From an optimization exercise on the open Yosys and OpenROAD flow, aimed at small area and a short achievable clock period; shortcuts taken in it are not production practice.
At most, simulation tests tie the RTL to the original design; equivalence was not proved.
The series may have gaps, and a smaller design here may also do less where the tests do not look.
Only the layout flow was run in runs 2 and 3; the RTL was not checked for function there.

--- flow/run.sh ---
#!/bin/bash
# synth_recipe.tcl (not shown) runs the flow's synth.tcl, then flattens the netlist and writes it again
# the make line also repeats each setting of config.mk as NAME=value (left out here)
make -C /OpenROAD-flow-scripts/flow DESIGN_CONFIG=/design/flow/config.mk WORK_HOME=/design/flow/orfs CLKGATE_MAP_FILE= SYNTH_SCRIPT=/design/flow/synth_recipe.tcl finish
--- flow/config.mk ---
export PLATFORM = sky130hd
export DESIGN_NAME = tpu
export DESIGN_NICKNAME = tpu
export VERILOG_FILES = /design/flow/design.v
export SDC_FILE = /design/flow/constraint.sdc
export NUM_CORES = 4
export LEC_CHECK = 0
export CAP_MARGIN = 20
export CORE_MARGIN = 2
export CORE_UTILIZATION = 40
export PLACE_DENSITY = 0.55
export SLEW_MARGIN = 20
--- flow/constraint.sdc ---
create_clock -name core_clock -period 6.0 [get_ports {clk}]
set_input_delay 1.2000 -clock core_clock [delete_from_list [all_inputs] [get_ports {clk}]]
set_output_delay 1.2000 -clock core_clock [all_outputs]
set_load 0.01 [all_outputs]
--- flow/design.v ---
`timescale 1 ns / 1ns
module multSigned #(parameter size = 8) (x,y,po);
	input signed [size - 1:0] x;
	input signed [size - 1:0] y;
	output signed [(size * 2) - 1:0] po;
	assign po = x * y;
endmodule
`timescale 1 ns / 1ns
module adder(a, b, o);
	parameter firstInpSize = 16;
	parameter secondInpSize = 16;
	parameter outputSize = 24;
	input signed [firstInpSize - 1:0] a;
	input signed [secondInpSize - 1:0] b;
	output signed [outputSize - 1:0] o;
	assign o = a + b;
endmodule 
`timescale 1 ns / 1ns
module mac(so, si, di, wi);
	parameter inputWeightSize = 8;
	parameter parSumSize = 24;
	parameter outputSize = 24;
	input [inputWeightSize - 1:0] di;
	input [inputWeightSize - 1:0] wi;
	input [parSumSize - 1:0] si;
	output [outputSize - 1:0] so;
	wire [(inputWeightSize * 2) - 1:0] multOut;
	multSigned#(inputWeightSize) MUL(di, wi, multOut);
	adder#((inputWeightSize * 2), parSumSize, outputSize) ADD(multOut,si,so);
endmodule
`timescale 1 ns / 1ns
module PE(
	so, wo, dout, si, di, wi, clk, rst
);
	input clk, rst;
	input [7:0] di;
	input [7:0] wi;
	input [23:0] si;
	output [7:0] dout;
	output [7:0] wo;
	output [23:0] so;
	reg [7:0] diReg;
	reg [7:0] wiReg;
	reg [23:0] soReg;
	wire [23:0] soReg_input;
	mac#(8, 24, 24) MAC_UNIT(soReg_input, si, diReg, wiReg);
	always @(posedge clk, posedge rst) begin
		if (rst) begin
			diReg <= 0;
			wiReg <= 0;
			soReg <= 0;
		end
		else begin
			diReg <= di;
			wiReg <= wi;
			soReg <= soReg_input;
		end
	end
	assign dout = diReg;
	assign wo = wiReg;
	assign so = soReg;
endmodule
`timescale 1ns/1ns
module tpu(
    o, d, w, clk, rst
);
    parameter arraySize = 8;
    output wire [24*arraySize-1:0] o;
    input  wire [8*arraySize-1:0] d;
    input  wire [8*arraySize-1:0] w;
    input   clk, rst;
    reg [2:0] age;
    always @(posedge clk, posedge rst)
        if (rst) age <= 3'd0;
        else if (age != 3'd7) age <= age + 3'd1;
    wire wvalid = (age == 3'd7);
    reg signed [10:0] p [1:8];
    integer k;
    always @(posedge clk, posedge rst)
        if (rst) begin
            for (k = 1; k <= 8; k = k + 1) p[k] <= 11'sd0;
        end else begin
            p[1] <= {{3{d[7]}}, d[7:0]};
            for (k = 2; k <= 8; k = k + 1)
                p[k] <= p[k-1] + {{3{d[8*k-1]}}, d[8*k-1 -: 8]};
        end
    reg signed [10:0] x [2:8];
    always @(posedge clk) begin
        x[2] <= p[8];
        for (k = 3; k <= 8; k = k + 1) x[k] <= x[k-1];
    end
    genvar i;
    generate
        for (i = 1; i <= arraySize; i = i + 1) begin : COL
            reg [7:0] wd [1:7];
            integer s;
            always @(posedge clk) begin
                wd[1] <= w[8*i-1 -: 8];
                for (s = 2; s <= 7; s = s + 1) wd[s] <= wd[s-1];
            end
            reg signed [7:0] w8;
            always @(posedge clk, posedge rst)
                if (rst) w8 <= 8'd0;
                else w8 <= wvalid ? wd[7] : 8'd0;
            wire signed [10:0] xi;
            if (i == 1) begin : X1
                assign xi = p[8];
            end else begin : XN
                assign xi = x[i];
            end
            reg signed [18:0] oreg;
            always @(posedge clk, posedge rst)
                if (rst) oreg <= 19'sd0;
                else oreg <= w8 * xi;
            assign o[24*i-1 -: 24] = {{5{oreg[18]}}, oreg};
        end
    endgenerate
endmodule
==> flow_metrics.tcl, run 1 <==
set metrics [dict create \
    status "complete, no violations" \
    place_inst 6007 \
    rsz0062_at_grt "no" \
    period_share_pct 80.9 \
    cp_max_fo 11 \
    skew_ps 29.9 \
    place_worst_setup_slack_ps 1180 \
    first_global_vias 30230 \
    post_cts_resized 0 \
    timing.hold.ws_ps 296 \
    synthesis.area_sq_um 47300 \
    cts_setup_buffers 0 \
    synth-seq-cells 827 \
    cts-root-buf "clkbuf_16" \
    ys.flop_type "dfxtp_1" \
    syn2layout_area_growth_pct 16.8 \
    dp_hpwl_mm 73.6 \
    r2r_setup_slack_ps 1150 \
    gr-total-overflow 0 \
    synth_area_per_cell_sq_um 11.1 \
    setup_viol 0 \
    maxCapViolCount 0 \
    syn_inst 4251 \
    grt_pass1_wl_mm 160 \
    place_congestion 0.837 \
    setup_tns_ps 0 \
    worst_slack_ps 1150 \
    cp.arrival_ps 5410 \
    synth_cell_types 58 \
    io_pins 322 \
    ys_warn_count 11 \
    routedWlPerCell_microns 15.6 \
    design.die.area_sq_um 121000 \
    clkLatencyLatePin_ps 700 \
    postRouteWirelength_mm 96.2 \
    path_class "reg2reg" \
    drtAntennaViolNets 0 \
    drive_above_1_share_pct 3.96 \
    final_cell_count_no_fill 6185 \
    clkTransAtPathRegs_ps 60 \
    syn_nets 5321 \
    fmax_mhz 206 \
    final.min_clock_period_ps 4850 \
    cp-start-kind "register" \
    cts-buffers-inserted 92 \
    avgViaCountPerCell 4.55 \
    timing.final.hold_violations 0 \
    critPathCaptureType "register" \
    hold_class "reg2reg" \
    required_ps 6550 \
    htreeDepth 3 \
    grt.total_usage_pct 16.6 \
    drtPass1Iterations 7 \
    drc_errors 0 \
    fp.coreArea_sq_um 118000 \
    vias 28159 \
    synth_seq_area_share_pct 38.2 \
    slew_viol_final 0 \
    nNetsFinal 5635 \
    worst_pin_slew_ps 948 \
    port_buffers 321 \
    post_dp_cell_area_sq_um 51900 \
    cts_buffer_depth 3 \
    drtIter0Drc 1108 \
    fillers 10913 \
    cts_tree "done" \
    synthArstFlopShare_pct 36.5 \
    start_util_pct 40.2 \
    core.rowCount 126 \
    holdBufCountCts 0 \
    antenna_found_initial 11 \
    synth-edff-count 0 \
    maxSlewHeadroom_pct 36.8 \
    cts_num_sinks 827 \
    grt_max_degree 113 \
]
-- run 1: layout make-up --
class	instances	area, sq um	share of cell area (%)
multi-input combinational	2530	25700	46.5
tap	1536	1920	3.48
clock inverter	52	554	1.00
clock buffer	121	2720	4.93
sequential	827	18100	32.7
timing repair buffer	325	3270	5.92
inverter	789	2970	5.37
antenna	5	12.5	0.0227
-- run 1: path summary, 6_finish.rpt --
check | startpoint | endpoint | cells after the start
setup / recovery | COL[6].w8[3] | COL[6].oreg[18] | 15
hold / removal | COL[5].wd[5][7] | COL[5].wd[6][7] | 0
setup reg to reg | COL[6].w8[3] | COL[6].oreg[18] | 15
hold reg to reg | COL[5].wd[5][7] | COL[5].wd[6][7] | 0
max in group asynchronous | rst | COL[7].oreg[14] | 3
min in group asynchronous | rst | COL[3].oreg[11] | 2
-- run 1: metal layers --
metal	up-vias	track usage [%]	wire length, microns
li1	13602	-	-
met1	13925	23.1	45500
met2	519	26.3	43700
met3	111	3.08	4940
met4	2	5.06	2100
met5	-	0	13
-- run 1: Yosys cell counts (8+ instances only) --
cell / n / share of area [%]
nor3_1: 32 / 0.34
ha_1: 349 / 9.2
nand2_1: 252 / 2.0
nor2_1: 154 / 1.2
o31a_1: 8 / 0.15
o21bai_1: 13 / 0.21
nand2b_1: 38 / 0.50
or2_2: 8 / 0.11
a21o_1: 29 / 0.46
nand3_1: 15 / 0.16
and2_1: 478 / 6.3
xnor2_1: 153 / 2.8
inv_1: 781 / 6.2
o311ai_0: 10 / 0.19
dfxtp_1: 525 / 22
fa_1: 591 / 25
a211oi_1: 14 / 0.22
dfrtp_1: 302 / 16
xor2_1: 44 / 0.82
o21a_1: 30 / 0.48
a21oi_1: 91 / 0.96
nor2b_1: 33 / 0.44
clkbuf_1: 64 / 0.51
buf_4: 40 / 0.64
o21ai_0: 81 / 0.86
-- run 1: sequential cells by signal, summed over array words and instances, names as in the netlist --
signal and cells:
COL.oreg 152, COL.w8 64, COL.wd 448, age 3, p 83, x 77
-- run 1: cell families after synthesis --
kind of cell	Yosys count	share of synthesized area [%]
compound gates	339	4.66
xor+xnor	197	3.65
fa+ha+maj	940	34.3
buf+inv	894	7.42
flops	827	38.2
mux	3	0.0688
simple gates	1051	11.7
-- run 1: critical path, cell delays in order, from the launching register on --
cell	delay, ps
dfrtp_1	590
nand2_1	140
fa_1	500
fa_1	550
inv_1	50
fa_1	480
inv_1	50
fa_1	480
inv_1	40
ha_1	330
o21a_1	140
o31a_1	240
o2111ai_1	170
a21boi_0	540
a21oi_1	160
a311o_1	280
-- run 1: cells in the final DEF (no fill, tap or decap), drive strengths merged, types with 81 or more instances in the layout --
cell type and count:
a21oi 91, and2 478, clkbuf 121, clkdlybuf4s50 321, dfrtp 302, dfxtp 525, fa 591, ha 349
inv 798, nand2 252, nor2 154, o21ai 81, xnor2 153
### M3 wires, run 1

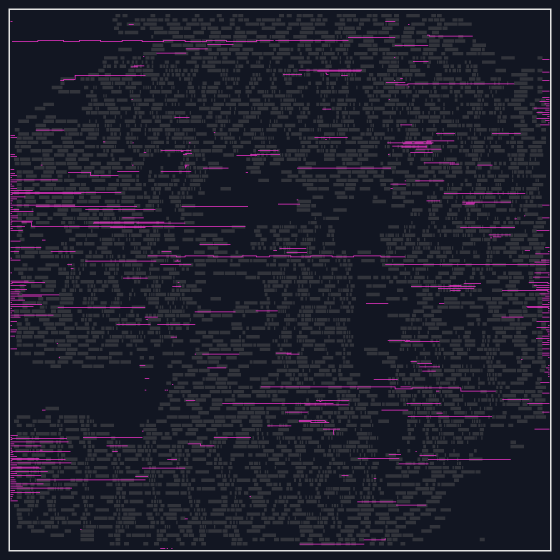
nets with wire on the layer = 276
longest straight run = 138 microns
wire length on this layer = 4940 microns

### Full-chip view from the flow's report step, run 1

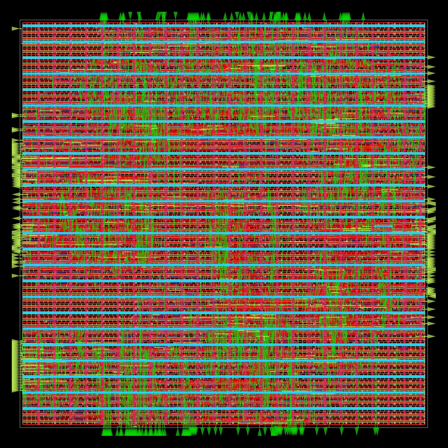
final instance area: 55200 sq um
Die X-Extent: 348 microns
die height: 348 microns
final core occ: 46.9%

### Gate-type map, run 1

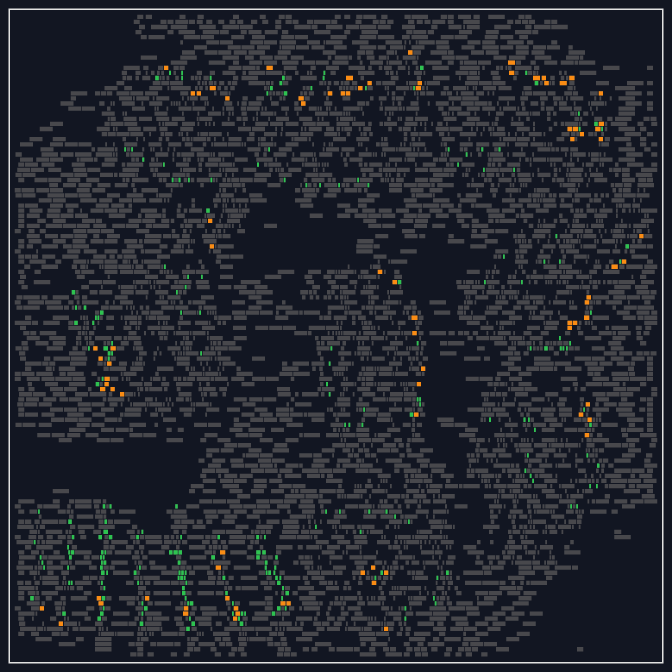
non-inverting ao/oa cells -> orange  # cells 83, most used o21a_1, where all over the die
nor cells -> green  # cells 230, most used nor2_1, where all over the die

### Congestion heat map, run 1

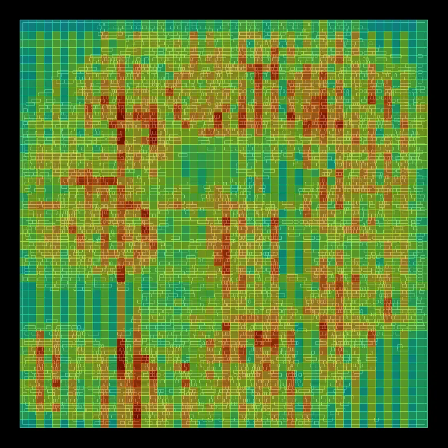
busiest grt layer: met2
M1 GR Usage: 23.1%

### Sequential cells colored by netlist name, run 1

Other sequential cells in the stronger gray, the rest of the logic in the fainter gray.
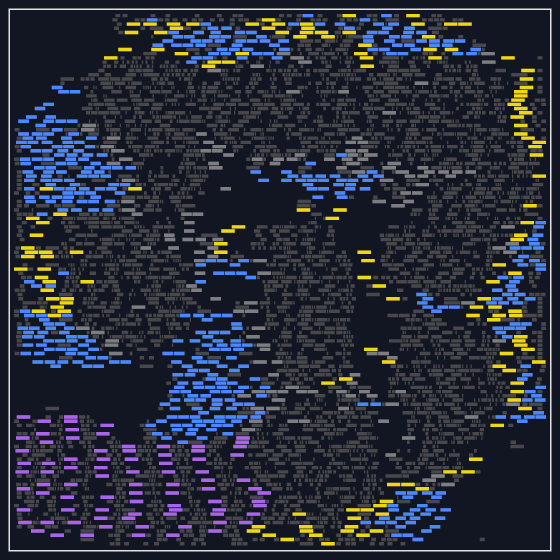

--- run 2 (changed files replaced; the others as in run 1) ---
==> flow/design.v <==
module mul8x11(a, b, p);
    input [7:0] a;
    input [10:0] b;
    output [18:0] p;
    wire pp1;
    assign pp1 = a[0] & b[0];
    wire pp2;
    assign pp2 = a[0] & b[1];
    wire pp3;
    assign pp3 = a[0] & b[2];
    wire pp4;
    assign pp4 = a[0] & b[3];
    wire pp5;
    assign pp5 = a[0] & b[4];
    wire pp6;
    assign pp6 = a[0] & b[5];
    wire pp7;
    assign pp7 = a[0] & b[6];
    wire pp8;
    assign pp8 = a[0] & b[7];
    wire pp9;
    assign pp9 = a[0] & b[8];
    wire pp10;
    assign pp10 = a[0] & b[9];
    wire pp11;
    assign pp11 = ~(a[0] & b[10]);
    wire pp12;
    assign pp12 = a[1] & b[0];
    wire pp13;
    assign pp13 = a[1] & b[1];
    wire pp14;
    assign pp14 = a[1] & b[2];
    wire pp15;
    assign pp15 = a[1] & b[3];
    wire pp16;
    assign pp16 = a[1] & b[4];
    wire pp17;
    assign pp17 = a[1] & b[5];
    wire pp18;
    assign pp18 = a[1] & b[6];
    wire pp19;
    assign pp19 = a[1] & b[7];
    wire pp20;
    assign pp20 = a[1] & b[8];
    wire pp21;
    assign pp21 = a[1] & b[9];
    wire pp22;
    assign pp22 = ~(a[1] & b[10]);
    wire pp23;
    assign pp23 = a[2] & b[0];
    wire pp24;
    assign pp24 = a[2] & b[1];
    wire pp25;
    assign pp25 = a[2] & b[2];
    wire pp26;
    assign pp26 = a[2] & b[3];
    wire pp27;
    assign pp27 = a[2] & b[4];
    wire pp28;
    assign pp28 = a[2] & b[5];
    wire pp29;
    assign pp29 = a[2] & b[6];
    wire pp30;
    assign pp30 = a[2] & b[7];
    wire pp31;
    assign pp31 = a[2] & b[8];
    wire pp32;
    assign pp32 = a[2] & b[9];
    wire pp33;
    assign pp33 = ~(a[2] & b[10]);
    wire pp34;
    assign pp34 = a[3] & b[0];
    wire pp35;
    assign pp35 = a[3] & b[1];
    wire pp36;
    assign pp36 = a[3] & b[2];
    wire pp37;
    assign pp37 = a[3] & b[3];
    wire pp38;
    assign pp38 = a[3] & b[4];
    wire pp39;
    assign pp39 = a[3] & b[5];
    wire pp40;
    assign pp40 = a[3] & b[6];
    wire pp41;
    assign pp41 = a[3] & b[7];
    wire pp42;
    assign pp42 = a[3] & b[8];
    wire pp43;
    assign pp43 = a[3] & b[9];
    wire pp44;
    assign pp44 = ~(a[3] & b[10]);
    wire pp45;
    assign pp45 = a[4] & b[0];
    wire pp46;
    assign pp46 = a[4] & b[1];
    wire pp47;
    assign pp47 = a[4] & b[2];
    wire pp48;
    assign pp48 = a[4] & b[3];
    wire pp49;
    assign pp49 = a[4] & b[4];
    wire pp50;
    assign pp50 = a[4] & b[5];
    wire pp51;
    assign pp51 = a[4] & b[6];
    wire pp52;
    assign pp52 = a[4] & b[7];
    wire pp53;
    assign pp53 = a[4] & b[8];
    wire pp54;
    assign pp54 = a[4] & b[9];
    wire pp55;
    assign pp55 = ~(a[4] & b[10]);
    wire pp56;
    assign pp56 = a[5] & b[0];
    wire pp57;
    assign pp57 = a[5] & b[1];
    wire pp58;
    assign pp58 = a[5] & b[2];
    wire pp59;
    assign pp59 = a[5] & b[3];
    wire pp60;
    assign pp60 = a[5] & b[4];
    wire pp61;
    assign pp61 = a[5] & b[5];
    wire pp62;
    assign pp62 = a[5] & b[6];
    wire pp63;
    assign pp63 = a[5] & b[7];
    wire pp64;
    assign pp64 = a[5] & b[8];
    wire pp65;
    assign pp65 = a[5] & b[9];
    wire pp66;
    assign pp66 = ~(a[5] & b[10]);
    wire pp67;
    assign pp67 = a[6] & b[0];
    wire pp68;
    assign pp68 = a[6] & b[1];
    wire pp69;
    assign pp69 = a[6] & b[2];
    wire pp70;
    assign pp70 = a[6] & b[3];
    wire pp71;
    assign pp71 = a[6] & b[4];
    wire pp72;
    assign pp72 = a[6] & b[5];
    wire pp73;
    assign pp73 = a[6] & b[6];
    wire pp74;
    assign pp74 = a[6] & b[7];
    wire pp75;
    assign pp75 = a[6] & b[8];
    wire pp76;
    assign pp76 = a[6] & b[9];
    wire pp77;
    assign pp77 = ~(a[6] & b[10]);
    wire pp78;
    assign pp78 = ~(a[7] & b[0]);
    wire pp79;
    assign pp79 = ~(a[7] & b[1]);
    wire pp80;
    assign pp80 = ~(a[7] & b[2]);
    wire pp81;
    assign pp81 = ~(a[7] & b[3]);
    wire pp82;
    assign pp82 = ~(a[7] & b[4]);
    wire pp83;
    assign pp83 = ~(a[7] & b[5]);
    wire pp84;
    assign pp84 = ~(a[7] & b[6]);
    wire pp85;
    assign pp85 = ~(a[7] & b[7]);
    wire pp86;
    assign pp86 = ~(a[7] & b[8]);
    wire pp87;
    assign pp87 = ~(a[7] & b[9]);
    wire pp88;
    assign pp88 = a[7] & b[10];
    wire s89;
    wire c90;
    assign s89 = pp7 ^ pp17;
    assign c90 = pp7 & pp17;
    wire s91;
    wire c92;
    assign s91 = pp8 ^ pp18 ^ pp28;
    assign c92 = (pp8 & pp18) | (pp8 & pp28) | (pp18 & pp28);
    wire s93;
    wire c94;
    assign s93 = pp38 ^ pp48 ^ pp58;
    assign c94 = (pp38 & pp48) | (pp38 & pp58) | (pp48 & pp58);
    wire s95;
    wire c96;
    assign s95 = pp9 ^ pp19 ^ pp29;
    assign c96 = (pp9 & pp19) | (pp9 & pp29) | (pp19 & pp29);
    wire s97;
    wire c98;
    assign s97 = pp39 ^ pp49 ^ pp59;
    assign c98 = (pp39 & pp49) | (pp39 & pp59) | (pp49 & pp59);
    wire s99;
    wire c100;
    assign s99 = pp10 ^ pp20 ^ pp30;
    assign c100 = (pp10 & pp20) | (pp10 & pp30) | (pp20 & pp30);
    wire s101;
    wire c102;
    assign s101 = pp40 ^ pp50 ^ pp60;
    assign c102 = (pp40 & pp50) | (pp40 & pp60) | (pp50 & pp60);
    wire s103;
    wire c104;
    assign s103 = pp11 ^ pp21 ^ pp31;
    assign c104 = (pp11 & pp21) | (pp11 & pp31) | (pp21 & pp31);
    wire s105;
    wire c106;
    assign s105 = pp41 ^ pp51 ^ pp61;
    assign c106 = (pp41 & pp51) | (pp41 & pp61) | (pp51 & pp61);
    wire s107;
    wire c108;
    assign s107 = pp71 ^ pp81;
    assign c108 = pp71 & pp81;
    wire s109;
    wire c110;
    assign s109 = pp22 ^ pp32 ^ pp42;
    assign c110 = (pp22 & pp32) | (pp22 & pp42) | (pp32 & pp42);
    wire s111;
    wire c112;
    assign s111 = pp52 ^ pp62 ^ pp72;
    assign c112 = (pp52 & pp62) | (pp52 & pp72) | (pp62 & pp72);
    wire s113;
    wire c114;
    assign s113 = pp33 ^ pp43 ^ pp53;
    assign c114 = (pp33 & pp43) | (pp33 & pp53) | (pp43 & pp53);
    wire s115;
    wire c116;
    assign s115 = pp5 ^ pp15;
    assign c116 = pp5 & pp15;
    wire s117;
    wire c118;
    assign s117 = pp6 ^ pp16 ^ pp26;
    assign c118 = (pp6 & pp16) | (pp6 & pp26) | (pp16 & pp26);
    wire s119;
    wire c120;
    assign s119 = pp36 ^ pp46;
    assign c120 = pp36 & pp46;
    wire s121;
    wire c122;
    assign s121 = pp27 ^ pp37 ^ pp47;
    assign c122 = (pp27 & pp37) | (pp27 & pp47) | (pp37 & pp47);
    wire s123;
    wire c124;
    assign s123 = pp57 ^ pp67 ^ s89;
    assign c124 = (pp57 & pp67) | (pp57 & s89) | (pp67 & s89);
    wire s125;
    wire c126;
    assign s125 = pp68 ^ pp78 ^ 1'b1;
    assign c126 = (pp68 & pp78) | (pp68 & 1'b1) | (pp78 & 1'b1);
    wire s127;
    wire c128;
    assign s127 = s91 ^ s93 ^ c90;
    assign c128 = (s91 & s93) | (s91 & c90) | (s93 & c90);
    wire s129;
    wire c130;
    assign s129 = pp69 ^ pp79 ^ s95;
    assign c130 = (pp69 & pp79) | (pp69 & s95) | (pp79 & s95);
    wire s131;
    wire c132;
    assign s131 = s97 ^ c92 ^ c94;
    assign c132 = (s97 & c92) | (s97 & c94) | (c92 & c94);
    wire s133;
    wire c134;
    assign s133 = pp70 ^ pp80 ^ s99;
    assign c134 = (pp70 & pp80) | (pp70 & s99) | (pp80 & s99);
    wire s135;
    wire c136;
    assign s135 = s101 ^ c96 ^ c98;
    assign c136 = (s101 & c96) | (s101 & c98) | (c96 & c98);
    wire s137;
    wire c138;
    assign s137 = 1'b1 ^ s103 ^ s105;
    assign c138 = (1'b1 & s103) | (1'b1 & s105) | (s103 & s105);
    wire s139;
    wire c140;
    assign s139 = s107 ^ c100 ^ c102;
    assign c140 = (s107 & c100) | (s107 & c102) | (c100 & c102);
    wire s141;
    wire c142;
    assign s141 = pp82 ^ s109 ^ s111;
    assign c142 = (pp82 & s109) | (pp82 & s111) | (s109 & s111);
    wire s143;
    wire c144;
    assign s143 = c104 ^ c106 ^ c108;
    assign c144 = (c104 & c106) | (c104 & c108) | (c106 & c108);
    wire s145;
    wire c146;
    assign s145 = pp63 ^ pp73 ^ pp83;
    assign c146 = (pp63 & pp73) | (pp63 & pp83) | (pp73 & pp83);
    wire s147;
    wire c148;
    assign s147 = s113 ^ c110 ^ c112;
    assign c148 = (s113 & c110) | (s113 & c112) | (c110 & c112);
    wire s149;
    wire c150;
    assign s149 = pp44 ^ pp54 ^ pp64;
    assign c150 = (pp44 & pp54) | (pp44 & pp64) | (pp54 & pp64);
    wire s151;
    wire c152;
    assign s151 = pp74 ^ pp84 ^ c114;
    assign c152 = (pp74 & pp84) | (pp74 & c114) | (pp84 & c114);
    wire s153;
    wire c154;
    assign s153 = pp55 ^ pp65 ^ pp75;
    assign c154 = (pp55 & pp65) | (pp55 & pp75) | (pp65 & pp75);
    wire s155;
    wire c156;
    assign s155 = pp4 ^ pp14;
    assign c156 = pp4 & pp14;
    wire s157;
    wire c158;
    assign s157 = pp25 ^ pp35 ^ pp45;
    assign c158 = (pp25 & pp35) | (pp25 & pp45) | (pp35 & pp45);
    wire s159;
    wire c160;
    assign s159 = pp56 ^ s117 ^ s119;
    assign c160 = (pp56 & s117) | (pp56 & s119) | (s117 & s119);
    wire s161;
    wire c162;
    assign s161 = s121 ^ s123 ^ c118;
    assign c162 = (s121 & s123) | (s121 & c118) | (s123 & c118);
    wire s163;
    wire c164;
    assign s163 = s125 ^ s127 ^ c122;
    assign c164 = (s125 & s127) | (s125 & c122) | (s127 & c122);
    wire s165;
    wire c166;
    assign s165 = s129 ^ s131 ^ c126;
    assign c166 = (s129 & s131) | (s129 & c126) | (s131 & c126);
    wire s167;
    wire c168;
    assign s167 = s133 ^ s135 ^ c130;
    assign c168 = (s133 & s135) | (s133 & c130) | (s135 & c130);
    wire s169;
    wire c170;
    assign s169 = s137 ^ s139 ^ c134;
    assign c170 = (s137 & s139) | (s137 & c134) | (s139 & c134);
    wire s171;
    wire c172;
    assign s171 = s141 ^ s143 ^ c138;
    assign c172 = (s141 & s143) | (s141 & c138) | (s143 & c138);
    wire s173;
    wire c174;
    assign s173 = s145 ^ s147 ^ c142;
    assign c174 = (s145 & s147) | (s145 & c142) | (s147 & c142);
    wire s175;
    wire c176;
    assign s175 = s149 ^ s151 ^ c146;
    assign c176 = (s149 & s151) | (s149 & c146) | (s151 & c146);
    wire s177;
    wire c178;
    assign s177 = pp85 ^ s153 ^ c150;
    assign c178 = (pp85 & s153) | (pp85 & c150) | (s153 & c150);
    wire s179;
    wire c180;
    assign s179 = pp66 ^ pp76 ^ pp86;
    assign c180 = (pp66 & pp76) | (pp66 & pp86) | (pp76 & pp86);
    wire s181;
    wire c182;
    assign s181 = pp3 ^ pp13;
    assign c182 = pp3 & pp13;
    wire s183;
    wire c184;
    assign s183 = pp24 ^ pp34 ^ s155;
    assign c184 = (pp24 & pp34) | (pp24 & s155) | (pp34 & s155);
    wire s185;
    wire c186;
    assign s185 = s115 ^ s157 ^ c156;
    assign c186 = (s115 & s157) | (s115 & c156) | (s157 & c156);
    wire s187;
    wire c188;
    assign s187 = c116 ^ s159 ^ c158;
    assign c188 = (c116 & s159) | (c116 & c158) | (s159 & c158);
    wire s189;
    wire c190;
    assign s189 = c120 ^ s161 ^ c160;
    assign c190 = (c120 & s161) | (c120 & c160) | (s161 & c160);
    wire s191;
    wire c192;
    assign s191 = c124 ^ s163 ^ c162;
    assign c192 = (c124 & s163) | (c124 & c162) | (s163 & c162);
    wire s193;
    wire c194;
    assign s193 = c128 ^ s165 ^ c164;
    assign c194 = (c128 & s165) | (c128 & c164) | (s165 & c164);
    wire s195;
    wire c196;
    assign s195 = c132 ^ s167 ^ c166;
    assign c196 = (c132 & s167) | (c132 & c166) | (s167 & c166);
    wire s197;
    wire c198;
    assign s197 = c136 ^ s169 ^ c168;
    assign c198 = (c136 & s169) | (c136 & c168) | (s169 & c168);
    wire s199;
    wire c200;
    assign s199 = c140 ^ s171 ^ c170;
    assign c200 = (c140 & s171) | (c140 & c170) | (s171 & c170);
    wire s201;
    wire c202;
    assign s201 = c144 ^ s173 ^ c172;
    assign c202 = (c144 & s173) | (c144 & c172) | (s173 & c172);
    wire s203;
    wire c204;
    assign s203 = c148 ^ s175 ^ c174;
    assign c204 = (c148 & s175) | (c148 & c174) | (s175 & c174);
    wire s205;
    wire c206;
    assign s205 = c152 ^ s177 ^ c176;
    assign c206 = (c152 & s177) | (c152 & c176) | (s177 & c176);
    wire s207;
    wire c208;
    assign s207 = c154 ^ s179 ^ c178;
    assign c208 = (c154 & s179) | (c154 & c178) | (s179 & c178);
    wire s209;
    wire c210;
    assign s209 = pp77 ^ pp87 ^ c180;
    assign c210 = (pp77 & pp87) | (pp77 & c180) | (pp87 & c180);
    wire [18:0] ra = {1'b1, pp88, s209, s207, s205, s203, s201, s199, s197, s195, s193, s191, s189, s187, s185, s183, pp23, pp2, pp1};
    wire [18:0] rb = {1'b0, c210, c208, c206, c204, c202, c200, c198, c196, c194, c192, c190, c188, c186, c184, c182, s181, pp12, 1'b0};
    assign p = ra + rb;
endmodule
`timescale 1 ns / 1ns
module adder(a, b, o);
	parameter firstInpSize = 16;
	parameter secondInpSize = 16;
	parameter outputSize = 24;
	input signed [firstInpSize - 1:0] a;
	input signed [secondInpSize - 1:0] b;
	output signed [outputSize - 1:0] o;
	assign o = a + b;
endmodule 
`timescale 1 ns / 1ns
module mac(so, si, di, wi);
	parameter inputWeightSize = 8;
	parameter parSumSize = 24;
	parameter outputSize = 24;
	input [inputWeightSize - 1:0] di;
	input [inputWeightSize - 1:0] wi;
	input [parSumSize - 1:0] si;
	output [outputSize - 1:0] so;
	wire [(inputWeightSize * 2) - 1:0] multOut;
	multSigned#(inputWeightSize) MUL(di, wi, multOut);
	adder#((inputWeightSize * 2), parSumSize, outputSize) ADD(multOut,si,so);
endmodule
`timescale 1 ns / 1ns
module PE(
	so, wo, dout, si, di, wi, clk, rst
);
	input clk, rst;
	input [7:0] di;
	input [7:0] wi;
	input [23:0] si;
	output [7:0] dout;
	output [7:0] wo;
	output [23:0] so;
	reg [7:0] diReg;
	reg [7:0] wiReg;
	reg [23:0] soReg;
	wire [23:0] soReg_input;
	mac#(8, 24, 24) MAC_UNIT(soReg_input, si, diReg, wiReg);
	always @(posedge clk, posedge rst) begin
		if (rst) begin
			diReg <= 0;
			wiReg <= 0;
			soReg <= 0;
		end
		else begin
			diReg <= di;
			wiReg <= wi;
			soReg <= soReg_input;
		end
	end
	assign dout = diReg;
	assign wo = wiReg;
	assign so = soReg;
endmodule
`timescale 1ns/1ns
module tpu(
    o, d, w, clk, rst
);
    parameter arraySize = 8;
    output wire [24*arraySize-1:0] o;
    input  wire [8*arraySize-1:0] d;
    input  wire [8*arraySize-1:0] w;
    input   clk, rst;
    reg [2:0] age;
    always @(posedge clk, posedge rst)
        if (rst) age <= 3'd0;
        else if (age != 3'd7) age <= age + 3'd1;
    wire wvalid = (age == 3'd7);
    reg signed [10:0] p [1:8];
    integer k;
    always @(posedge clk, posedge rst)
        if (rst) begin
            for (k = 1; k <= 8; k = k + 1) p[k] <= 11'sd0;
        end else begin
            p[1] <= {{3{d[7]}}, d[7:0]};
            for (k = 2; k <= 8; k = k + 1)
                p[k] <= p[k-1] + {{3{d[8*k-1]}}, d[8*k-1 -: 8]};
        end
    reg signed [10:0] x [2:8];
    always @(posedge clk) begin
        x[2] <= p[8];
        for (k = 3; k <= 8; k = k + 1) x[k] <= x[k-1];
    end
    genvar i;
    generate
        for (i = 1; i <= arraySize; i = i + 1) begin : COL
            reg [7:0] wd [1:7];
            integer s;
            always @(posedge clk) begin
                wd[1] <= w[8*i-1 -: 8];
                for (s = 2; s <= 7; s = s + 1) wd[s] <= wd[s-1];
            end
            reg signed [7:0] w8;
            always @(posedge clk, posedge rst)
                if (rst) w8 <= 8'd0;
                else w8 <= wvalid ? wd[7] : 8'd0;
            wire signed [10:0] xi;
            if (i == 1) begin : X1
                assign xi = p[8];
            end else begin : XN
                assign xi = x[i];
            end
            wire [18:0] prod;
            mul8x11 MUL(w8, xi, prod);
            reg [18:0] oreg;
            always @(posedge clk, posedge rst)
                if (rst) oreg <= 19'd0;
                else oreg <= prod;
            assign o[24*i-1 -: 24] = {{5{oreg[18]}}, oreg};
        end
    endgenerate
endmodule
### Sequential cells colored by netlist name, run 2

Other sequential cells in the stronger gray, the rest of the logic in the fainter gray.
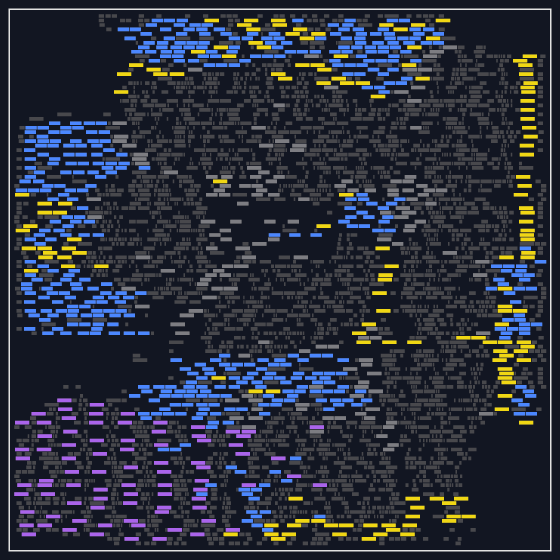
COL.wd -> blue  # sequential cells 448, where all over the die
p -> purple  # sequential cells 83, where bottom left
COL.oreg -> yellow  # sequential cells 152, where all over the die
not colored = 144

### M1 wires, run 2

The bar under the picture is 100 microns long.
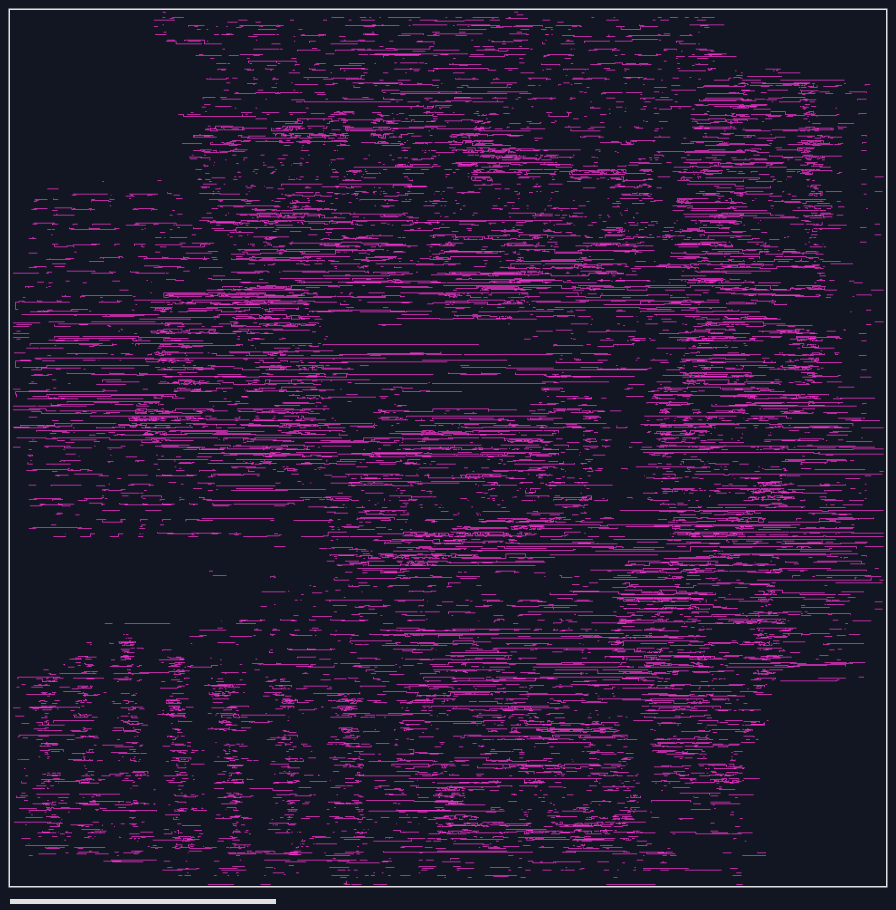
share of all routed wire = 45%
nets with wire on the layer = 4512
main direction = horizontal

==> run 2 against run 1 <==
Effect of this change: still clean; cell count down 11%; worst setup slack better by 30 ps; die area is 11% lower; clock-buffer cell count grew 4; synthesized area down 11%; design area decreased by 10%; clock skew is 12 ps lower; routed wire length fell by 9.1%; largest cell class unchanged.
==> flow_metrics.tcl, run 2 <==
set metrics [dict create \
    cts-root-buf "clkbuf_16" \
    synth_area_per_cell_sq_um 11.3 \
    drc_errors 0 \
    drtPass1Iterations 5 \
    synth.top_cell.area_share_pct 24.9 \
    maxSlewHeadroom_pct 43.9 \
    cp-start-kind "register" \
    place_worst_setup_slack_ps 1210 \
    clkTransAtPathRegs_ps 60 \
    final_area_sq_um 49600 \
    synth-edff-count 0 \
    synth-seq-cells 827 \
    gr-total-overflow 0 \
    port_buffers 321 \
    reg_top3 "COL.wd (448), COL.oreg (152), p (83)" \
    drtIter0Drc 1019 \
    synth_seq_area_share_pct 42.8 \
    reg2reg_to "COL[4].oreg[18]" \
    yosys-top-cells-count "525 x dfxtp_1, 468 x inv_1, 462 x and2_1" \
    drive_above_1_share_pct 4.59 \
    layout_common_cells "525 x dfxtp_1, 467 x inv_1, 462 x and2_1, 439 x fa_1, 372 x nand2_1" \
    fmax_mhz 207 \
    largest_register "COL.wd" \
    min_to "COL[1].wd[3][7]" \
    antenna_found_initial 2 \
    syn2layout_area_growth_pct 17.7 \
    cts-buffers-inserted 88 \
    worst_slack_ps 1180 \
    cp_max_fo 11 \
    synthesis.area_sq_um 42200 \
    post-route-util_pct 47.3 \
    vias 25505 \
    syn_nets 4574 \
    die_x_microns 329 \
    post_dp_cell_area_sq_um 46600 \
    synth.most_common_cell "dfxtp_1" \
    slew_viol_final 0 \
    routedWlPerCell_microns 15.9 \
    final_cell_count_no_fill 5506 \
    cp.arrival_ps 5410 \
    layout_commonest_cell "dfxtp_1" \
    clkLatencyLatePin_ps 670 \
    cts_setup_buffers 0 \
    place_inst 5340 \
    dp_hpwl_mm 65.4 \
    first_global_vias 26628 \
    largest_register_ffs 448 \
    critPathCaptureType "register" \
    grt.total_usage_pct 16.6 \
    synth_largest_area_cell "dfxtp_1" \
    synth_cell_types 70 \
    setup_viol 0 \
    place_congestion 0.831 \
    required_ps 6590 \
    r2r_setup_slack_ps 1180 \
    hold_class "reg2reg" \
    cts_num_sinks 827 \
    post_cts_resized 0 \
    syn_inst 3736 \
    reg2regPathDepth 15 \
    skew_ps 18.2 \
    die_h_microns 329 \
    maxCapViolCount 0 \
    htreeDepth 3 \
    synthArstFlopShare_pct 36.5 \
    design.die.area_sq_um 108000 \
    setup_tns_ps 0 \
    ys_warn_count 11 \
    io_pins 322 \
    ys.flop_type "dfxtp_1" \
    drtAntennaViolNets 0 \
    nNetsFinal 4877 \
    postRouteWirelength_mm 87.5 \
    cts_buffer_depth 3 \
    fp.coreArea_sq_um 105000 \
    start_util_pct 40.2 \
    synthTopCellsByArea "dfxtp_1 25%, fa_1 21%, dfrtp_1 18%" \
    status "complete, no violations" \
    holdBufCountCts 0 \
    avgViaCountPerCell 4.63 \
    rsz0062_at_grt "no" \
    period_share_pct 80.4 \
    grt_pass1_wl_mm 143 \
    min_from "COL[1].wd[2][7]" \
]
### Congestion heat map, run 2

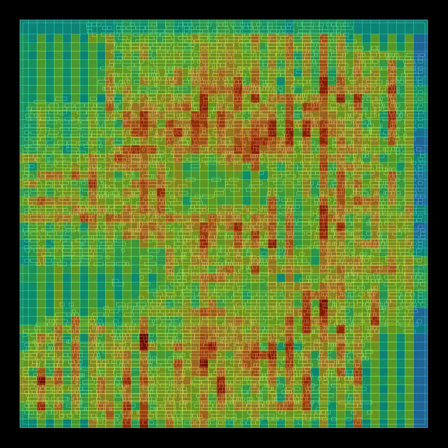
M1 GR Usage: 21.9%
met3 global-route usage: 3.00%

[run 2: layer usage]
layer  wire (microns)  vias up  GRT usage, %
met2            41500      496          27.4
met4             2810        0          5.76
met5                0        -             0
met1            39500    12514          21.9
li1                 -    12346             -
met3             3640      149          3.00
[run 2: area by class of cell]
class	count	area, sq um	area share [%]
clock buffer	125	2600	5.23
clock inverter	40	398	0.802
sequential	827	18100	36.4
multi-input combinational	2326	21800	43.9
tap	1391	1740	3.51
timing repair buffer	328	3300	6.65
antenna	1	2.50	0.00504
inverter	468	1760	3.55
[run 2: worst max-delay path by stage]
stage	cells after the start	slack, ps	endpoint	start
finish	15	1180	COL[4].oreg[18]	COL[4].w8[2]
global route	15	910	COL[3].oreg[15]	x[3][4]
CTS	15	1170	COL[3].oreg[15]	x[3][4]
detailed placement	13	1210	COL[1].oreg[16]	COL[1].w8[5]
global placement	13	1230	COL[3].oreg[15]	x[3][3]
floorplan	1	780	COL[1].oreg[0]	rst
[run 2: kinds of logic (layout without fill, tap and decap cells)]
family,count (synthesis),after routing,synth area share [%]
compound gates,394,394,6.36
xor+xnor,156,156,3.24
fa+ha+maj,708,708,28.8
buf+inv,583,961,5.54
flops,827,827,42.8
mux,4,4,0.104
other cells,0,1,0
simple gates,1064,1064,13.1
[run 2: critical path, stage by stage, from the launching register on]
cell	delay [ps]
dfrtp_1	520
and2_1	250
fa_1	500
fa_1	540
inv_1	50
fa_1	480
fa_1	530
inv_1	50
ha_1	370
nand4_1	130
nor4_1	50
or2_2	320
o41ai_2	350
o21ai_1	170
a221o_1	310
a21oi_1	130
### Full-chip view from the flow's report step, run 2

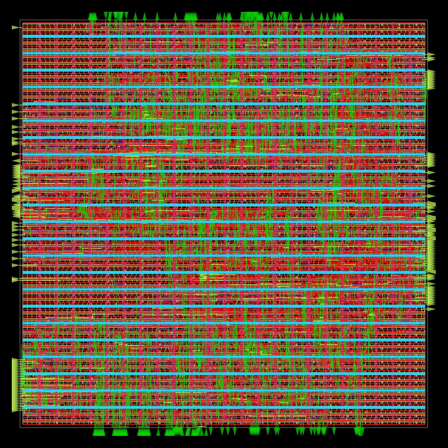

==> inputs of run 3 (changes only) <==
--- a/flow/config.mk
+++ b/flow/config.mk
@@ -9,4 +9,5 @@
 export CORE_MARGIN = 2
 export CORE_UTILIZATION = 40
 export PLACE_DENSITY = 0.55
+export SETUP_SLACK_MARGIN = 2.5
 export SLEW_MARGIN = 20
### Full-chip view from the flow's report step, run 3

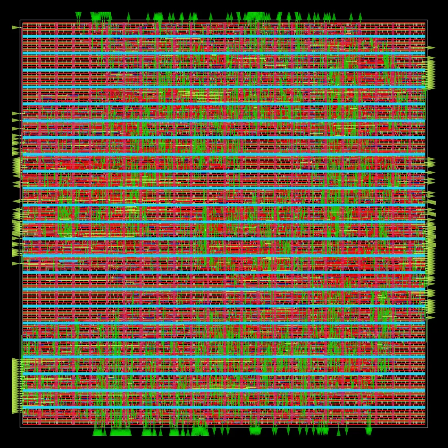
Die X-Extent: 329 microns
final WL: 92.5 mm

### M3 wires, run 3

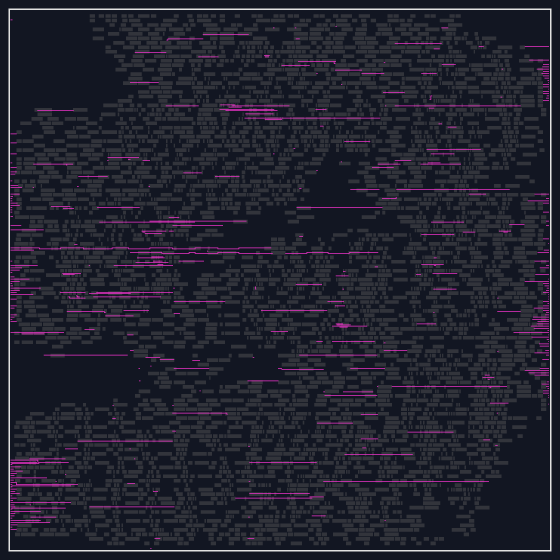
nets with wire on the layer = 270
main direction = horizontal
share of all routed wire = 4.5%

==> run 3 against run 2 <==
Effect of this change: still clean; flip-flop and latch count unchanged; fmax increased by 9.9%; cell count up 5.1%; routed wire length rose by 5.8%; synthesized cell count stayed put; non-clock buffer count increased by 269; design area grew 10%; critical path type unchanged; critical endpoint unchanged; largest cell class unchanged.
==> flow_metrics.tcl, run 3 <==
set metrics [dict create \
    largest_register "COL.wd" \
    cts-buffers-inserted 92 \
    drtIter0Drc 1035 \
    ys.flop_type "dfxtp_1" \
    dp_hpwl_mm 66.0 \
    synthArstFlopShare_pct 36.5 \
    design.die.area_sq_um 108000 \
    yosys-top-cells-count "525 x dfxtp_1, 468 x inv_1, 462 x and2_1" \
    syn2layout_area_growth_pct 29.6 \
    cp_max_fo 6 \
    timing.final.hold_violations 0 \
    rsz0062_at_grt "yes" \
    final.min_clock_period_ps 4390 \
    fp.coreArea_sq_um 105000 \
    reg_top3 "COL.wd (448), COL.oreg (152), p (83)" \
    hold_class "reg2reg" \
    drtPass1Iterations 7 \
    crit_top_cell "fa_1" \
    cts_num_sinks 827 \
    largest_register_ffs 448 \
    layout_common_cells "465 x dfxtp_1, 434 x inv_1, 408 x fa_1, 404 x and2_1, 333 x nand2_1" \
    timing.hold.ws_ps 316 \
    path_class "reg2reg" \
    grt_pass1_wl_mm 150 \
    nNetsFinal 5150 \
    io_pins 322 \
    drc_errors 0 \
    vias 26724 \
    synth.top_cell.area_share_pct 24.9 \
    antenna_found_initial 10 \
    clkLatencyLatePin_ps 660 \
    syn_nets 4574 \
    status "complete, no violations" \
    cts-root-buf "clkbuf_16" \
    grt_max_degree 123 \
    place_congestion 0.836 \
    maxSlewHeadroom_pct 45.6 \
    period_share_pct 73.1 \
    synth_seq_area_share_pct 42.8 \
    grt.total_usage_pct 17.5 \
    cp.arrival_ps 4970 \
    place_inst 5339 \
    synth_largest_area_cell "dfxtp_1" \
    crit_chain "and2_4 > fa_1 > fa_1 > inv_2 > fa_1 > fa_1 > inv_2 > ha_4 > nand4_1 > nor4_2 > or2_4 > o41ai_4 > o21ai_2 > a221o_1 > a21oi_1" \
    worst_slack_ps 1610 \
    start_util_pct 40.2 \
    cts_tree "done" \
    setup_tns_ps 0 \
    slowest_delay_ps 520 \
    drive_above_1_share_pct 22.1 \
    holdBufCountCts 0 \
    synth-edff-count 0 \
    synth_cell_types 70 \
    synth.most_common_cell "dfxtp_1" \
    required_ps 6590 \
    cp_slowest_cell "fa_1" \
    maxCapViolCount 0 \
    cts_buffer_depth 3 \
    ys_warn_count 11 \
    skew_ps 37.2 \
    place_worst_setup_slack_ps 1400 \
    avgViaCountPerCell 4.62 \
    gr-total-overflow 0 \
    synthTopCellsByArea "dfxtp_1 25%, fa_1 21%, dfrtp_1 18%" \
    synthesis.area_sq_um 42200 \
    setup_viol 0 \
    syn_inst 3736 \
    routedWlPerCell_microns 16.0 \
    port_buffers 321 \
    worst_pin_slew_ps 817 \
    synth_area_per_cell_sq_um 11.3 \
    final_cell_count_no_fill 5787 \
    fmax_mhz 228 \
    cp-start-kind "register" \
    drtAntennaViolNets 0 \
    crit_family "adder cells" \
    htreeDepth 3 \
    fillers 9230 \
    synth-seq-cells 827 \
    core.rowCount 119 \
    slew_viol_final 0 \
    first_global_vias 28272 \
    layout_commonest_cell "dfxtp_1" \
    critPathBufInv 2 \
    clkTransAtPathRegs_ps 70 \
    critPathCaptureType "register" \
]
### Sequential cells colored by netlist name, run 3

Other sequential cells in the stronger gray, the rest of the logic in the fainter gray.
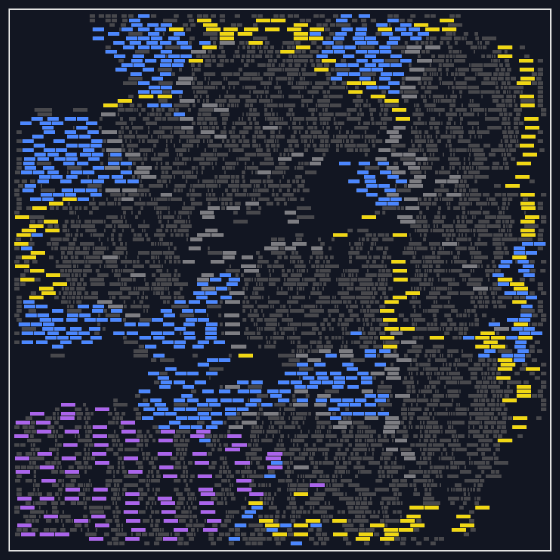
sequential share of cell area: 33.5%
final core occ: 52.1%
register area: 18300 sq um

run 3: cell counts after synthesis:
No cell type changed its count.
run 3: metal layers:
layer	GRT usage (%)	wire, microns
met3	2.98	4120
met2	29.0	44700
met5	0	12
met4	5.80	2190
met1	23.3	41500
run 3: logic make-up (layout without fill, tap and decap cells):
group	count (synthesis)	count (layout)	share of synthesized area, %
buf+inv	583	1237	5.54
fa+ha+maj	708	708	28.8
flops	827	827	42.8
mux	4	4	0.104
compound gates	394	394	6.36
other cells	0	6	0
xor+xnor	156	156	3.24
simple gates	1064	1064	13.1
run 3: worst paths after layout:
kind / from / to / slack [ps] / cells past startpoint
max: COL[4].w8[0] / COL[4].oreg[18] / 1610 / 15
min: COL[3].wd[5][0] / COL[3].wd[6][0] / 320 / 0
max reg2reg: COL[4].w8[0] / COL[4].oreg[18] / 1610 / 15
min reg2reg: COL[3].wd[5][0] / COL[3].wd[6][0] / 320 / 0
max in group asynchronous: rst / COL[6].w8[1] / 3870 / 3
min in group asynchronous: rst / COL[2].oreg[5] / 930 / 2
run 3: through the flow:
stage / cell area [sq um]
detailed placement: 47600
global route: 54600
floorplan: 43500
CTS: 53500
global placement: 47600
finish: 54600
run 3: final cells by class:
| cell class | instances | area [sq um] | area share (%) |
|---|---|---|---|
| multi-input cells | 2326 | 24100 | 44.1 |
| clock buffers | 132 | 2720 | 4.98 |
| well taps | 1391 | 1740 | 3.18 |
| repair buffers | 597 | 5540 | 10.1 |
| clock inverters | 40 | 470 | 0.861 |
| flip-flops and latches | 827 | 18300 | 33.5 |
| diodes | 6 | 15.0 | 0.0275 |
| inverters | 468 | 1760 | 3.22 |
run 3: worst register-to-register path, cell delays in order, from the launching register on:
cell and delay, ps:
dfrtp_2 460, and2_4 180, fa_1 500, fa_1 510, inv_2 40, fa_1 470, fa_1 520, inv_2 50
ha_4 220, nand4_1 120, nor4_2 70, or2_4 260, o41ai_4 350, o21ai_2 130, a221o_1 300, a21oi_1 120
run 3: timing repair:
action / in CTS / in global routing
setup buffers: 215 / 55
pin swaps: 137 / 166
gates cloned: 0 / 0
resized for setup: 327 / 173
endpoints found under the setup margin: 91 / 94
### M1 wires, run 3

The bar under the picture is 100 microns long.
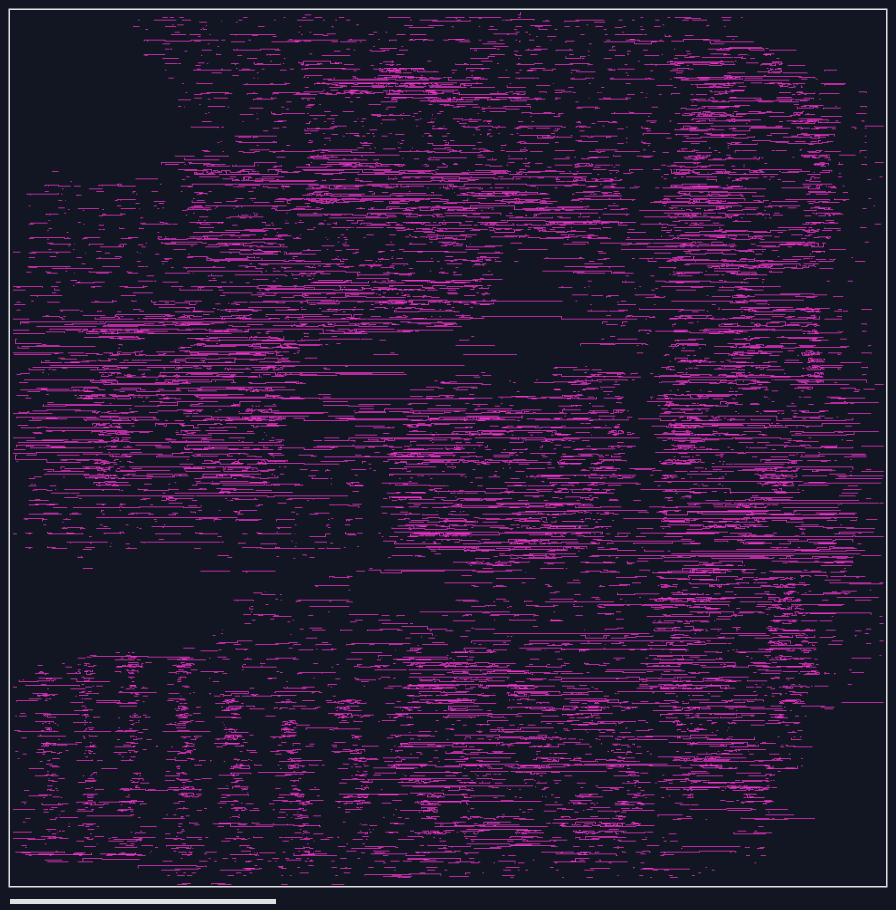

## Run 4: files that changed since run 3, shown whole
==> flow/design.v <==
module mul8x11(neg, one, two, b, p);
    input [3:0] neg, one, two;
    input [10:0] b;
    output [18:0] p;
    wire [11:0] bx = {b[10], b};
    wire [11:0] b2 = {b, 1'b0};
    wire pp1;
    assign pp1 = (((one[0] & bx[0]) | (two[0] & b2[0])) ^ neg[0]);
    wire pp2;
    assign pp2 = (((one[0] & bx[1]) | (two[0] & b2[1])) ^ neg[0]);
    wire pp3;
    assign pp3 = (((one[0] & bx[2]) | (two[0] & b2[2])) ^ neg[0]);
    wire pp4;
    assign pp4 = (((one[0] & bx[3]) | (two[0] & b2[3])) ^ neg[0]);
    wire pp5;
    assign pp5 = (((one[0] & bx[4]) | (two[0] & b2[4])) ^ neg[0]);
    wire pp6;
    assign pp6 = (((one[0] & bx[5]) | (two[0] & b2[5])) ^ neg[0]);
    wire pp7;
    assign pp7 = (((one[0] & bx[6]) | (two[0] & b2[6])) ^ neg[0]);
    wire pp8;
    assign pp8 = (((one[0] & bx[7]) | (two[0] & b2[7])) ^ neg[0]);
    wire pp9;
    assign pp9 = (((one[0] & bx[8]) | (two[0] & b2[8])) ^ neg[0]);
    wire pp10;
    assign pp10 = (((one[0] & bx[9]) | (two[0] & b2[9])) ^ neg[0]);
    wire pp11;
    assign pp11 = (((one[0] & bx[10]) | (two[0] & b2[10])) ^ neg[0]);
    wire pp12;
    assign pp12 = ~(((one[0] & bx[11]) | (two[0] & b2[11])) ^ neg[0]);
    wire pp13;
    assign pp13 = (((one[1] & bx[0]) | (two[1] & b2[0])) ^ neg[1]);
    wire pp14;
    assign pp14 = (((one[1] & bx[1]) | (two[1] & b2[1])) ^ neg[1]);
    wire pp15;
    assign pp15 = (((one[1] & bx[2]) | (two[1] & b2[2])) ^ neg[1]);
    wire pp16;
    assign pp16 = (((one[1] & bx[3]) | (two[1] & b2[3])) ^ neg[1]);
    wire pp17;
    assign pp17 = (((one[1] & bx[4]) | (two[1] & b2[4])) ^ neg[1]);
    wire pp18;
    assign pp18 = (((one[1] & bx[5]) | (two[1] & b2[5])) ^ neg[1]);
    wire pp19;
    assign pp19 = (((one[1] & bx[6]) | (two[1] & b2[6])) ^ neg[1]);
    wire pp20;
    assign pp20 = (((one[1] & bx[7]) | (two[1] & b2[7])) ^ neg[1]);
    wire pp21;
    assign pp21 = (((one[1] & bx[8]) | (two[1] & b2[8])) ^ neg[1]);
    wire pp22;
    assign pp22 = (((one[1] & bx[9]) | (two[1] & b2[9])) ^ neg[1]);
    wire pp23;
    assign pp23 = (((one[1] & bx[10]) | (two[1] & b2[10])) ^ neg[1]);
    wire pp24;
    assign pp24 = ~(((one[1] & bx[11]) | (two[1] & b2[11])) ^ neg[1]);
    wire pp25;
    assign pp25 = (((one[2] & bx[0]) | (two[2] & b2[0])) ^ neg[2]);
    wire pp26;
    assign pp26 = (((one[2] & bx[1]) | (two[2] & b2[1])) ^ neg[2]);
    wire pp27;
    assign pp27 = (((one[2] & bx[2]) | (two[2] & b2[2])) ^ neg[2]);
    wire pp28;
    assign pp28 = (((one[2] & bx[3]) | (two[2] & b2[3])) ^ neg[2]);
    wire pp29;
    assign pp29 = (((one[2] & bx[4]) | (two[2] & b2[4])) ^ neg[2]);
    wire pp30;
    assign pp30 = (((one[2] & bx[5]) | (two[2] & b2[5])) ^ neg[2]);
    wire pp31;
    assign pp31 = (((one[2] & bx[6]) | (two[2] & b2[6])) ^ neg[2]);
    wire pp32;
    assign pp32 = (((one[2] & bx[7]) | (two[2] & b2[7])) ^ neg[2]);
    wire pp33;
    assign pp33 = (((one[2] & bx[8]) | (two[2] & b2[8])) ^ neg[2]);
    wire pp34;
    assign pp34 = (((one[2] & bx[9]) | (two[2] & b2[9])) ^ neg[2]);
    wire pp35;
    assign pp35 = (((one[2] & bx[10]) | (two[2] & b2[10])) ^ neg[2]);
    wire pp36;
    assign pp36 = ~(((one[2] & bx[11]) | (two[2] & b2[11])) ^ neg[2]);
    wire pp37;
    assign pp37 = (((one[3] & bx[0]) | (two[3] & b2[0])) ^ neg[3]);
    wire pp38;
    assign pp38 = (((one[3] & bx[1]) | (two[3] & b2[1])) ^ neg[3]);
    wire pp39;
    assign pp39 = (((one[3] & bx[2]) | (two[3] & b2[2])) ^ neg[3]);
    wire pp40;
    assign pp40 = (((one[3] & bx[3]) | (two[3] & b2[3])) ^ neg[3]);
    wire pp41;
    assign pp41 = (((one[3] & bx[4]) | (two[3] & b2[4])) ^ neg[3]);
    wire pp42;
    assign pp42 = (((one[3] & bx[5]) | (two[3] & b2[5])) ^ neg[3]);
    wire pp43;
    assign pp43 = (((one[3] & bx[6]) | (two[3] & b2[6])) ^ neg[3]);
    wire pp44;
    assign pp44 = (((one[3] & bx[7]) | (two[3] & b2[7])) ^ neg[3]);
    wire pp45;
    assign pp45 = (((one[3] & bx[8]) | (two[3] & b2[8])) ^ neg[3]);
    wire pp46;
    assign pp46 = (((one[3] & bx[9]) | (two[3] & b2[9])) ^ neg[3]);
    wire pp47;
    assign pp47 = (((one[3] & bx[10]) | (two[3] & b2[10])) ^ neg[3]);
    wire pp48;
    assign pp48 = ~(((one[3] & bx[11]) | (two[3] & b2[11])) ^ neg[3]);
    wire s49;
    assign s49 = ~pp12;
    wire s50;
    assign s50 = ~pp12;
    wire s51;
    assign s51 = ~pp35;
    wire s52;
    assign s52 = ~pp47;
    wire s53;
    wire c54;
    HA us53(neg[3], pp17, s53, c54);
    wire s55;
    wire c56;
    HA us55(pp18, pp28, s55, c56);
    wire s57;
    wire c58;
    HA us57(pp19, pp29, s57, c58);
    wire s59;
    wire c60;
    HA us59(pp10, pp20, s59, c60);
    wire s61;
    wire c62;
    HA us61(pp11, pp21, s61, c62);
    wire s63;
    wire c64;
    HA us63(pp22, pp32, s63, c64);
    wire s65;
    wire c66;
    HA us65(pp23, pp33, s65, c66);
    wire s67;
    wire c68;
    HA us67(pp12, pp24, s67, c68);
    wire s69;
    wire c70;
    HA us69(neg[2], pp15, s69, c70);
    wire s71;
    wire c72;
    HA us71(pp16, pp26, s71, c72);
    wire s73;
    wire c74;
    FA us73(pp27, pp37, pp7, s73, c74);
    wire s75;
    wire c76;
    FA us75(pp38, pp8, c54, s75, c76);
    wire s77;
    wire c78;
    FA us77(pp39, pp9, c56, s77, c78);
    wire s79;
    wire c80;
    FA us79(pp30, pp40, c58, s79, c80);
    wire s81;
    wire c82;
    FA us81(pp31, pp41, c60, s81, c82);
    wire s83;
    wire c84;
    FA us83(pp42, s49, c62, s83, c84);
    wire s85;
    wire c86;
    FA us85(pp43, s50, c64, s85, c86);
    wire s87;
    wire c88;
    FA us87(pp34, pp44, c66, s87, c88);
    wire s89;
    wire c90;
    HA us89(pp45, s51, s89, c90);
    wire s91;
    wire c92;
    HA us91(pp35, pp36, s91, c92);
    wire s93;
    wire c94;
    HA us93(neg[1], pp13, s93, c94);
    wire s95;
    wire c96;
    HA us95(pp14, pp4, s95, c96);
    wire s97;
    wire c98;
    FA us97(pp25, pp5, s69, s97, c98);
    wire s99;
    wire c100;
    FA us99(pp6, c70, s71, s99, c100);
    wire s101;
    wire c102;
    FA us101(c72, s53, s73, s101, c102);
    wire s103;
    wire c104;
    FA us103(s55, c74, s75, s103, c104);
    wire s105;
    wire c106;
    FA us105(s57, c76, s77, s105, c106);
    wire s107;
    wire c108;
    FA us107(s59, c78, s79, s107, c108);
    wire s109;
    wire c110;
    FA us109(s61, c80, s81, s109, c110);
    wire s111;
    wire c112;
    FA us111(s63, c82, s83, s111, c112);
    wire s113;
    wire c114;
    FA us113(s65, c84, s85, s113, c114);
    wire s115;
    wire c116;
    FA us115(s67, c86, s87, s115, c116);
    wire s117;
    wire c118;
    FA us117(c68, s89, c88, s117, c118);
    wire s119;
    wire c120;
    FA us119(pp46, c90, s91, s119, c120);
    wire s121;
    wire c122;
    HA us121(s52, c92, s121, c122);
    wire s123;
    wire c124;
    HA us123(pp47, pp48, s123, c124);
    wire [18:0] ra = {1'b1, s123, s121, s119, s117, s115, s113, s111, s109, s107, s105, s103, s101, s99, s97, s95, pp3, pp2, neg[0]};
    wire [18:0] rb = {c124, c122, c120, c118, c116, c114, c112, c110, c108, c106, c104, c102, c100, c98, c96, c94, s93, 1'b0, pp1};
    assign p = ra + rb;
endmodule
module FA(a, b, c, s, co);
    input a, b, c;
    output s, co;
    assign s = a ^ b ^ c;
    assign co = (a & b) | (a & c) | (b & c);
endmodule
module HA(a, b, s, co);
    input a, b;
    output s, co;
    assign s = a ^ b;
    assign co = a & b;
endmodule
`timescale 1ns/1ns
module tpu(
    o, d, w, clk, rst
);
    parameter arraySize = 8;
    output wire [24*arraySize-1:0] o;
    input  wire [8*arraySize-1:0] d;
    input  wire [8*arraySize-1:0] w;
    input   clk, rst;
    reg [2:0] age;
    always @(posedge clk, posedge rst)
        if (rst) age <= 3'd0;
        else if (age != 3'd7) age <= age + 3'd1;
    wire wvalid = (age == 3'd7);
    reg signed [10:0] p [1:8];
    integer k;
    always @(posedge clk, posedge rst)
        if (rst) begin
            for (k = 1; k <= 8; k = k + 1) p[k] <= 11'sd0;
        end else begin
            p[1] <= {{3{d[7]}}, d[7:0]};
            for (k = 2; k <= 8; k = k + 1)
                p[k] <= p[k-1] + {{3{d[8*k-1]}}, d[8*k-1 -: 8]};
        end
    reg signed [10:0] x [2:8];
    always @(posedge clk) begin
        x[2] <= p[8];
        for (k = 3; k <= 8; k = k + 1) x[k] <= x[k-1];
    end
    genvar i;
    generate
        for (i = 1; i <= arraySize; i = i + 1) begin : COL
            reg [7:0] wd [1:7];
            integer s;
            always @(posedge clk) begin
                wd[1] <= w[8*i-1 -: 8];
                for (s = 2; s <= 7; s = s + 1) wd[s] <= wd[s-1];
            end
            wire [7:0] wm = wvalid ? wd[7] : 8'd0;
            wire [8:0] we = {wm, 1'b0};
            reg [3:0] neg, one, two;
            integer q;
            always @(posedge clk, posedge rst)
                if (rst) begin
                    neg <= 4'd0; one <= 4'd0; two <= 4'd0;
                end else begin
                    for (q = 0; q < 4; q = q + 1) begin
                        neg[q] <= we[2*q+2];
                        one[q] <= we[2*q+1] ^ we[2*q];
                        two[q] <= (we[2*q+2] & ~we[2*q+1] & ~we[2*q]) |
                                  (~we[2*q+2] & we[2*q+1] & we[2*q]);
                    end
                end
            wire signed [10:0] xi;
            if (i == 1) begin : X1
                assign xi = p[8];
            end else begin : XN
                assign xi = x[i];
            end
            wire [18:0] prod;
            mul8x11 MUL(neg, one, two, xi, prod);
            reg [18:0] oreg;
            always @(posedge clk, posedge rst)
                if (rst) oreg <= 19'd0;
                else oreg <= prod;
            assign o[24*i-1 -: 24] = {{5{oreg[18]}}, oreg};
        end
    endgenerate
endmodule
==> flow/config.mk <==
export PLATFORM = sky130hd
export DESIGN_NAME = tpu
export DESIGN_NICKNAME = tpu
export VERILOG_FILES = /design/flow/design.v
export SDC_FILE = /design/flow/constraint.sdc
export NUM_CORES = 4
export LEC_CHECK = 0
export ABC_AREA = 1
export CAP_MARGIN = 20
export CORE_MARGIN = 2
export CORE_UTILIZATION = 60
export CTS_BUF_LIST = sky130_fd_sc_hd__clkbuf_4 sky130_fd_sc_hd__clkbuf_8
export PLACE_DENSITY = 0.7
export SLEW_MARGIN = 20
export SYNTH_HIERARCHICAL = 1
export SYNTH_MINIMUM_KEEP_SIZE = 0
### M1 wires, run 4

The bar under the picture is 100 microns long.
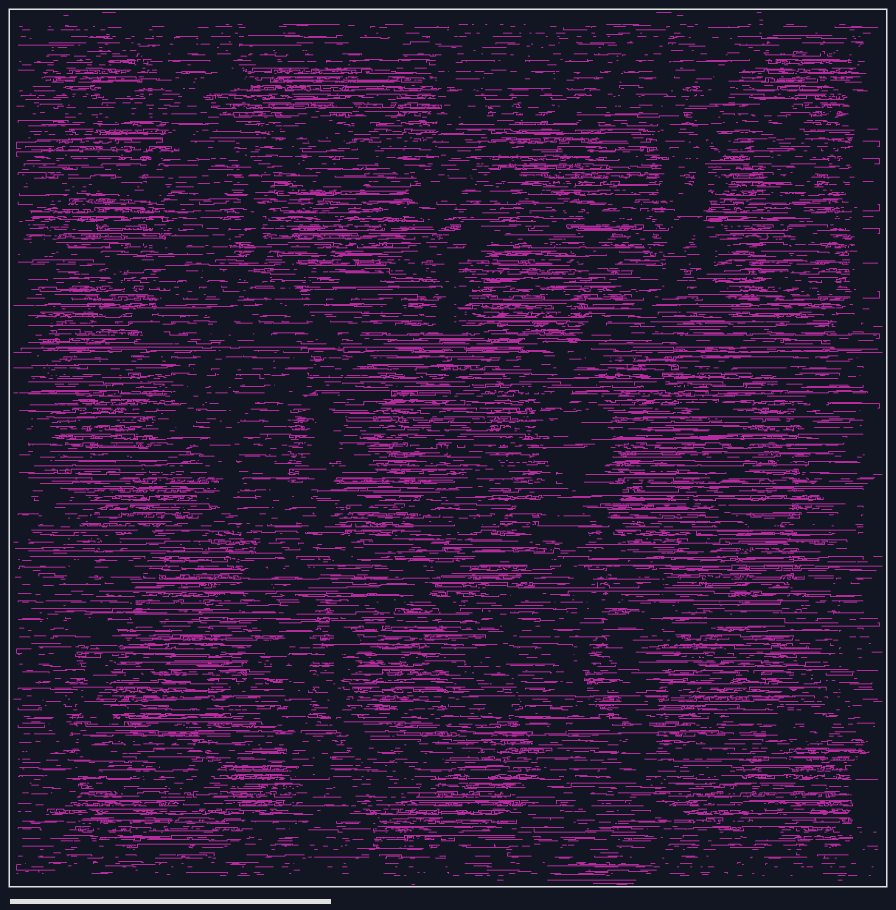
main direction = horizontal
longest straight run = 61.2 microns
wire length on this layer = 42.2 mm

### Full-chip view from the flow's report step, run 4

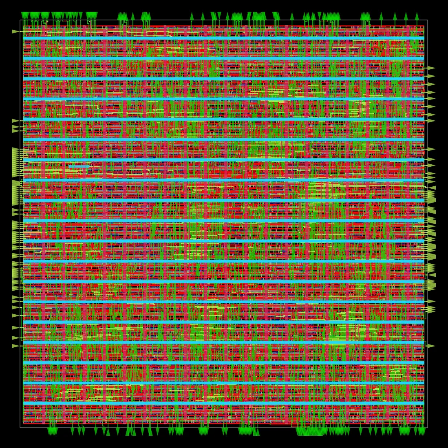
I/O Pins: 322
final core occ: 70.6%
Die X-Extent: 273 microns
Layout Cells excl Fill: 6023

==> run 4 against run 3 <==
Effect of this change: fmax rose by 19%; clock-buffer cell count rose by 81; hold slack got worse by 11 ps; highest routed layer unchanged; worst setup slack improved by 700 ps; via count rose by 19%; still clean on timing, DRC and antenna; synthesized area rose by 3.2%; register-to-register slack improved by 700 ps; critical path type unchanged; clock skew barely moved; first-iteration DRC count rose by 100%; non-clock buffer count fell by 271.
==> flow_metrics.tcl, run 4 <==
set metrics [dict create \
    worstSetupStartpoint "COL[5].neg[0]" \
    synth.top_cell.area_share_pct 24.2 \
    synthesis.area_sq_um 43500 \
    slowest_delay_ps 810 \
    synthArstFlopShare_pct 38.9 \
    worst_pin_slew_ps 1050 \
    required_ps 6690 \
    r2r_start "COL[5].neg[0]" \
    crit_top_cell "nand2_1" \
    hold_class "reg2reg" \
    maxSlewHeadroom_pct 29.8 \
    cts_tree "done" \
    maxCapViolCount 0 \
    timing.final.hold_violations 0 \
    vias 31684 \
    layout_common_cells "829 x nand2_1, 525 x dfxtp_1, 459 x inv_1, 451 x xor2_1, 340 x ha_1" \
    drtIter0Drc 2073 \
    period_share_pct 61.5 \
    synth_area_per_cell_sq_um 9.51 \
    synthTopCellsByArea "dfxtp_1 24%, dfrtp_1 19%, ha_1 9.8%" \
    rsz0062_at_grt "no" \
    syn_inst 4573 \
    post_dp_cell_area_sq_um 47400 \
    place_congestion 0.975 \
    skew_ps 37.7 \
    cts_buffer_depth 3 \
    syn_nets 5211 \
    fillers 5665 \
    drc_errors 0 \
    cp_max_fo 14 \
    antenna_found_initial 3 \
    cts_num_sinks 859 \
    avgViaCountPerCell 5.26 \
    timing.hold.ws_ps 305 \
    layout_commonest_cell "nand2_1" \
    synth-seq-cells 859 \
    cp.arrival_ps 4380 \
    post_cts_resized 0 \
    setup_viol 0 \
    synth-edff-count 0 \
    reg_top3 "COL.wd (448), COL.oreg (152), p (83)" \
    drtPass1Iterations 6 \
    core.rowCount 98 \
    critPathCaptureType "register" \
    cts-buffers-inserted 137 \
    ys_warn_count 17 \
    largest_register "COL.wd" \
    port_buffers 321 \
    fp.coreArea_sq_um 71600 \
    final_area_sq_um 50500 \
    status "complete, no violations" \
    postRouteWirelength_mm 95.1 \
    cts_setup_buffers 0 \
    drive_above_1_share_pct 8.32 \
    syn2layout_area_growth_pct 16.2 \
    final.min_clock_period_ps 3690 \
    critPathBufInv 3 \
    holdBufCountCts 0 \
    fmax_mhz 271 \
    gr-total-overflow 0 \
    synth.most_common_cell "nand2_1" \
    start_util_pct 60.8 \
    grt_max_degree 150 \
    htreeDepth 4 \
    clkLatencyLatePin_ps 810 \
    crit_family "adder cells" \
]
### Sequential cells colored by netlist name, run 4

Other sequential cells in the stronger gray, the rest of the logic in the fainter gray.
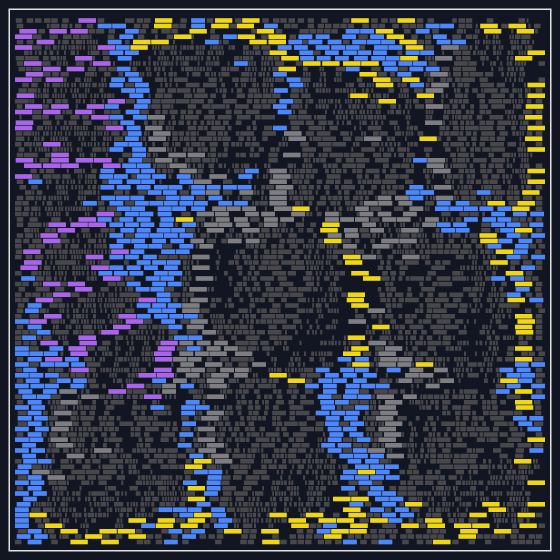
sequential share of cell area: 37.3%

## run 4: logic make-up after synthesis
group,share of synthesized area [%]
simple gates,14.7
flops,43.4
buf+inv,6.03
compound gates,8.54
fa+ha+maj,17.5
xor+xnor,9.86
mux,0.0518
## run 4: path summary, 6_finish.rpt
path	end	slack, ps	cells past startpoint
max	COL[5].oreg[18]	2310	14
min	COL[4].wd[7][0]	310	0
max reg2reg	COL[5].oreg[18]	2310	14
min reg2reg	COL[4].wd[7][0]	310	0
max in group asynchronous	COL[7].one[0]	4010	3
min in group asynchronous	COL[8].neg[3]	740	2
## run 4: area by class of cell
| class | instances | area, sq um | area share, % |
|---|---|---|---|
| Inverter | 547 | 2060 | 4.07 |
| Sequential cell | 859 | 18900 | 37.3 |
| Timing Repair Buffer | 326 | 3280 | 6.48 |
| Tap cell | 950 | 1190 | 2.35 |
| Clock inverter | 42 | 462 | 0.913 |
| Multi-Input combinational cell | 3085 | 22000 | 43.6 |
| Clock buffer | 213 | 2670 | 5.28 |
| Antenna cell | 1 | 2.50 | 0.00495 |
## run 4: modules after synthesis (local to each module, per instance)
module,flip-flops and latches,cells inside
HA,0,1
mul8x11,0,313
FA,0,1
tpu,859,1781
## run 4: layer usage
metal | routed length [microns] | track usage (%) | vias up
li1 | - | - | 15782
met1 | 42200 | 34.0 | 14804
met4 | 2570 | 9.17 | 2
met3 | 5080 | 4.23 | 188
met5 | 11 | 0 | -
met2 | 45300 | 42.2 | 908
## run 4: per-stage QoR
stage	setup WS (ps)	util, %
5_1_grt	2050	70.6
3_3_place_gp	2460	66.2
4_1_cts	2350	70.6
2_1_floorplan	337	-
6_report	2310	70.6
3_5_place_dp	2370	66.2
### M3 wires, run 4

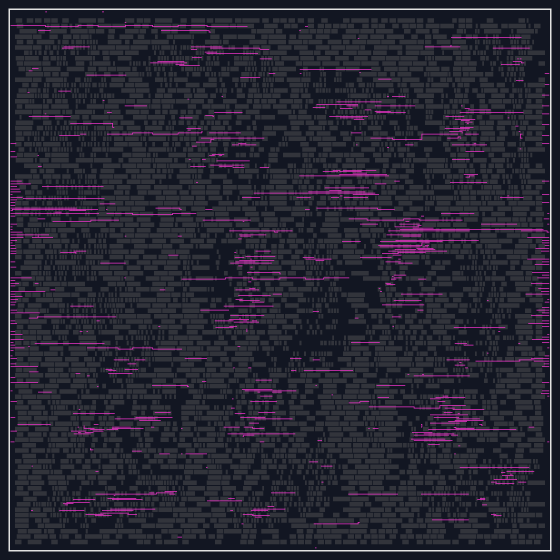

==> inputs of run 5 (changes only) <==
--- a/flow/config.mk
+++ b/flow/config.mk
@@ -10,6 +10,8 @@
 export CORE_MARGIN = 2
 export CORE_UTILIZATION = 60
 export CTS_BUF_LIST = sky130_fd_sc_hd__clkbuf_4 sky130_fd_sc_hd__clkbuf_8
+export CTS_CLUSTER_DIAMETER = 60
+export CTS_CLUSTER_SIZE = 20
 export PLACE_DENSITY = 0.7
 export SLEW_MARGIN = 20
 export SYNTH_HIERARCHICAL = 1
### M3 wires, run 5

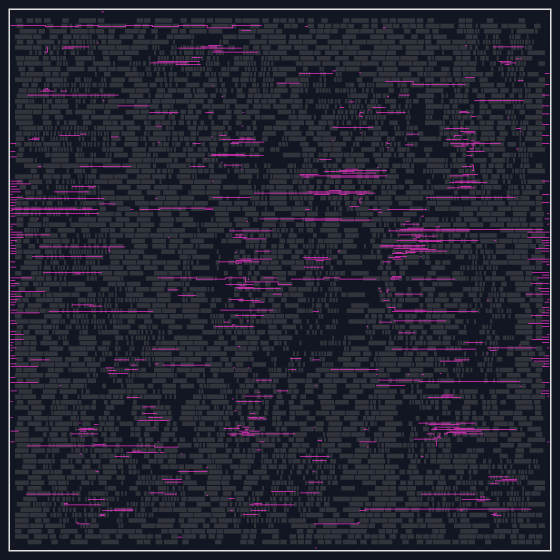
share of all routed wire = 4.9%
nets with wire on the layer = 390

### M1 wires, run 5

The bar under the picture is 100 microns long.
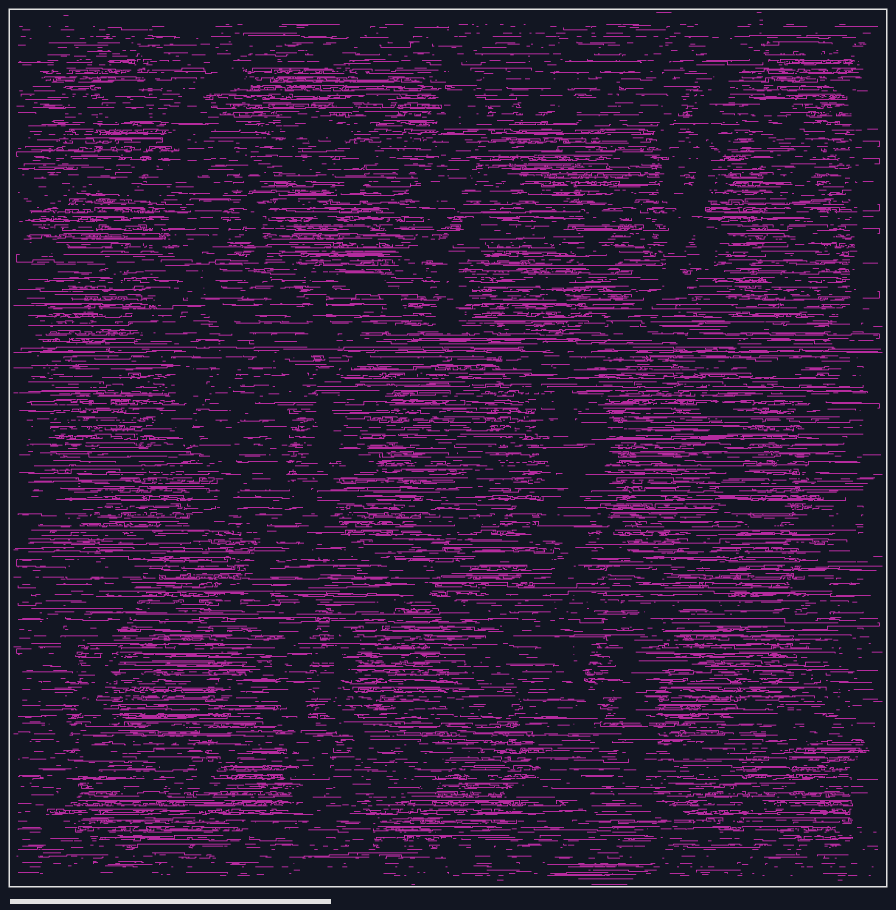
M1 GR Usage: 33.9%
DR vias: 31098
final WL: 93.1 mm

### Sequential cells colored by netlist name, run 5

Other sequential cells in the stronger gray, the rest of the logic in the fainter gray.
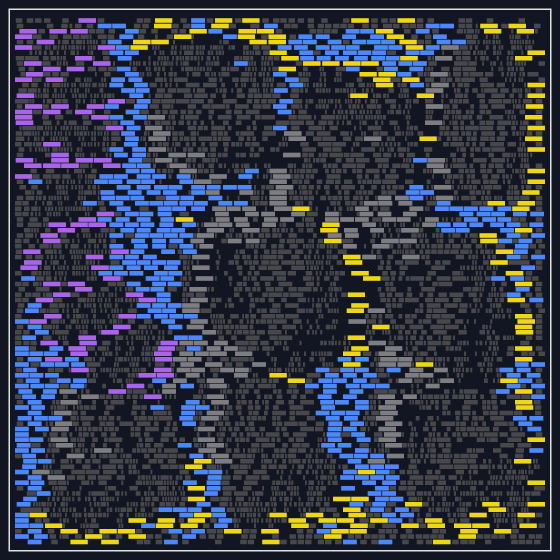
final core occ: 68.4%
sequential share of cell area: 38.5%
register area: 18900 sq um

==> run 5 against run 4 <==
Effect of this change: still clean on timing, DRC and antenna; design area decreased by 3.2%; non-clock buffer count stayed put; die area stayed put; global-route usage is 0.73 points lower; via count decreased by 1.8%; first-iteration DRC count increased by 2.2%; hold slack better by 7.6 ps.
==> flow_metrics.tcl, run 5 <==
set metrics [dict create \
    port_buffers 321 \
    maxCapViolCount 0 \
    drtPass1Iterations 6 \
    antenna_found_initial 3 \
    worst_slack_ps 2320 \
    cp_slowest_cell "dfrtp_1" \
    core.rowCount 98 \
    required_ps 6570 \
    crit_family "adder cells" \
    worst_pin_slew_ps 1060 \
    synthesis.area_sq_um 43500 \
    layout_common_cells "829 x nand2_1, 525 x dfxtp_1, 459 x inv_1, 451 x xor2_1, 340 x ha_1" \
    cts_tree "done" \
    clkLatencyLatePin_ps 690 \
    syn2layout_area_growth_pct 12.5 \
    largest_register "COL.wd" \
    setup_viol 0 \
    gr-total-overflow 0 \
    ys_warn_count 17 \
    routedWlPerCell_microns 15.8 \
    cp.arrival_ps 4250 \
    cp_max_fo 14 \
    place_congestion 0.975 \
    synth-edff-count 0 \
    critPathCaptureType "register" \
    critPathBufInv 3 \
    slowest_delay_ps 810 \
    setup_tns_ps 0 \
    die_x_microns 273 \
    place_worst_setup_slack_ps 2370 \
    path_class "reg2reg" \
    cp-start-kind "register" \
    status "complete, no violations" \
    r2r_setup_slack_ps 2320 \
    synth.most_common_cell "nand2_1" \
    synth_area_per_cell_sq_um 9.51 \
    synth_largest_area_cell "dfxtp_1" \
    slew_viol_final 0 \
    clkTransAtPathRegs_ps 120 \
    min_from "COL[2].wd[4][1]" \
    first_global_vias 30046 \
    cts-root-buf "clkbuf_8" \
    drc_errors 0 \
    ys.flop_type "dfxtp_1" \
    reg2reg_to "COL[5].oreg[13]" \
    synth_cell_types 37 \
    drtIter0Drc 2119 \
    min_to "COL[2].wd[5][1]" \
    reg2regPathDepth 14 \
    dp_hpwl_mm 73.0 \
    cts_num_sinks 859 \
    holdBufCountCts 0 \
    r2r_start "COL[5].neg[0]" \
    syn_inst 4573 \
    avgViaCountPerCell 5.28 \
    synth.top_cell.area_share_pct 24.2 \
    synth-seq-cells 859 \
    whs_path_depth 0 \
    syn_nets 5211 \
    start_util_pct 60.8 \
    crit_top_cell "nand2_1" \
    grt_max_degree 150 \
    post_cts_resized 0 \
    cts_setup_buffers 0 \
    skew_ps 35.3 \
    cts-buffers-inserted 67 \
    design.die.area_sq_um 74700 \
    grt_pass1_wl_mm 151 \
    reg_top3 "COL.wd (448), COL.oreg (152), p (83)" \
    nNetsFinal 5524 \
]
[run 5: cell counts after synthesis]
No cell type changed its count.
[run 5: worst max path at each step]
stage / depth (start not counted) / to / slack (ps) / start
final: 14 / COL[5].oreg[13] / 2320 / COL[5].neg[0]
after global routing: 14 / COL[5].oreg[18] / 2050 / COL[5].neg[0]
after CTS: 14 / COL[6].oreg[18] / 2320 / COL[6].neg[0]
after detailed placement: 14 / COL[5].oreg[18] / 2370 / COL[5].neg[0]
after global placement: 13 / COL[6].oreg[18] / 2460 / COL[6].neg[0]
after floorplan: 1 / COL[1].neg[0] / 340 / rst
[run 5: logic make-up (layout without fill, tap and decap cells)]
logic type	after synthesis	count (layout)	synth area share, %
buffers and inverters	629	994	6.03
AOI/OAI and AO/OA	610	610	8.54
other	0	3	0
adders and majority gates	508	508	17.5
xor gates and xnor gates	490	490	9.86
DFF	859	859	43.4
muxes	2	2	0.0518
and+or+nand+nor	1475	1475	14.7
[run 5: worst register-to-register path: stages, from the launching register on]
cell and delay, ps:
dfrtp_1 810, inv_1 260, xor2_1 280, inv_1 120
fa_1 530, fa_1 410, ha_1 360, nand2_1 130
inv_1 60, nand2_1 60, nand3_1 90, a21oi_1 210
nand2_1 80, nand2_1 60, nand2_1 80
[run 5: through the flow]
stage / std cells / hold slack (ps) / instance area, sq um
after floorplan: 4573 / 310 / 43500
after global placement: 5767 / 310 / 47400
after detailed placement: 5767 / 312 / 47400
after CTS: 5888 / 312 / 48900
after global routing: 5889 / 314 / 48900
final: 5891 / 313 / 48900
[run 5: per-module statistics from Yosys, one instance, submodules excluded]
module	cells	times used	cell area (sq um)
FA	1	160	20.0
tpu	1781	1	24000
mul8x11	313	8	1840
HA	1	128	12.5
[run 5: final cells by class]
cell class,count,area [sq um]
fill,5832,22700
multi-input combinational,3085,22000
sequential,859,18900
timing repair buffer,326,3280
inverter,547,2060
tap,950,1190
clock buffer,87,1100
clock inverter,34,422
antenna,3,7.51
[run 5: metal layers]
layer	wire [microns]	global-route usage, %
met1	41900	33.9
met2	44200	41.5
met3	4510	3.03
met4	2440	7.72
met5	11	0
### Congestion heat map, run 5

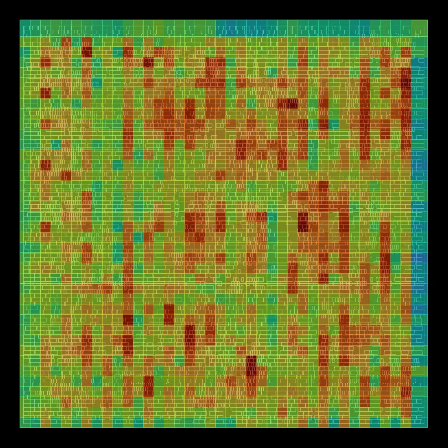

==> inputs of run 6 (changes only) <==
==> flow/config.mk (replaced) <==
export PLATFORM = sky130hd
export DESIGN_NAME = tpu
export DESIGN_NICKNAME = tpu
export VERILOG_FILES = /design/flow/design.v
export SDC_FILE = /design/flow/constraint.sdc
export NUM_CORES = 4
export LEC_CHECK = 0
export ABC_AREA = 1
export CAP_MARGIN = 20
export CORE_MARGIN = 2
export CORE_UTILIZATION = 40
export PLACE_DENSITY = 0.55
export SETUP_SLACK_MARGIN = 3.3
export SLEW_MARGIN = 20
export SYNTH_HIERARCHICAL = 1
export SYNTH_MINIMUM_KEEP_SIZE = 0
### Congestion heat map, run 6

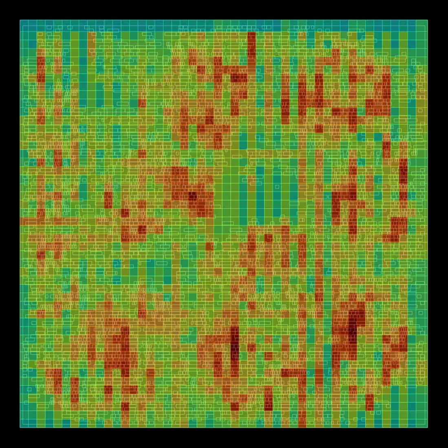
met2 usage: 33.0%
wire length per cell: 16.8 microns
final core occ: 54.1%

### M3 wires, run 6

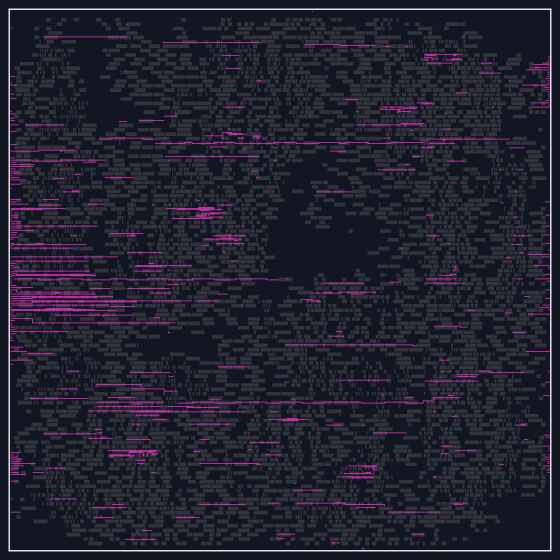
nets with wire on the layer = 373
longest straight run = 112 microns
wire length on this layer = 5630 microns
main direction = horizontal
share of all routed wire = 5.0%

==> run 6 against run 5 <==
Effect of this change: first-iteration DRC count down 25%; clock skew increased by 3.8 ps; hold slack worse by 9.7 ps; worst setup slack improved by 330 ps; global-route usage shrank 5.3 points; clock-buffer cell count up 46; via count increased by 5.1%.
==> flow_metrics.tcl, run 6 <==
set metrics [dict create \
    status "complete, no violations" \
    crit_chain "clkinv_4 > buf_6 > o22ai_2 > xor2_1 > ha_2 > fa_1 > fa_1 > ha_4 > a21oi_4 > nand2_2 > nor2_1 > nand2_1 > nand3b_1 > nand2_1 > nand2_1 > nand2_1" \
    cts-root-buf "clkbuf_16" \
    avgViaCountPerCell 4.91 \
    ys.flop_type "dfxtp_1" \
    worst_slack_ps 2650 \
    rsz0062_at_grt "yes" \
    timing.hold.ws_ps 303 \
    synth_cell_types 37 \
    worst_pin_slew_ps 775 \
    maxSlewHeadroom_pct 48.4 \
    setup_tns_ps 0 \
    slew_viol_final 0 \
    synth_area_per_cell_sq_um 9.51 \
    reg_top3 "COL.wd (448), COL.oreg (152), p (83)" \
    start_util_pct 40.5 \
    clkLatencyLatePin_ps 690 \
    ys_warn_count 17 \
    core.rowCount 120 \
    drive_above_1_share_pct 28.1 \
    antenna_found_initial 6 \
    yosys-top-cells-count "829 x nand2_1, 525 x dfxtp_1, 460 x inv_1" \
    port_buffers 321 \
    syn_nets 5211 \
    drtIter0Drc 1595 \
    clkTransAtPathRegs_ps 60 \
    first_global_vias 32875 \
    drtAntennaViolNets 0 \
    layout_common_cells "678 x nand2_1, 484 x dfxtp_1, 422 x xor2_1, 373 x inv_1, 282 x dfrtp_1" \
    fmax_mhz 298 \
    synth.top_cell.area_share_pct 24.2 \
    postRouteWirelength_mm 112 \
    synth_seq_area_share_pct 43.4 \
    place_inst 6220 \
    synth_largest_area_cell "dfxtp_1" \
    syn2layout_area_growth_pct 33.7 \
    place_congestion 0.904 \
    grt.total_usage_pct 19.6 \
    hold_class "reg2reg" \
    dp_hpwl_mm 82.8 \
    grt_pass1_wl_mm 175 \
    largest_register_ffs 448 \
    cp_slowest_cell "fa_1" \
    synth-edff-count 0 \
    nNetsFinal 5809 \
    final_cell_count_no_fill 6654 \
    final.min_clock_period_ps 3350 \
    cts_tree "done" \
    grt_max_degree 118 \
    maxCapViolCount 0 \
    setup_viol 0 \
    slowest_delay_ps 540 \
    htreeDepth 3 \
    synth-seq-cells 859 \
    cts-buffers-inserted 92 \
    critPathCaptureType "register" \
    die_h_microns 334 \
    largest_register "COL.wd" \
    gr-total-overflow 0 \
    timing.final.hold_violations 0 \
    cts_num_sinks 859 \
    synth.most_common_cell "nand2_1" \
]
### M1 wires, run 6

The bar under the picture is 100 microns long.
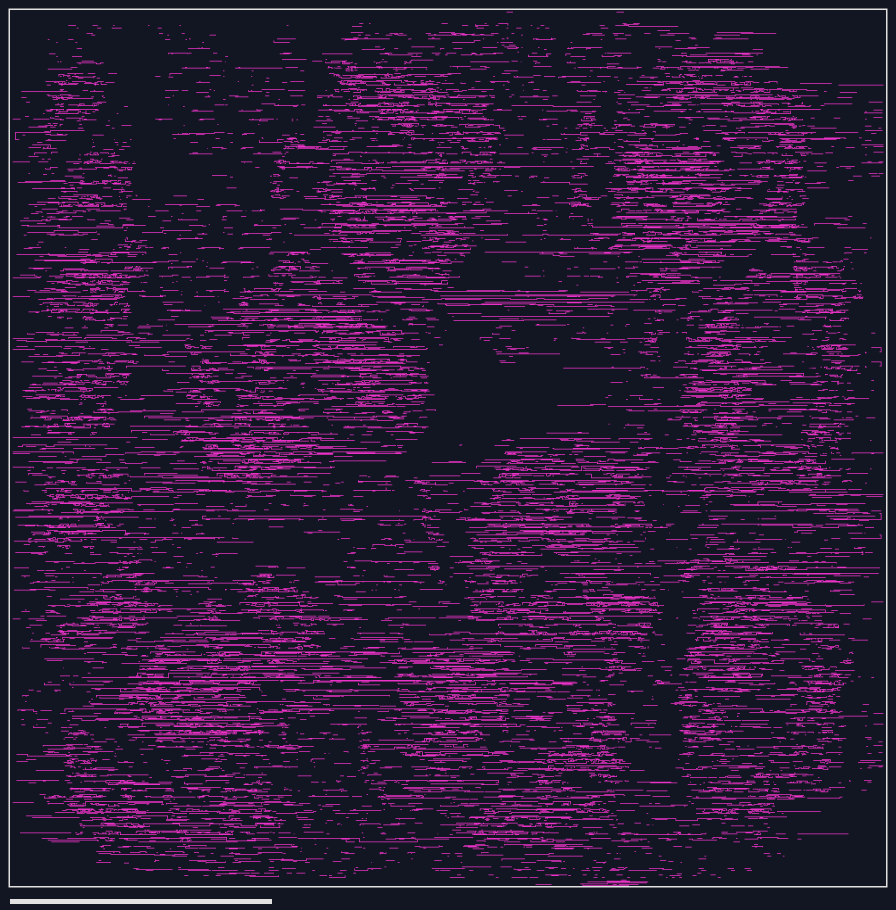
main direction = horizontal
longest straight run = 76.8 microns
share of all routed wire = 43%

-- run 6: cell types whose count changed in the layout (fill, tap and decap cells not counted), sizes merged, moves of 4 or more --
cell           previous run  this run
clkbuf                   87       145
dlymetal6s2s              0         6
clkinv                   55        68
inv                     518       507
dlygate4sd2               0       169
clkinvlp                  6        11
bufinv                    2         6
clkdlybuf4s50           321       129
buf                       5       262
-- run 6: cells by family after synthesis --
| group | count (synthesis) | synth area share (%) |
|---|---|---|
| mux | 2 | 0.0518 |
| buf+inv | 629 | 6.03 |
| compound gates | 610 | 8.54 |
| fa+ha+maj | 508 | 17.5 |
| flops | 859 | 43.4 |
| simple gates | 1475 | 14.7 |
| xor+xnor | 490 | 9.86 |
-- run 6: cell type report --
class,instances,share of cell area (%)
antenna,1,0.00430
clock buffer,133,4.79
clock inverter,40,0.906
inverter,547,4.06
multi-input combinational,3085,45.4
sequential,859,32.7
tap,1403,3.02
timing repair buffer,581,9.03
timing repair inverter,5,0.0624
-- run 6: Yosys stat by module, one instance, submodules excluded --
module,times used,flip-flops and latches
tpu,1,859
mul8x11,8,0
FA,160,0
HA,128,0
-- run 6: worst paths after layout --
| check | start | to | slack, ps | depth (start not counted) |
|---|---|---|---|---|
| min | COL[1].wd[6][5] | COL[1].wd[7][5] | 300 | 0 |
| min in group asynchronous | rst | COL[1].oreg[1] | 920 | 2 |
| max | COL[2].one[1] | COL[2].oreg[17] | 2650 | 16 |
| min reg2reg | COL[1].wd[6][5] | COL[1].wd[7][5] | 300 | 0 |
| max in group asynchronous | rst | COL[4].neg[0] | 3900 | 3 |
| max reg2reg | COL[2].one[1] | COL[2].oreg[17] | 2650 | 16 |
-- run 6: metrics by stage --
| stage | cell area (sq um) |
|---|---|
| 3_3_place_gp | 49400 |
| 5_1_grt | 58200 |
| 2_1_floorplan | 45000 |
| 6_report | 58200 |
| 4_1_cts | 55900 |
| 3_5_place_dp | 49400 |
-- run 6: worst max-delay path: cells and delay by family (launching register included) --
family,cells,cell delay (ps)
compound gates,2,340
fa+ha+maj,4,1450
flops,1,420
simple gates,7,510
xor+xnor,1,280
buf+inv,2,240
-- run 6: layer usage --
layer  vias to the layer above  routed length (microns)  GRT usage [%]
li1                      16158                        -              -
met1                     15612                    48300           25.0
met2                       729                    54100           33.0
met3                       193                     5630           4.01
met4                         6                     3850           6.71
met5                         -                       37              0
-- run 6: what timing repair did --
action                                  in CTS  in global routing
cloned                                       3                  2
endpoints found under the setup margin     304                135
setup buffers                              169                 86
pin swaps                                  293                285
hold buffers                                 0                  0
hold endpoints to repair                     0                  0
gates resized for setup                    786                412
### Gate-type map, run 6

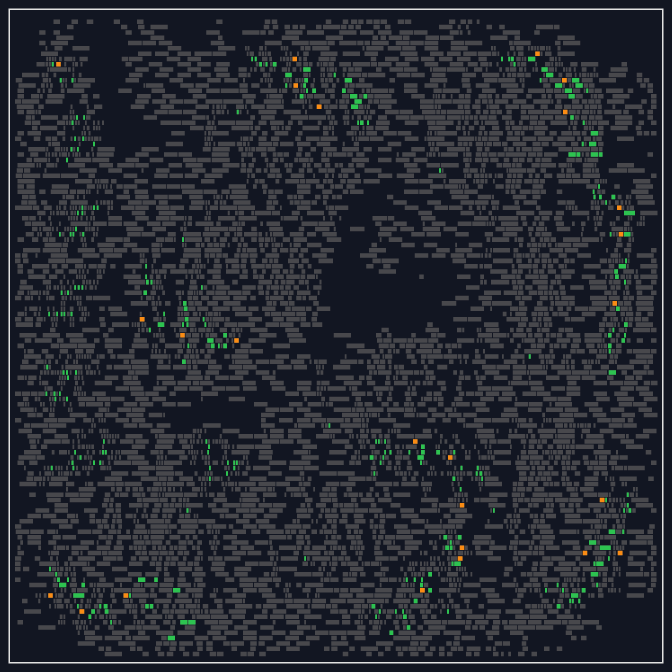

==> inputs of run 7 (changes only) <==
--- a/flow/config.mk
+++ b/flow/config.mk
@@ -10,7 +10,7 @@
 export CORE_MARGIN = 2
 export CORE_UTILIZATION = 40
 export PLACE_DENSITY = 0.55
-export SETUP_SLACK_MARGIN = 3.3
+export SETUP_SLACK_MARGIN = 2.8
 export SLEW_MARGIN = 20
 export SYNTH_HIERARCHICAL = 1
 export SYNTH_MINIMUM_KEEP_SIZE = 0
### Gate-type map, run 7

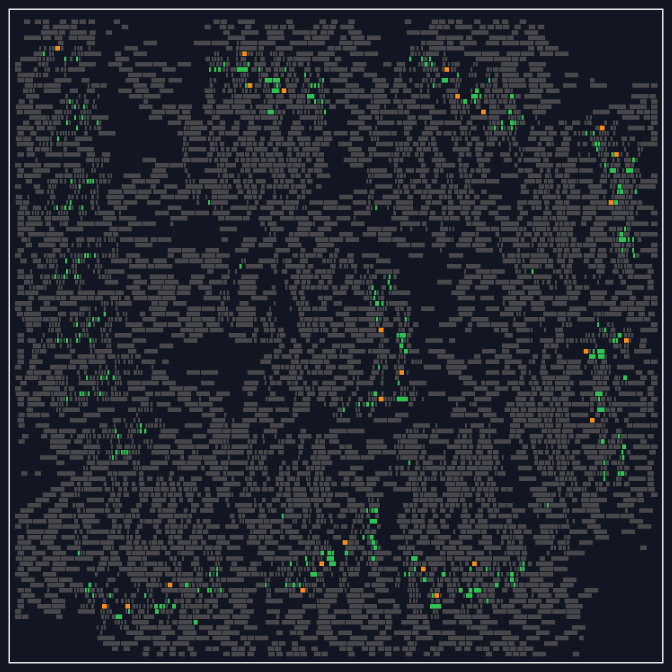
nor cells -> green  # cells 254, most used nor2_1, where all over the die
non-inverting ao/oa cells -> orange  # cells 25, most used o21a_1, where all over the die

### M1 wires, run 7

The bar under the picture is 100 microns long.
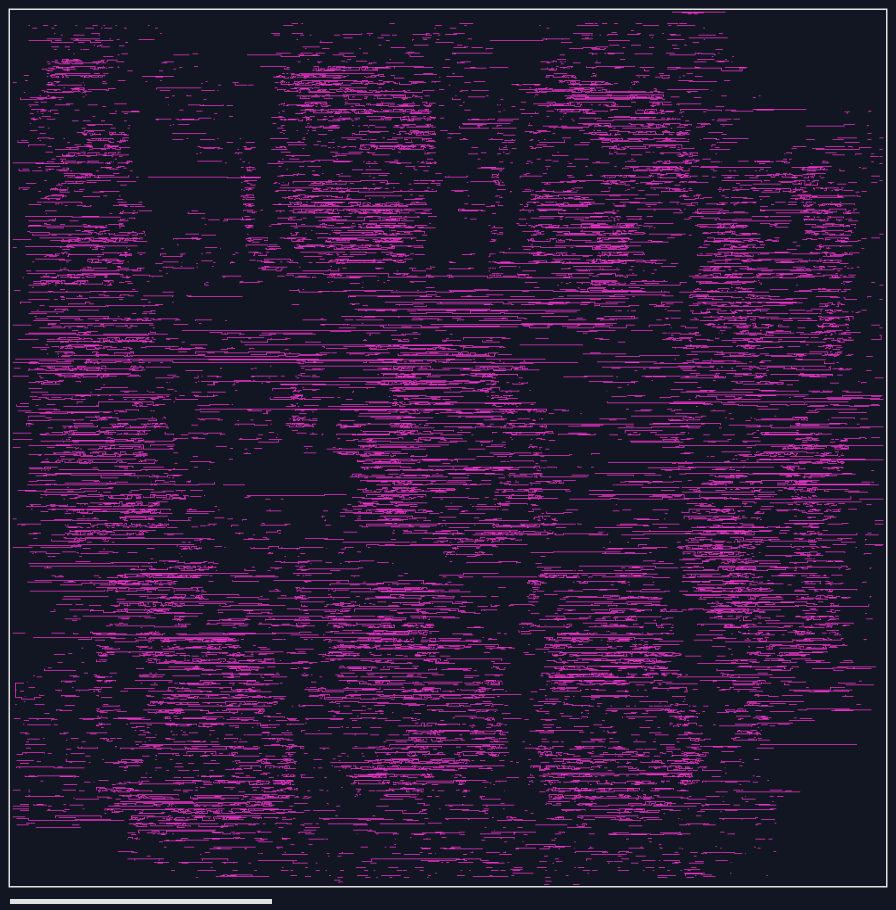
share of all routed wire = 44%
wire length on this layer = 47.1 mm

==> run 7 against run 6 <==
Effect of this change: hold slack improved by 13 ps; worst setup slack improved by 48 ps.
==> flow_metrics.tcl, run 7 <==
set metrics [dict create \
    ys_warn_count 17 \
    yosys-top-cells-count "829 x nand2_1, 525 x dfxtp_1, 460 x inv_1" \
    cp.depth 14 \
    maxSlewHeadroom_pct 47.2 \
    start_util_pct 40.5 \
    path_class "reg2reg" \
    vias 32507 \
    skew_ps 24.7 \
    maxCapViolCount 0 \
    final.min_clock_period_ps 3310 \
    cp_max_fo 8 \
    core.rowCount 120 \
    routedWlPerCell_microns 16.3 \
    largest_register_ffs 448 \
    synth_largest_area_cell "dfxtp_1" \
    largest_register "COL.wd" \
    syn_inst 4573 \
    nNetsFinal 5722 \
    period_share_pct 55.1 \
    antenna_found_initial 7 \
    cp-start-kind "register" \
    slew_viol_final 0 \
    clkLatencyLatePin_ps 680 \
    required_ps 6560 \
    status "complete, no violations" \
    postRouteWirelength_mm 107 \
    synth-edff-count 0 \
    cts_tree "done" \
    crit_chain "clkinvlp_4 > o22ai_2 > xor2_1 > ha_2 > fa_1 > fa_2 > ha_4 > a21o_1 > nor2_1 > nand3_2 > nand2_2 > nand2_1 > nand2_1 > nand2_1" \
    fp.coreArea_sq_um 108000 \
    place_congestion 0.901 \
    timing.hold.ws_ps 316 \
    cts_buffer_depth 3 \
    crit_path_end "COL[4].oreg[14]" \
    hold_class "reg2reg" \
    port_buffers 321 \
    gr-total-overflow 0 \
    synth.top_cell.area_share_pct 24.2 \
    reg2regPathDepth 14 \
    cp_slowest_cell "fa_2" \
    worst_pin_slew_ps 792 \
    setup_tns_ps 0 \
    timing.final.hold_violations 0 \
    crit_family "adder cells" \
    reg_top3 "COL.wd (448), COL.oreg (152), p (83)" \
    first_global_vias 31659 \
    die_h_microns 334 \
    fillers 9692 \
    multi_input_area_sq_um 25200 \
    ys.flop_type "dfxtp_1" \
    setup_viol 0 \
    worstSetupStartpoint "x[4][6]" \
    io_pins 322 \
    drive_above_1_share_pct 23.5 \
    slowest_delay_ps 580 \
    design.die.area_sq_um 111000 \
    cts-root-buf "clkbuf_16" \
    cts-buffers-inserted 93 \
]
### M3 wires, run 7

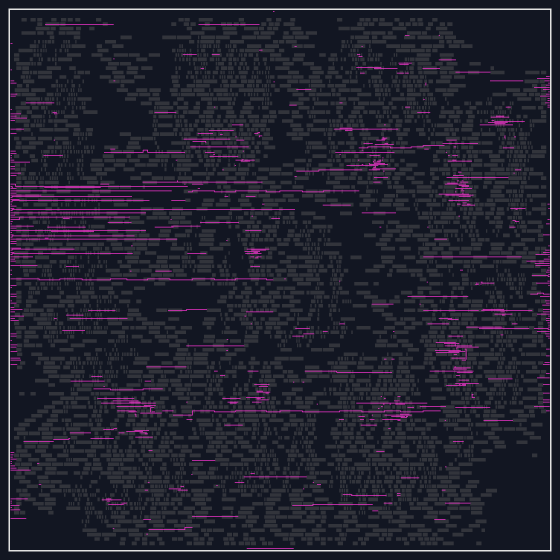
main direction = horizontal
nets with wire on the layer = 407
share of all routed wire = 5.1%

run 7: worst min path at each step:
stage	start	slack [ps]	cells past startpoint	to
final	COL[2].wd[3][3]	320	0	COL[2].wd[4][3]
after global routing	COL[4].wd[6][1]	320	0	COL[4].wd[7][1]
after CTS	COL[2].wd[3][3]	320	0	COL[2].wd[4][3]
after detailed placement	COL[7].wd[3][0]	310	0	COL[7].wd[4][0]
after global placement	COL[3].wd[4][4]	310	0	COL[3].wd[5][4]
after floorplan	COL[1].wd[1][0]	310	0	COL[1].wd[2][0]
run 7: timing repair:
| action | 4_1_cts | 5_1_grt |
|---|---|---|
| cloned | 0 | 5 |
| endpoints found under the setup margin | 95 | 90 |
| resized for setup | 372 | 556 |
| pin swaps | 57 | 266 |
| hold endpoints to repair | 0 | 0 |
| setup buffers | 69 | 99 |
run 7: logic make-up after synthesis:
logic type | share of synthesized area, %
simple gates | 14.7
flops | 43.4
buf+inv | 6.03
compound gates | 8.54
fa+ha+maj | 17.5
xor+xnor | 9.86
mux | 0.0518
run 7: metal layers:
metal / routed length, microns / GRT usage (%) / vias to the layer above
li1: - / - / 16004
met1: 47100 / 24.1 / 15487
met2: 51600 / 31.4 / 818
met3: 5450 / 3.53 / 192
met4: 3120 / 5.88 / 6
met5: 39 / 0 / -
run 7: through the flow:
step           cell area (sq um)  util [%]  std cells  setup slack [ps]
6_report                   56200      52.3       6568              2690
5_1_grt                    56200      52.3       6567              2560
4_1_cts                    53100      49.4       6463              2750
3_5_place_dp               48000      44.6       6219              2330
3_3_place_gp               48000      44.6       6219              2360
2_1_floorplan              43500         -       4573               337
run 7: layout make-up:
type / instances / area share, %
diodes: 1 / 0.00445
clock buffers: 129 / 5.01
flip-flops and latches: 859 / 33.8
repair inverters: 5 / 0.0512
well taps: 1403 / 3.12
clock inverters: 46 / 0.851
repair buffers: 493 / 8.15
multi-input cells: 3085 / 44.9
inverters: 547 / 4.09
run 7: worst register-to-register path, cell delays in order (launching register included):
cell and delay, ps:
dfxtp_4 380, clkinvlp_4 200, o22ai_2 230, xor2_1 180
ha_2 210, fa_1 450, fa_2 580, ha_4 230
a21o_1 200, nor2_1 130, nand3_2 140, nand2_2 110
nand2_1 60, nand2_1 60, nand2_1 50
run 7: Yosys stat by module (local to each module, per instance):
module	copies in the design	area, sq um	flip-flops and latches	cells inside
mul8x11	8	1840	0	313
HA	128	12.5	0	1
tpu	1	24000	859	1781
FA	160	20.0	0	1
### Congestion heat map, run 7

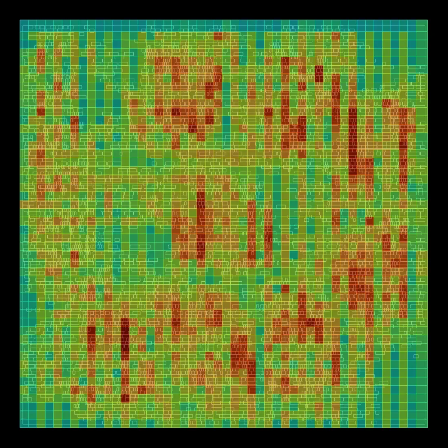

==> inputs of run 8 (changes only) <==
--- a/flow/config.mk
+++ b/flow/config.mk
@@ -10,7 +10,6 @@
 export CORE_MARGIN = 2
 export CORE_UTILIZATION = 40
 export PLACE_DENSITY = 0.55
-export SETUP_SLACK_MARGIN = 2.8
 export SLEW_MARGIN = 20
 export SYNTH_HIERARCHICAL = 1
 export SYNTH_MINIMUM_KEEP_SIZE = 0
### Congestion heat map, run 8

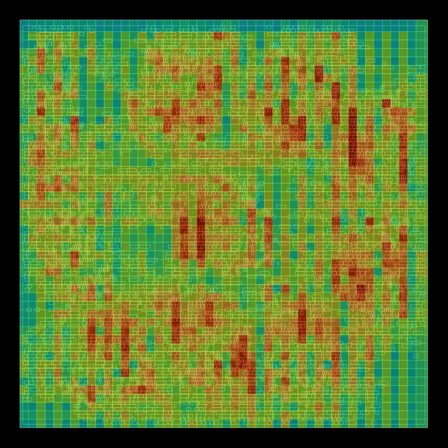
M1 GR Usage: 23.8%
GR Util All Layers: 18.3%
met2 usage: 30.5%
met3 global-route usage: 3.75%

### Gate-type map, run 8

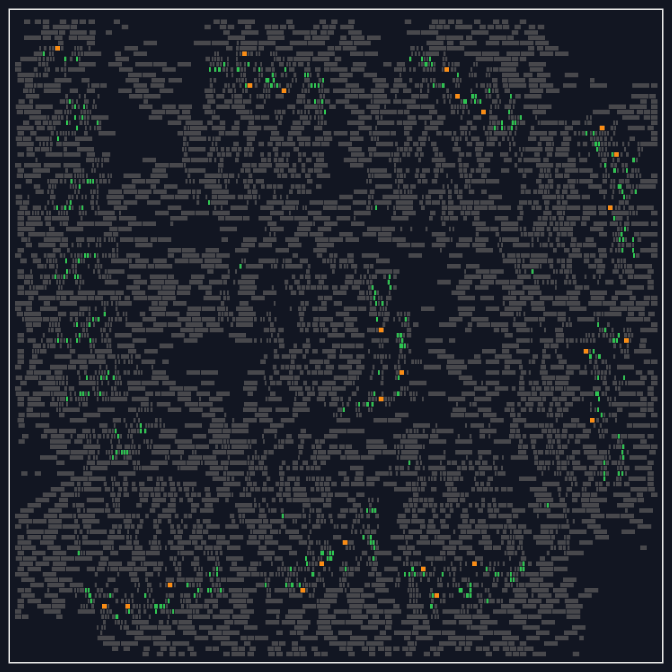
nor cells -> green  # cells 254, most used nor2_1, where all over the die
non-inverting ao/oa cells -> orange  # cells 25, most used o21a_1, where all over the die

### Full-chip view from the flow's report step, run 8

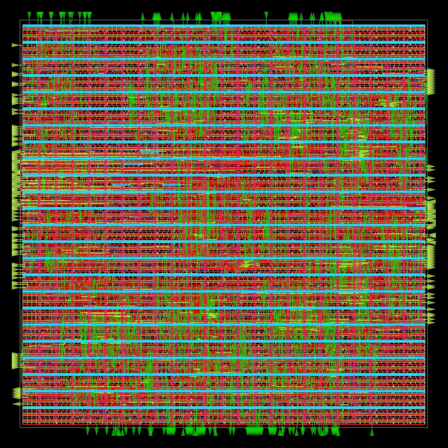
die area: 111000 sq um
final WL: 102 mm
# rows: 120

==> run 8 against run 7 <==
Effect of this change: still clean; register-to-register slack lost 360 ps; clock skew shrank 3.0 ps; cell count shrank 2.6%; global-route usage shrank 0.33 points; sequential share of layout area grew 3.0 points; first-iteration DRC count grew 5.6%; fmax shrank 9.7%; flip-flop and latch count is the same; design area shrank 8.7%; routed wire length shrank 4.8%; die area is the same; clock-buffer cell count is the same.
==> flow_metrics.tcl, run 8 <==
set metrics [dict create \
    clkLatencyLatePin_ps 670 \
    synth_cell_types 37 \
    drtAntennaViolNets 0 \
    cts_buffer_depth 3 \
    slew_viol_final 0 \
    setup_tns_ps 0 \
    rsz0062_at_grt "no" \
    first_global_vias 31034 \
    drc_errors 0 \
    maxSlewHeadroom_pct 44.9 \
    status "complete, no violations" \
    cp.arrival_ps 4210 \
    start_util_pct 40.5 \
    synth_seq_area_share_pct 43.4 \
    drtPass1Iterations 5 \
    final.min_clock_period_ps 3660 \
    critPathBufInv 3 \
    cp_max_fo 14 \
    setup_viol 0 \
    cp-start-kind "register" \
    ys.flop_type "dfxtp_1" \
    die_x_microns 334 \
    drive_above_1_share_pct 6.61 \
    synth_largest_area_cell "dfxtp_1" \
    grt_pass1_wl_mm 165 \
    fmax_mhz 273 \
    worst_pin_slew_ps 827 \
    die_h_microns 334 \
    antenna_found_initial 6 \
    synthArstFlopShare_pct 38.9 \
    io_pins 322 \
    dp_hpwl_mm 80.1 \
    required_ps 6550 \
    cts_tree "done" \
    skew_ps 21.7 \
    holdBufCountCts 0 \
    layout_commonest_cell "nand2_1" \
    cts_setup_buffers 0 \
    grt_max_degree 131 \
    top_usage_layer "met2" \
    gr-total-overflow 0 \
    post-route-util_pct 47.7 \
    final_cell_count_no_fill 6395 \
    synth_area_per_cell_sq_um 9.51 \
    slowest_delay_ps 770 \
    crit_chain "inv_1 > xor2_1 > inv_1 > fa_1 > fa_1 > ha_1 > inv_1 > o21ai_0 > a21oi_1 > nor2_1 > nor2_1 > nand2_1 > nand2_1 > nand2_1" \
    syn_inst 4573 \
    reg_top3 "COL.wd (448), COL.oreg (152), p (83)" \
    period_share_pct 61.0 \
]
run 8: cell counts after synthesis:
Identical to the previous run, type by type.
run 8: per-layer routing:
metal	routed length (microns)	up-vias
met5	53	-
met4	3110	8
met3	5650	175
met2	48000	776
met1	45400	14757
li1	-	15666
run 8: kinds of logic (layout without fill, tap and decap cells):
family	after synthesis	after routing	share of synthesized area, %
and+or+nand+nor	1475	1475	14.7
DFF	859	859	43.4
buffers and inverters	629	1047	6.03
AOI/OAI and AO/OA	610	610	8.54
adders and majority gates	508	508	17.5
xor gates and xnor gates	490	490	9.86
muxes	2	2	0.0518
other	0	1	0
run 8: worst paths after layout:
kind / start / to / slack (ps) / cells after the start
min in group asynchronous: rst / COL[8].one[2] / 930 / 2
setup / recovery: COL[6].neg[0] / COL[6].oreg[18] / 2340 / 14
max in group asynchronous: rst / p[1][6] / 3940 / 3
setup reg to reg: COL[6].neg[0] / COL[6].oreg[18] / 2340 / 14
hold / removal: COL[2].wd[3][3] / COL[2].wd[4][3] / 320 / 0
hold reg to reg: COL[2].wd[3][3] / COL[2].wd[4][3] / 320 / 0
run 8: layout make-up:
| type | count | area (sq um) | area share (%) |
|---|---|---|---|
| Clock buffer | 129 | 2810 | 5.49 |
| Multi-Input combinational cell | 3085 | 22000 | 43.0 |
| Sequential cell | 859 | 18900 | 36.8 |
| Inverter | 547 | 2060 | 4.01 |
| Antenna cell | 1 | 2.50 | 0.00488 |
| Tap cell | 1403 | 1760 | 3.42 |
| Timing Repair Buffer | 325 | 3280 | 6.40 |
| Clock inverter | 46 | 478 | 0.932 |
run 8: metrics by stage:
step	area (sq um)	setup slack (ps)	hold slack, ps
after detailed placement	48000	2330	312
after global placement	48000	2360	310
after global routing	51300	2050	316
after CTS	51300	2320	317
after floorplan	43500	337	310
final	51300	2340	317
run 8: modules after synthesis, one instance, submodules excluded:
module   area, sq um  copies in the design  flops+latches
FA              20.0                   160              0
HA              12.5                   128              0
mul8x11         1840                     8              0
tpu            24000                     1            859
### M1 wires, run 8

The bar under the picture is 100 microns long.
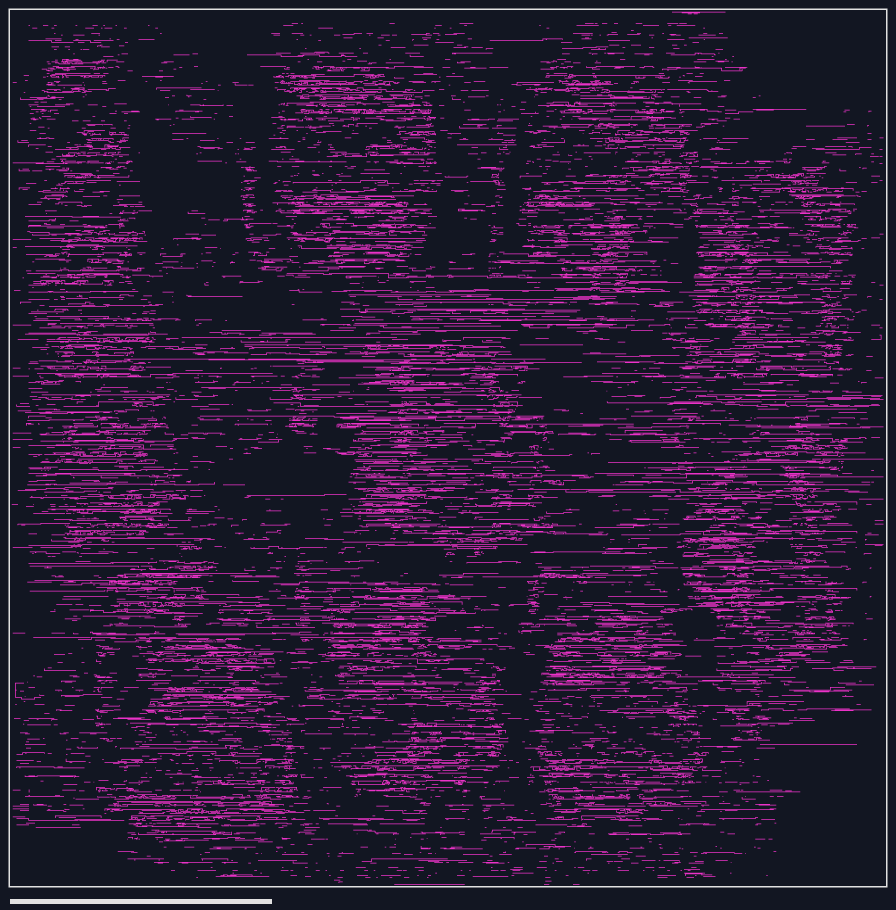

==> inputs of run 9 (changes only) <==
==> flow/flow/run.sh (new file) <==
#!/bin/bash
# The standard layout, with the port buffers made of the smallest buffer cell
# instead of the delay buffer buffer_ports picks by default.
set -euo pipefail
bash standard.sh BUFFER_PORTS_ARGS="-buffer_cell sky130_fd_sc_hd__buf_1" finish > standard_flow.log 2>&1
==> flow/standard.sh (new file) <==
#!/bin/bash
# synth_recipe.tcl (not shown) runs the flow's synth.tcl, then flattens the netlist and writes it again
# the make line also repeats each setting of config.mk as NAME=value (left out here)
make -C /OpenROAD-flow-scripts/flow DESIGN_CONFIG=/design/flow/config.mk WORK_HOME=/design/flow/orfs CLKGATE_MAP_FILE= SYNTH_SCRIPT=/design/flow/synth_recipe.tcl "${@:-finish}"
removed: flow/run.sh
### M1 wires, run 9

The bar under the picture is 100 microns long.
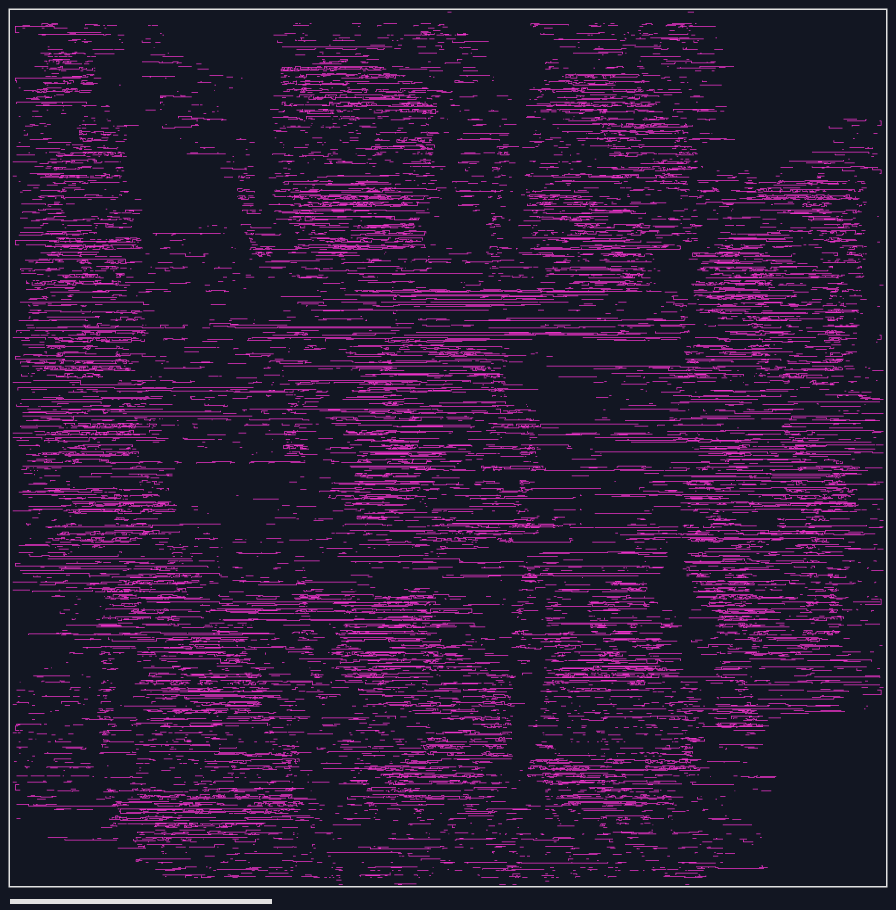
nets with wire on the layer = 5143
main direction = horizontal
longest straight run = 76.8 microns
wire length on this layer = 45.1 mm
share of all routed wire = 44%

### Congestion heat map, run 9

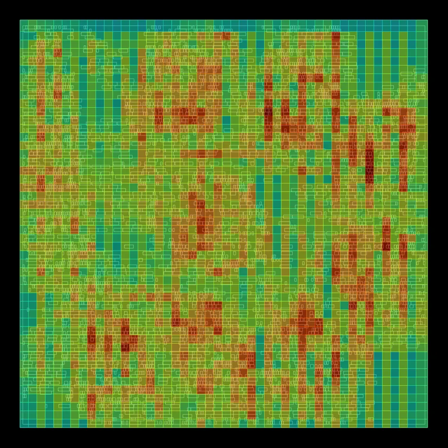
final core occ: 45.7%
met2 usage: 30.9%
GR Util All Layers: 18.1%
met3 global-route usage: 3.88%
wire length per cell: 15.9 microns

### Full-chip view from the flow's report step, run 9

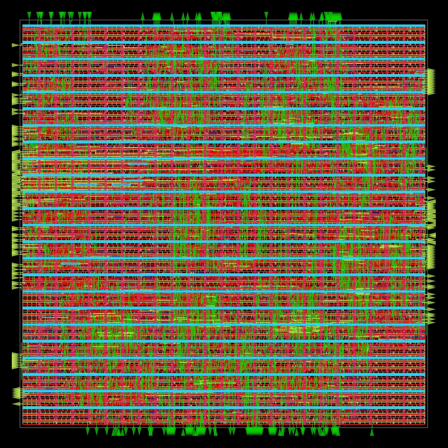
final WL: 101 mm
die height: 334 microns
final instance area: 49100 sq um

==> run 9 against run 8 <==
Effect of this change: clock skew is 3.0 ps higher; highest routed layer unchanged; via count decreased by 0.47%; critical path type unchanged.
==> flow_metrics.tcl, run 9 <==
set metrics [dict create \
    ys.flop_type "dfxtp_1" \
    synthTopCellsByArea "dfxtp_1 24%, dfrtp_1 19%, ha_1 9.8%" \
    start_util_pct 40.5 \
    whs_path_depth 0 \
    final_cell_count_no_fill 6391 \
    status "complete, no violations" \
    cts_buffer_depth 3 \
    critPathCaptureType "register" \
    crit_family "adder cells" \
    post_dp_cell_area_sq_um 46000 \
    maxSlewHeadroom_pct 41.4 \
    cp.arrival_ps 4260 \
    synth_largest_area_cell "dfxtp_1" \
    setup_tns_ps 0 \
    syn_nets 5211 \
    fp.coreArea_sq_um 108000 \
    ys_warn_count 17 \
    grt_max_degree 138 \
    maxCapViolCount 0 \
    timing.hold.ws_ps 307 \
    timing.final.hold_violations 0 \
    drtIter0Drc 1612 \
    drc_errors 0 \
    period_share_pct 61.8 \
    synth-edff-count 0 \
]
[run 9: cell counts after synthesis]
Identical to the previous run, type by type.
[run 9: cell type report]
cell class,instances,area [sq um],share of cell area [%]
Sequential cell,859,18900,38.4
Timing Repair Buffer,326,1270,2.58
Inverter,547,2060,4.19
Antenna cell,1,2.50,0.00510
Multi-Input combinational cell,3085,22000,44.9
Clock inverter,37,394,0.803
Tap cell,1403,1760,3.58
Clock buffer,133,2710,5.53
[run 9: cell families (layout without fill, tap and decap cells)]
kind of cell / count (synthesis) / count (layout) / share of synthesized area, %
simple gates: 1475 / 1475 / 14.7
buf+inv: 629 / 1043 / 6.03
fa+ha+maj: 508 / 508 / 17.5
xor+xnor: 490 / 490 / 9.86
flops: 859 / 859 / 43.4
other cells: 0 / 1 / 0
compound gates: 610 / 610 / 8.54
mux: 2 / 2 / 0.0518
[run 9: Yosys stat by module, one instance, submodules excluded]
module / flip-flops and latches / copies in the design
HA: 0 / 128
tpu: 859 / 1
FA: 0 / 160
mul8x11: 0 / 8

==> screenshots <==
M3 wires.
picture 1
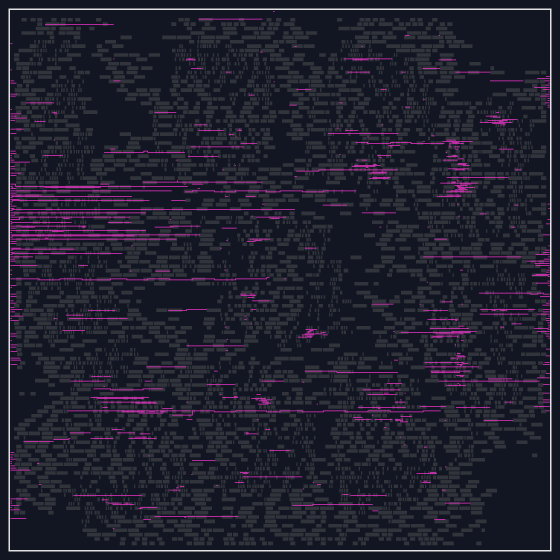
picture 2
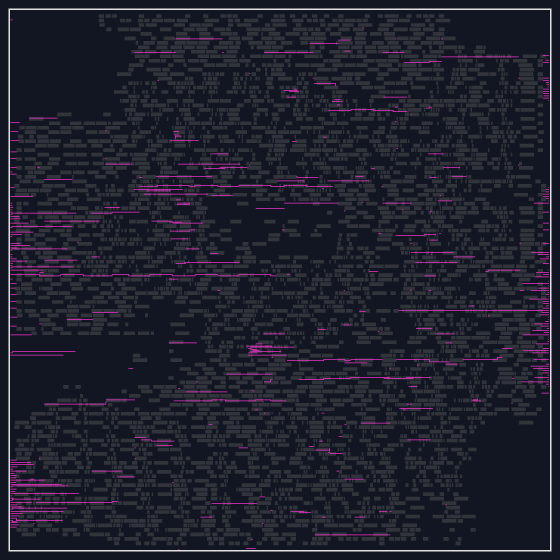
- picture 1 = run 8
- picture 2 = run 2


==> gallery <==
Full-chip view from the flow's report step.
panel A
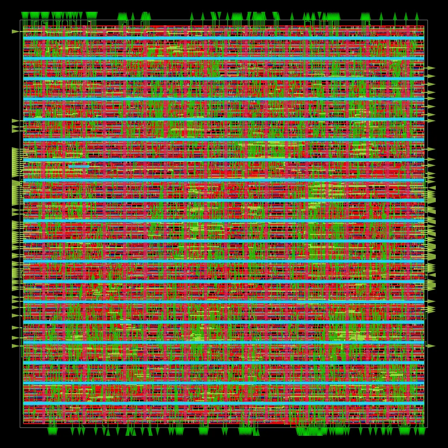
panel B
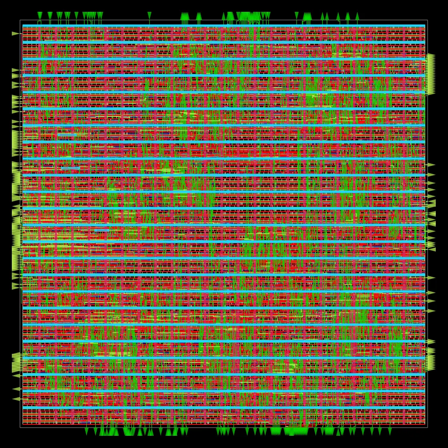
panel C
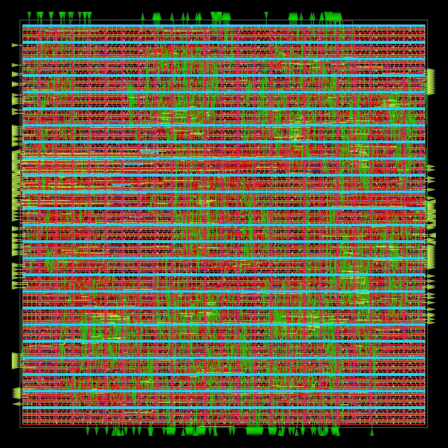
panel B -> run 6
panel A -> run 5
panel C -> run 7

-- static timing again, ports no longer ideal --
The flow's constraints put no driver on any port. The routed layouts listed below were extracted and timed again, unchanged, in two steps. Step 1, drivers: a clkbuf_16 drives clk and a buf_2 each remaining input, both assumed. Step 2, shift: input delay + t, output delay - t, t = (earliest + latest rising clock arrival at the registers) / 2. This alone moves slack from input paths to output paths. Slacks: ideal ports / drivers / drivers and shift; pairs: ideal ports / drivers.
| run | t, ns | slack for setup (ns) | hold slack, ns | worst setup path at the end | cell pins on the clock port's net |
|---|---|---|---|---|---|
| run 1 | 0.753 | 1.145 / 1.145 / 1.145 | 0.296 / 0.296 / 0.296 | register to register | 1 |
| run 2 | 0.732 | 1.176 / 1.176 / 1.176 | 0.315 / 0.315 / 0.315 | register to register | 1 |
| run 3 | 0.709 | 1.611 / 1.611 / 1.611 | 0.316 / 0.316 / 0.316 | register to register | 1 |
| run 4 | 0.849 | 2.312 / 2.312 / 2.312 | 0.305 / 0.305 / 0.305 | register to register | 1 |
| run 5 | 0.741 | 2.319 / 2.319 / 2.319 | 0.313 / 0.313 / 0.313 | register to register | 1 |
| run 6 | 0.746 | 2.647 / 2.647 / 2.647 | 0.303 / 0.303 / 0.303 | register to register | 1 |
| run 7 | 0.732 | 2.695 / 2.695 / 2.695 | 0.316 / 0.316 / 0.316 | register to register | 1 |
| run 8 | 0.729 | 2.338 / 2.338 / 2.338 | 0.317 / 0.317 / 0.317 | register to register | 1 |
| run 9 | 0.730 | 2.290 / 2.290 / 2.290 | 0.307 / 0.307 / 0.307 | register to register | 1 |
After both steps setup and hold are still met in every run listed.
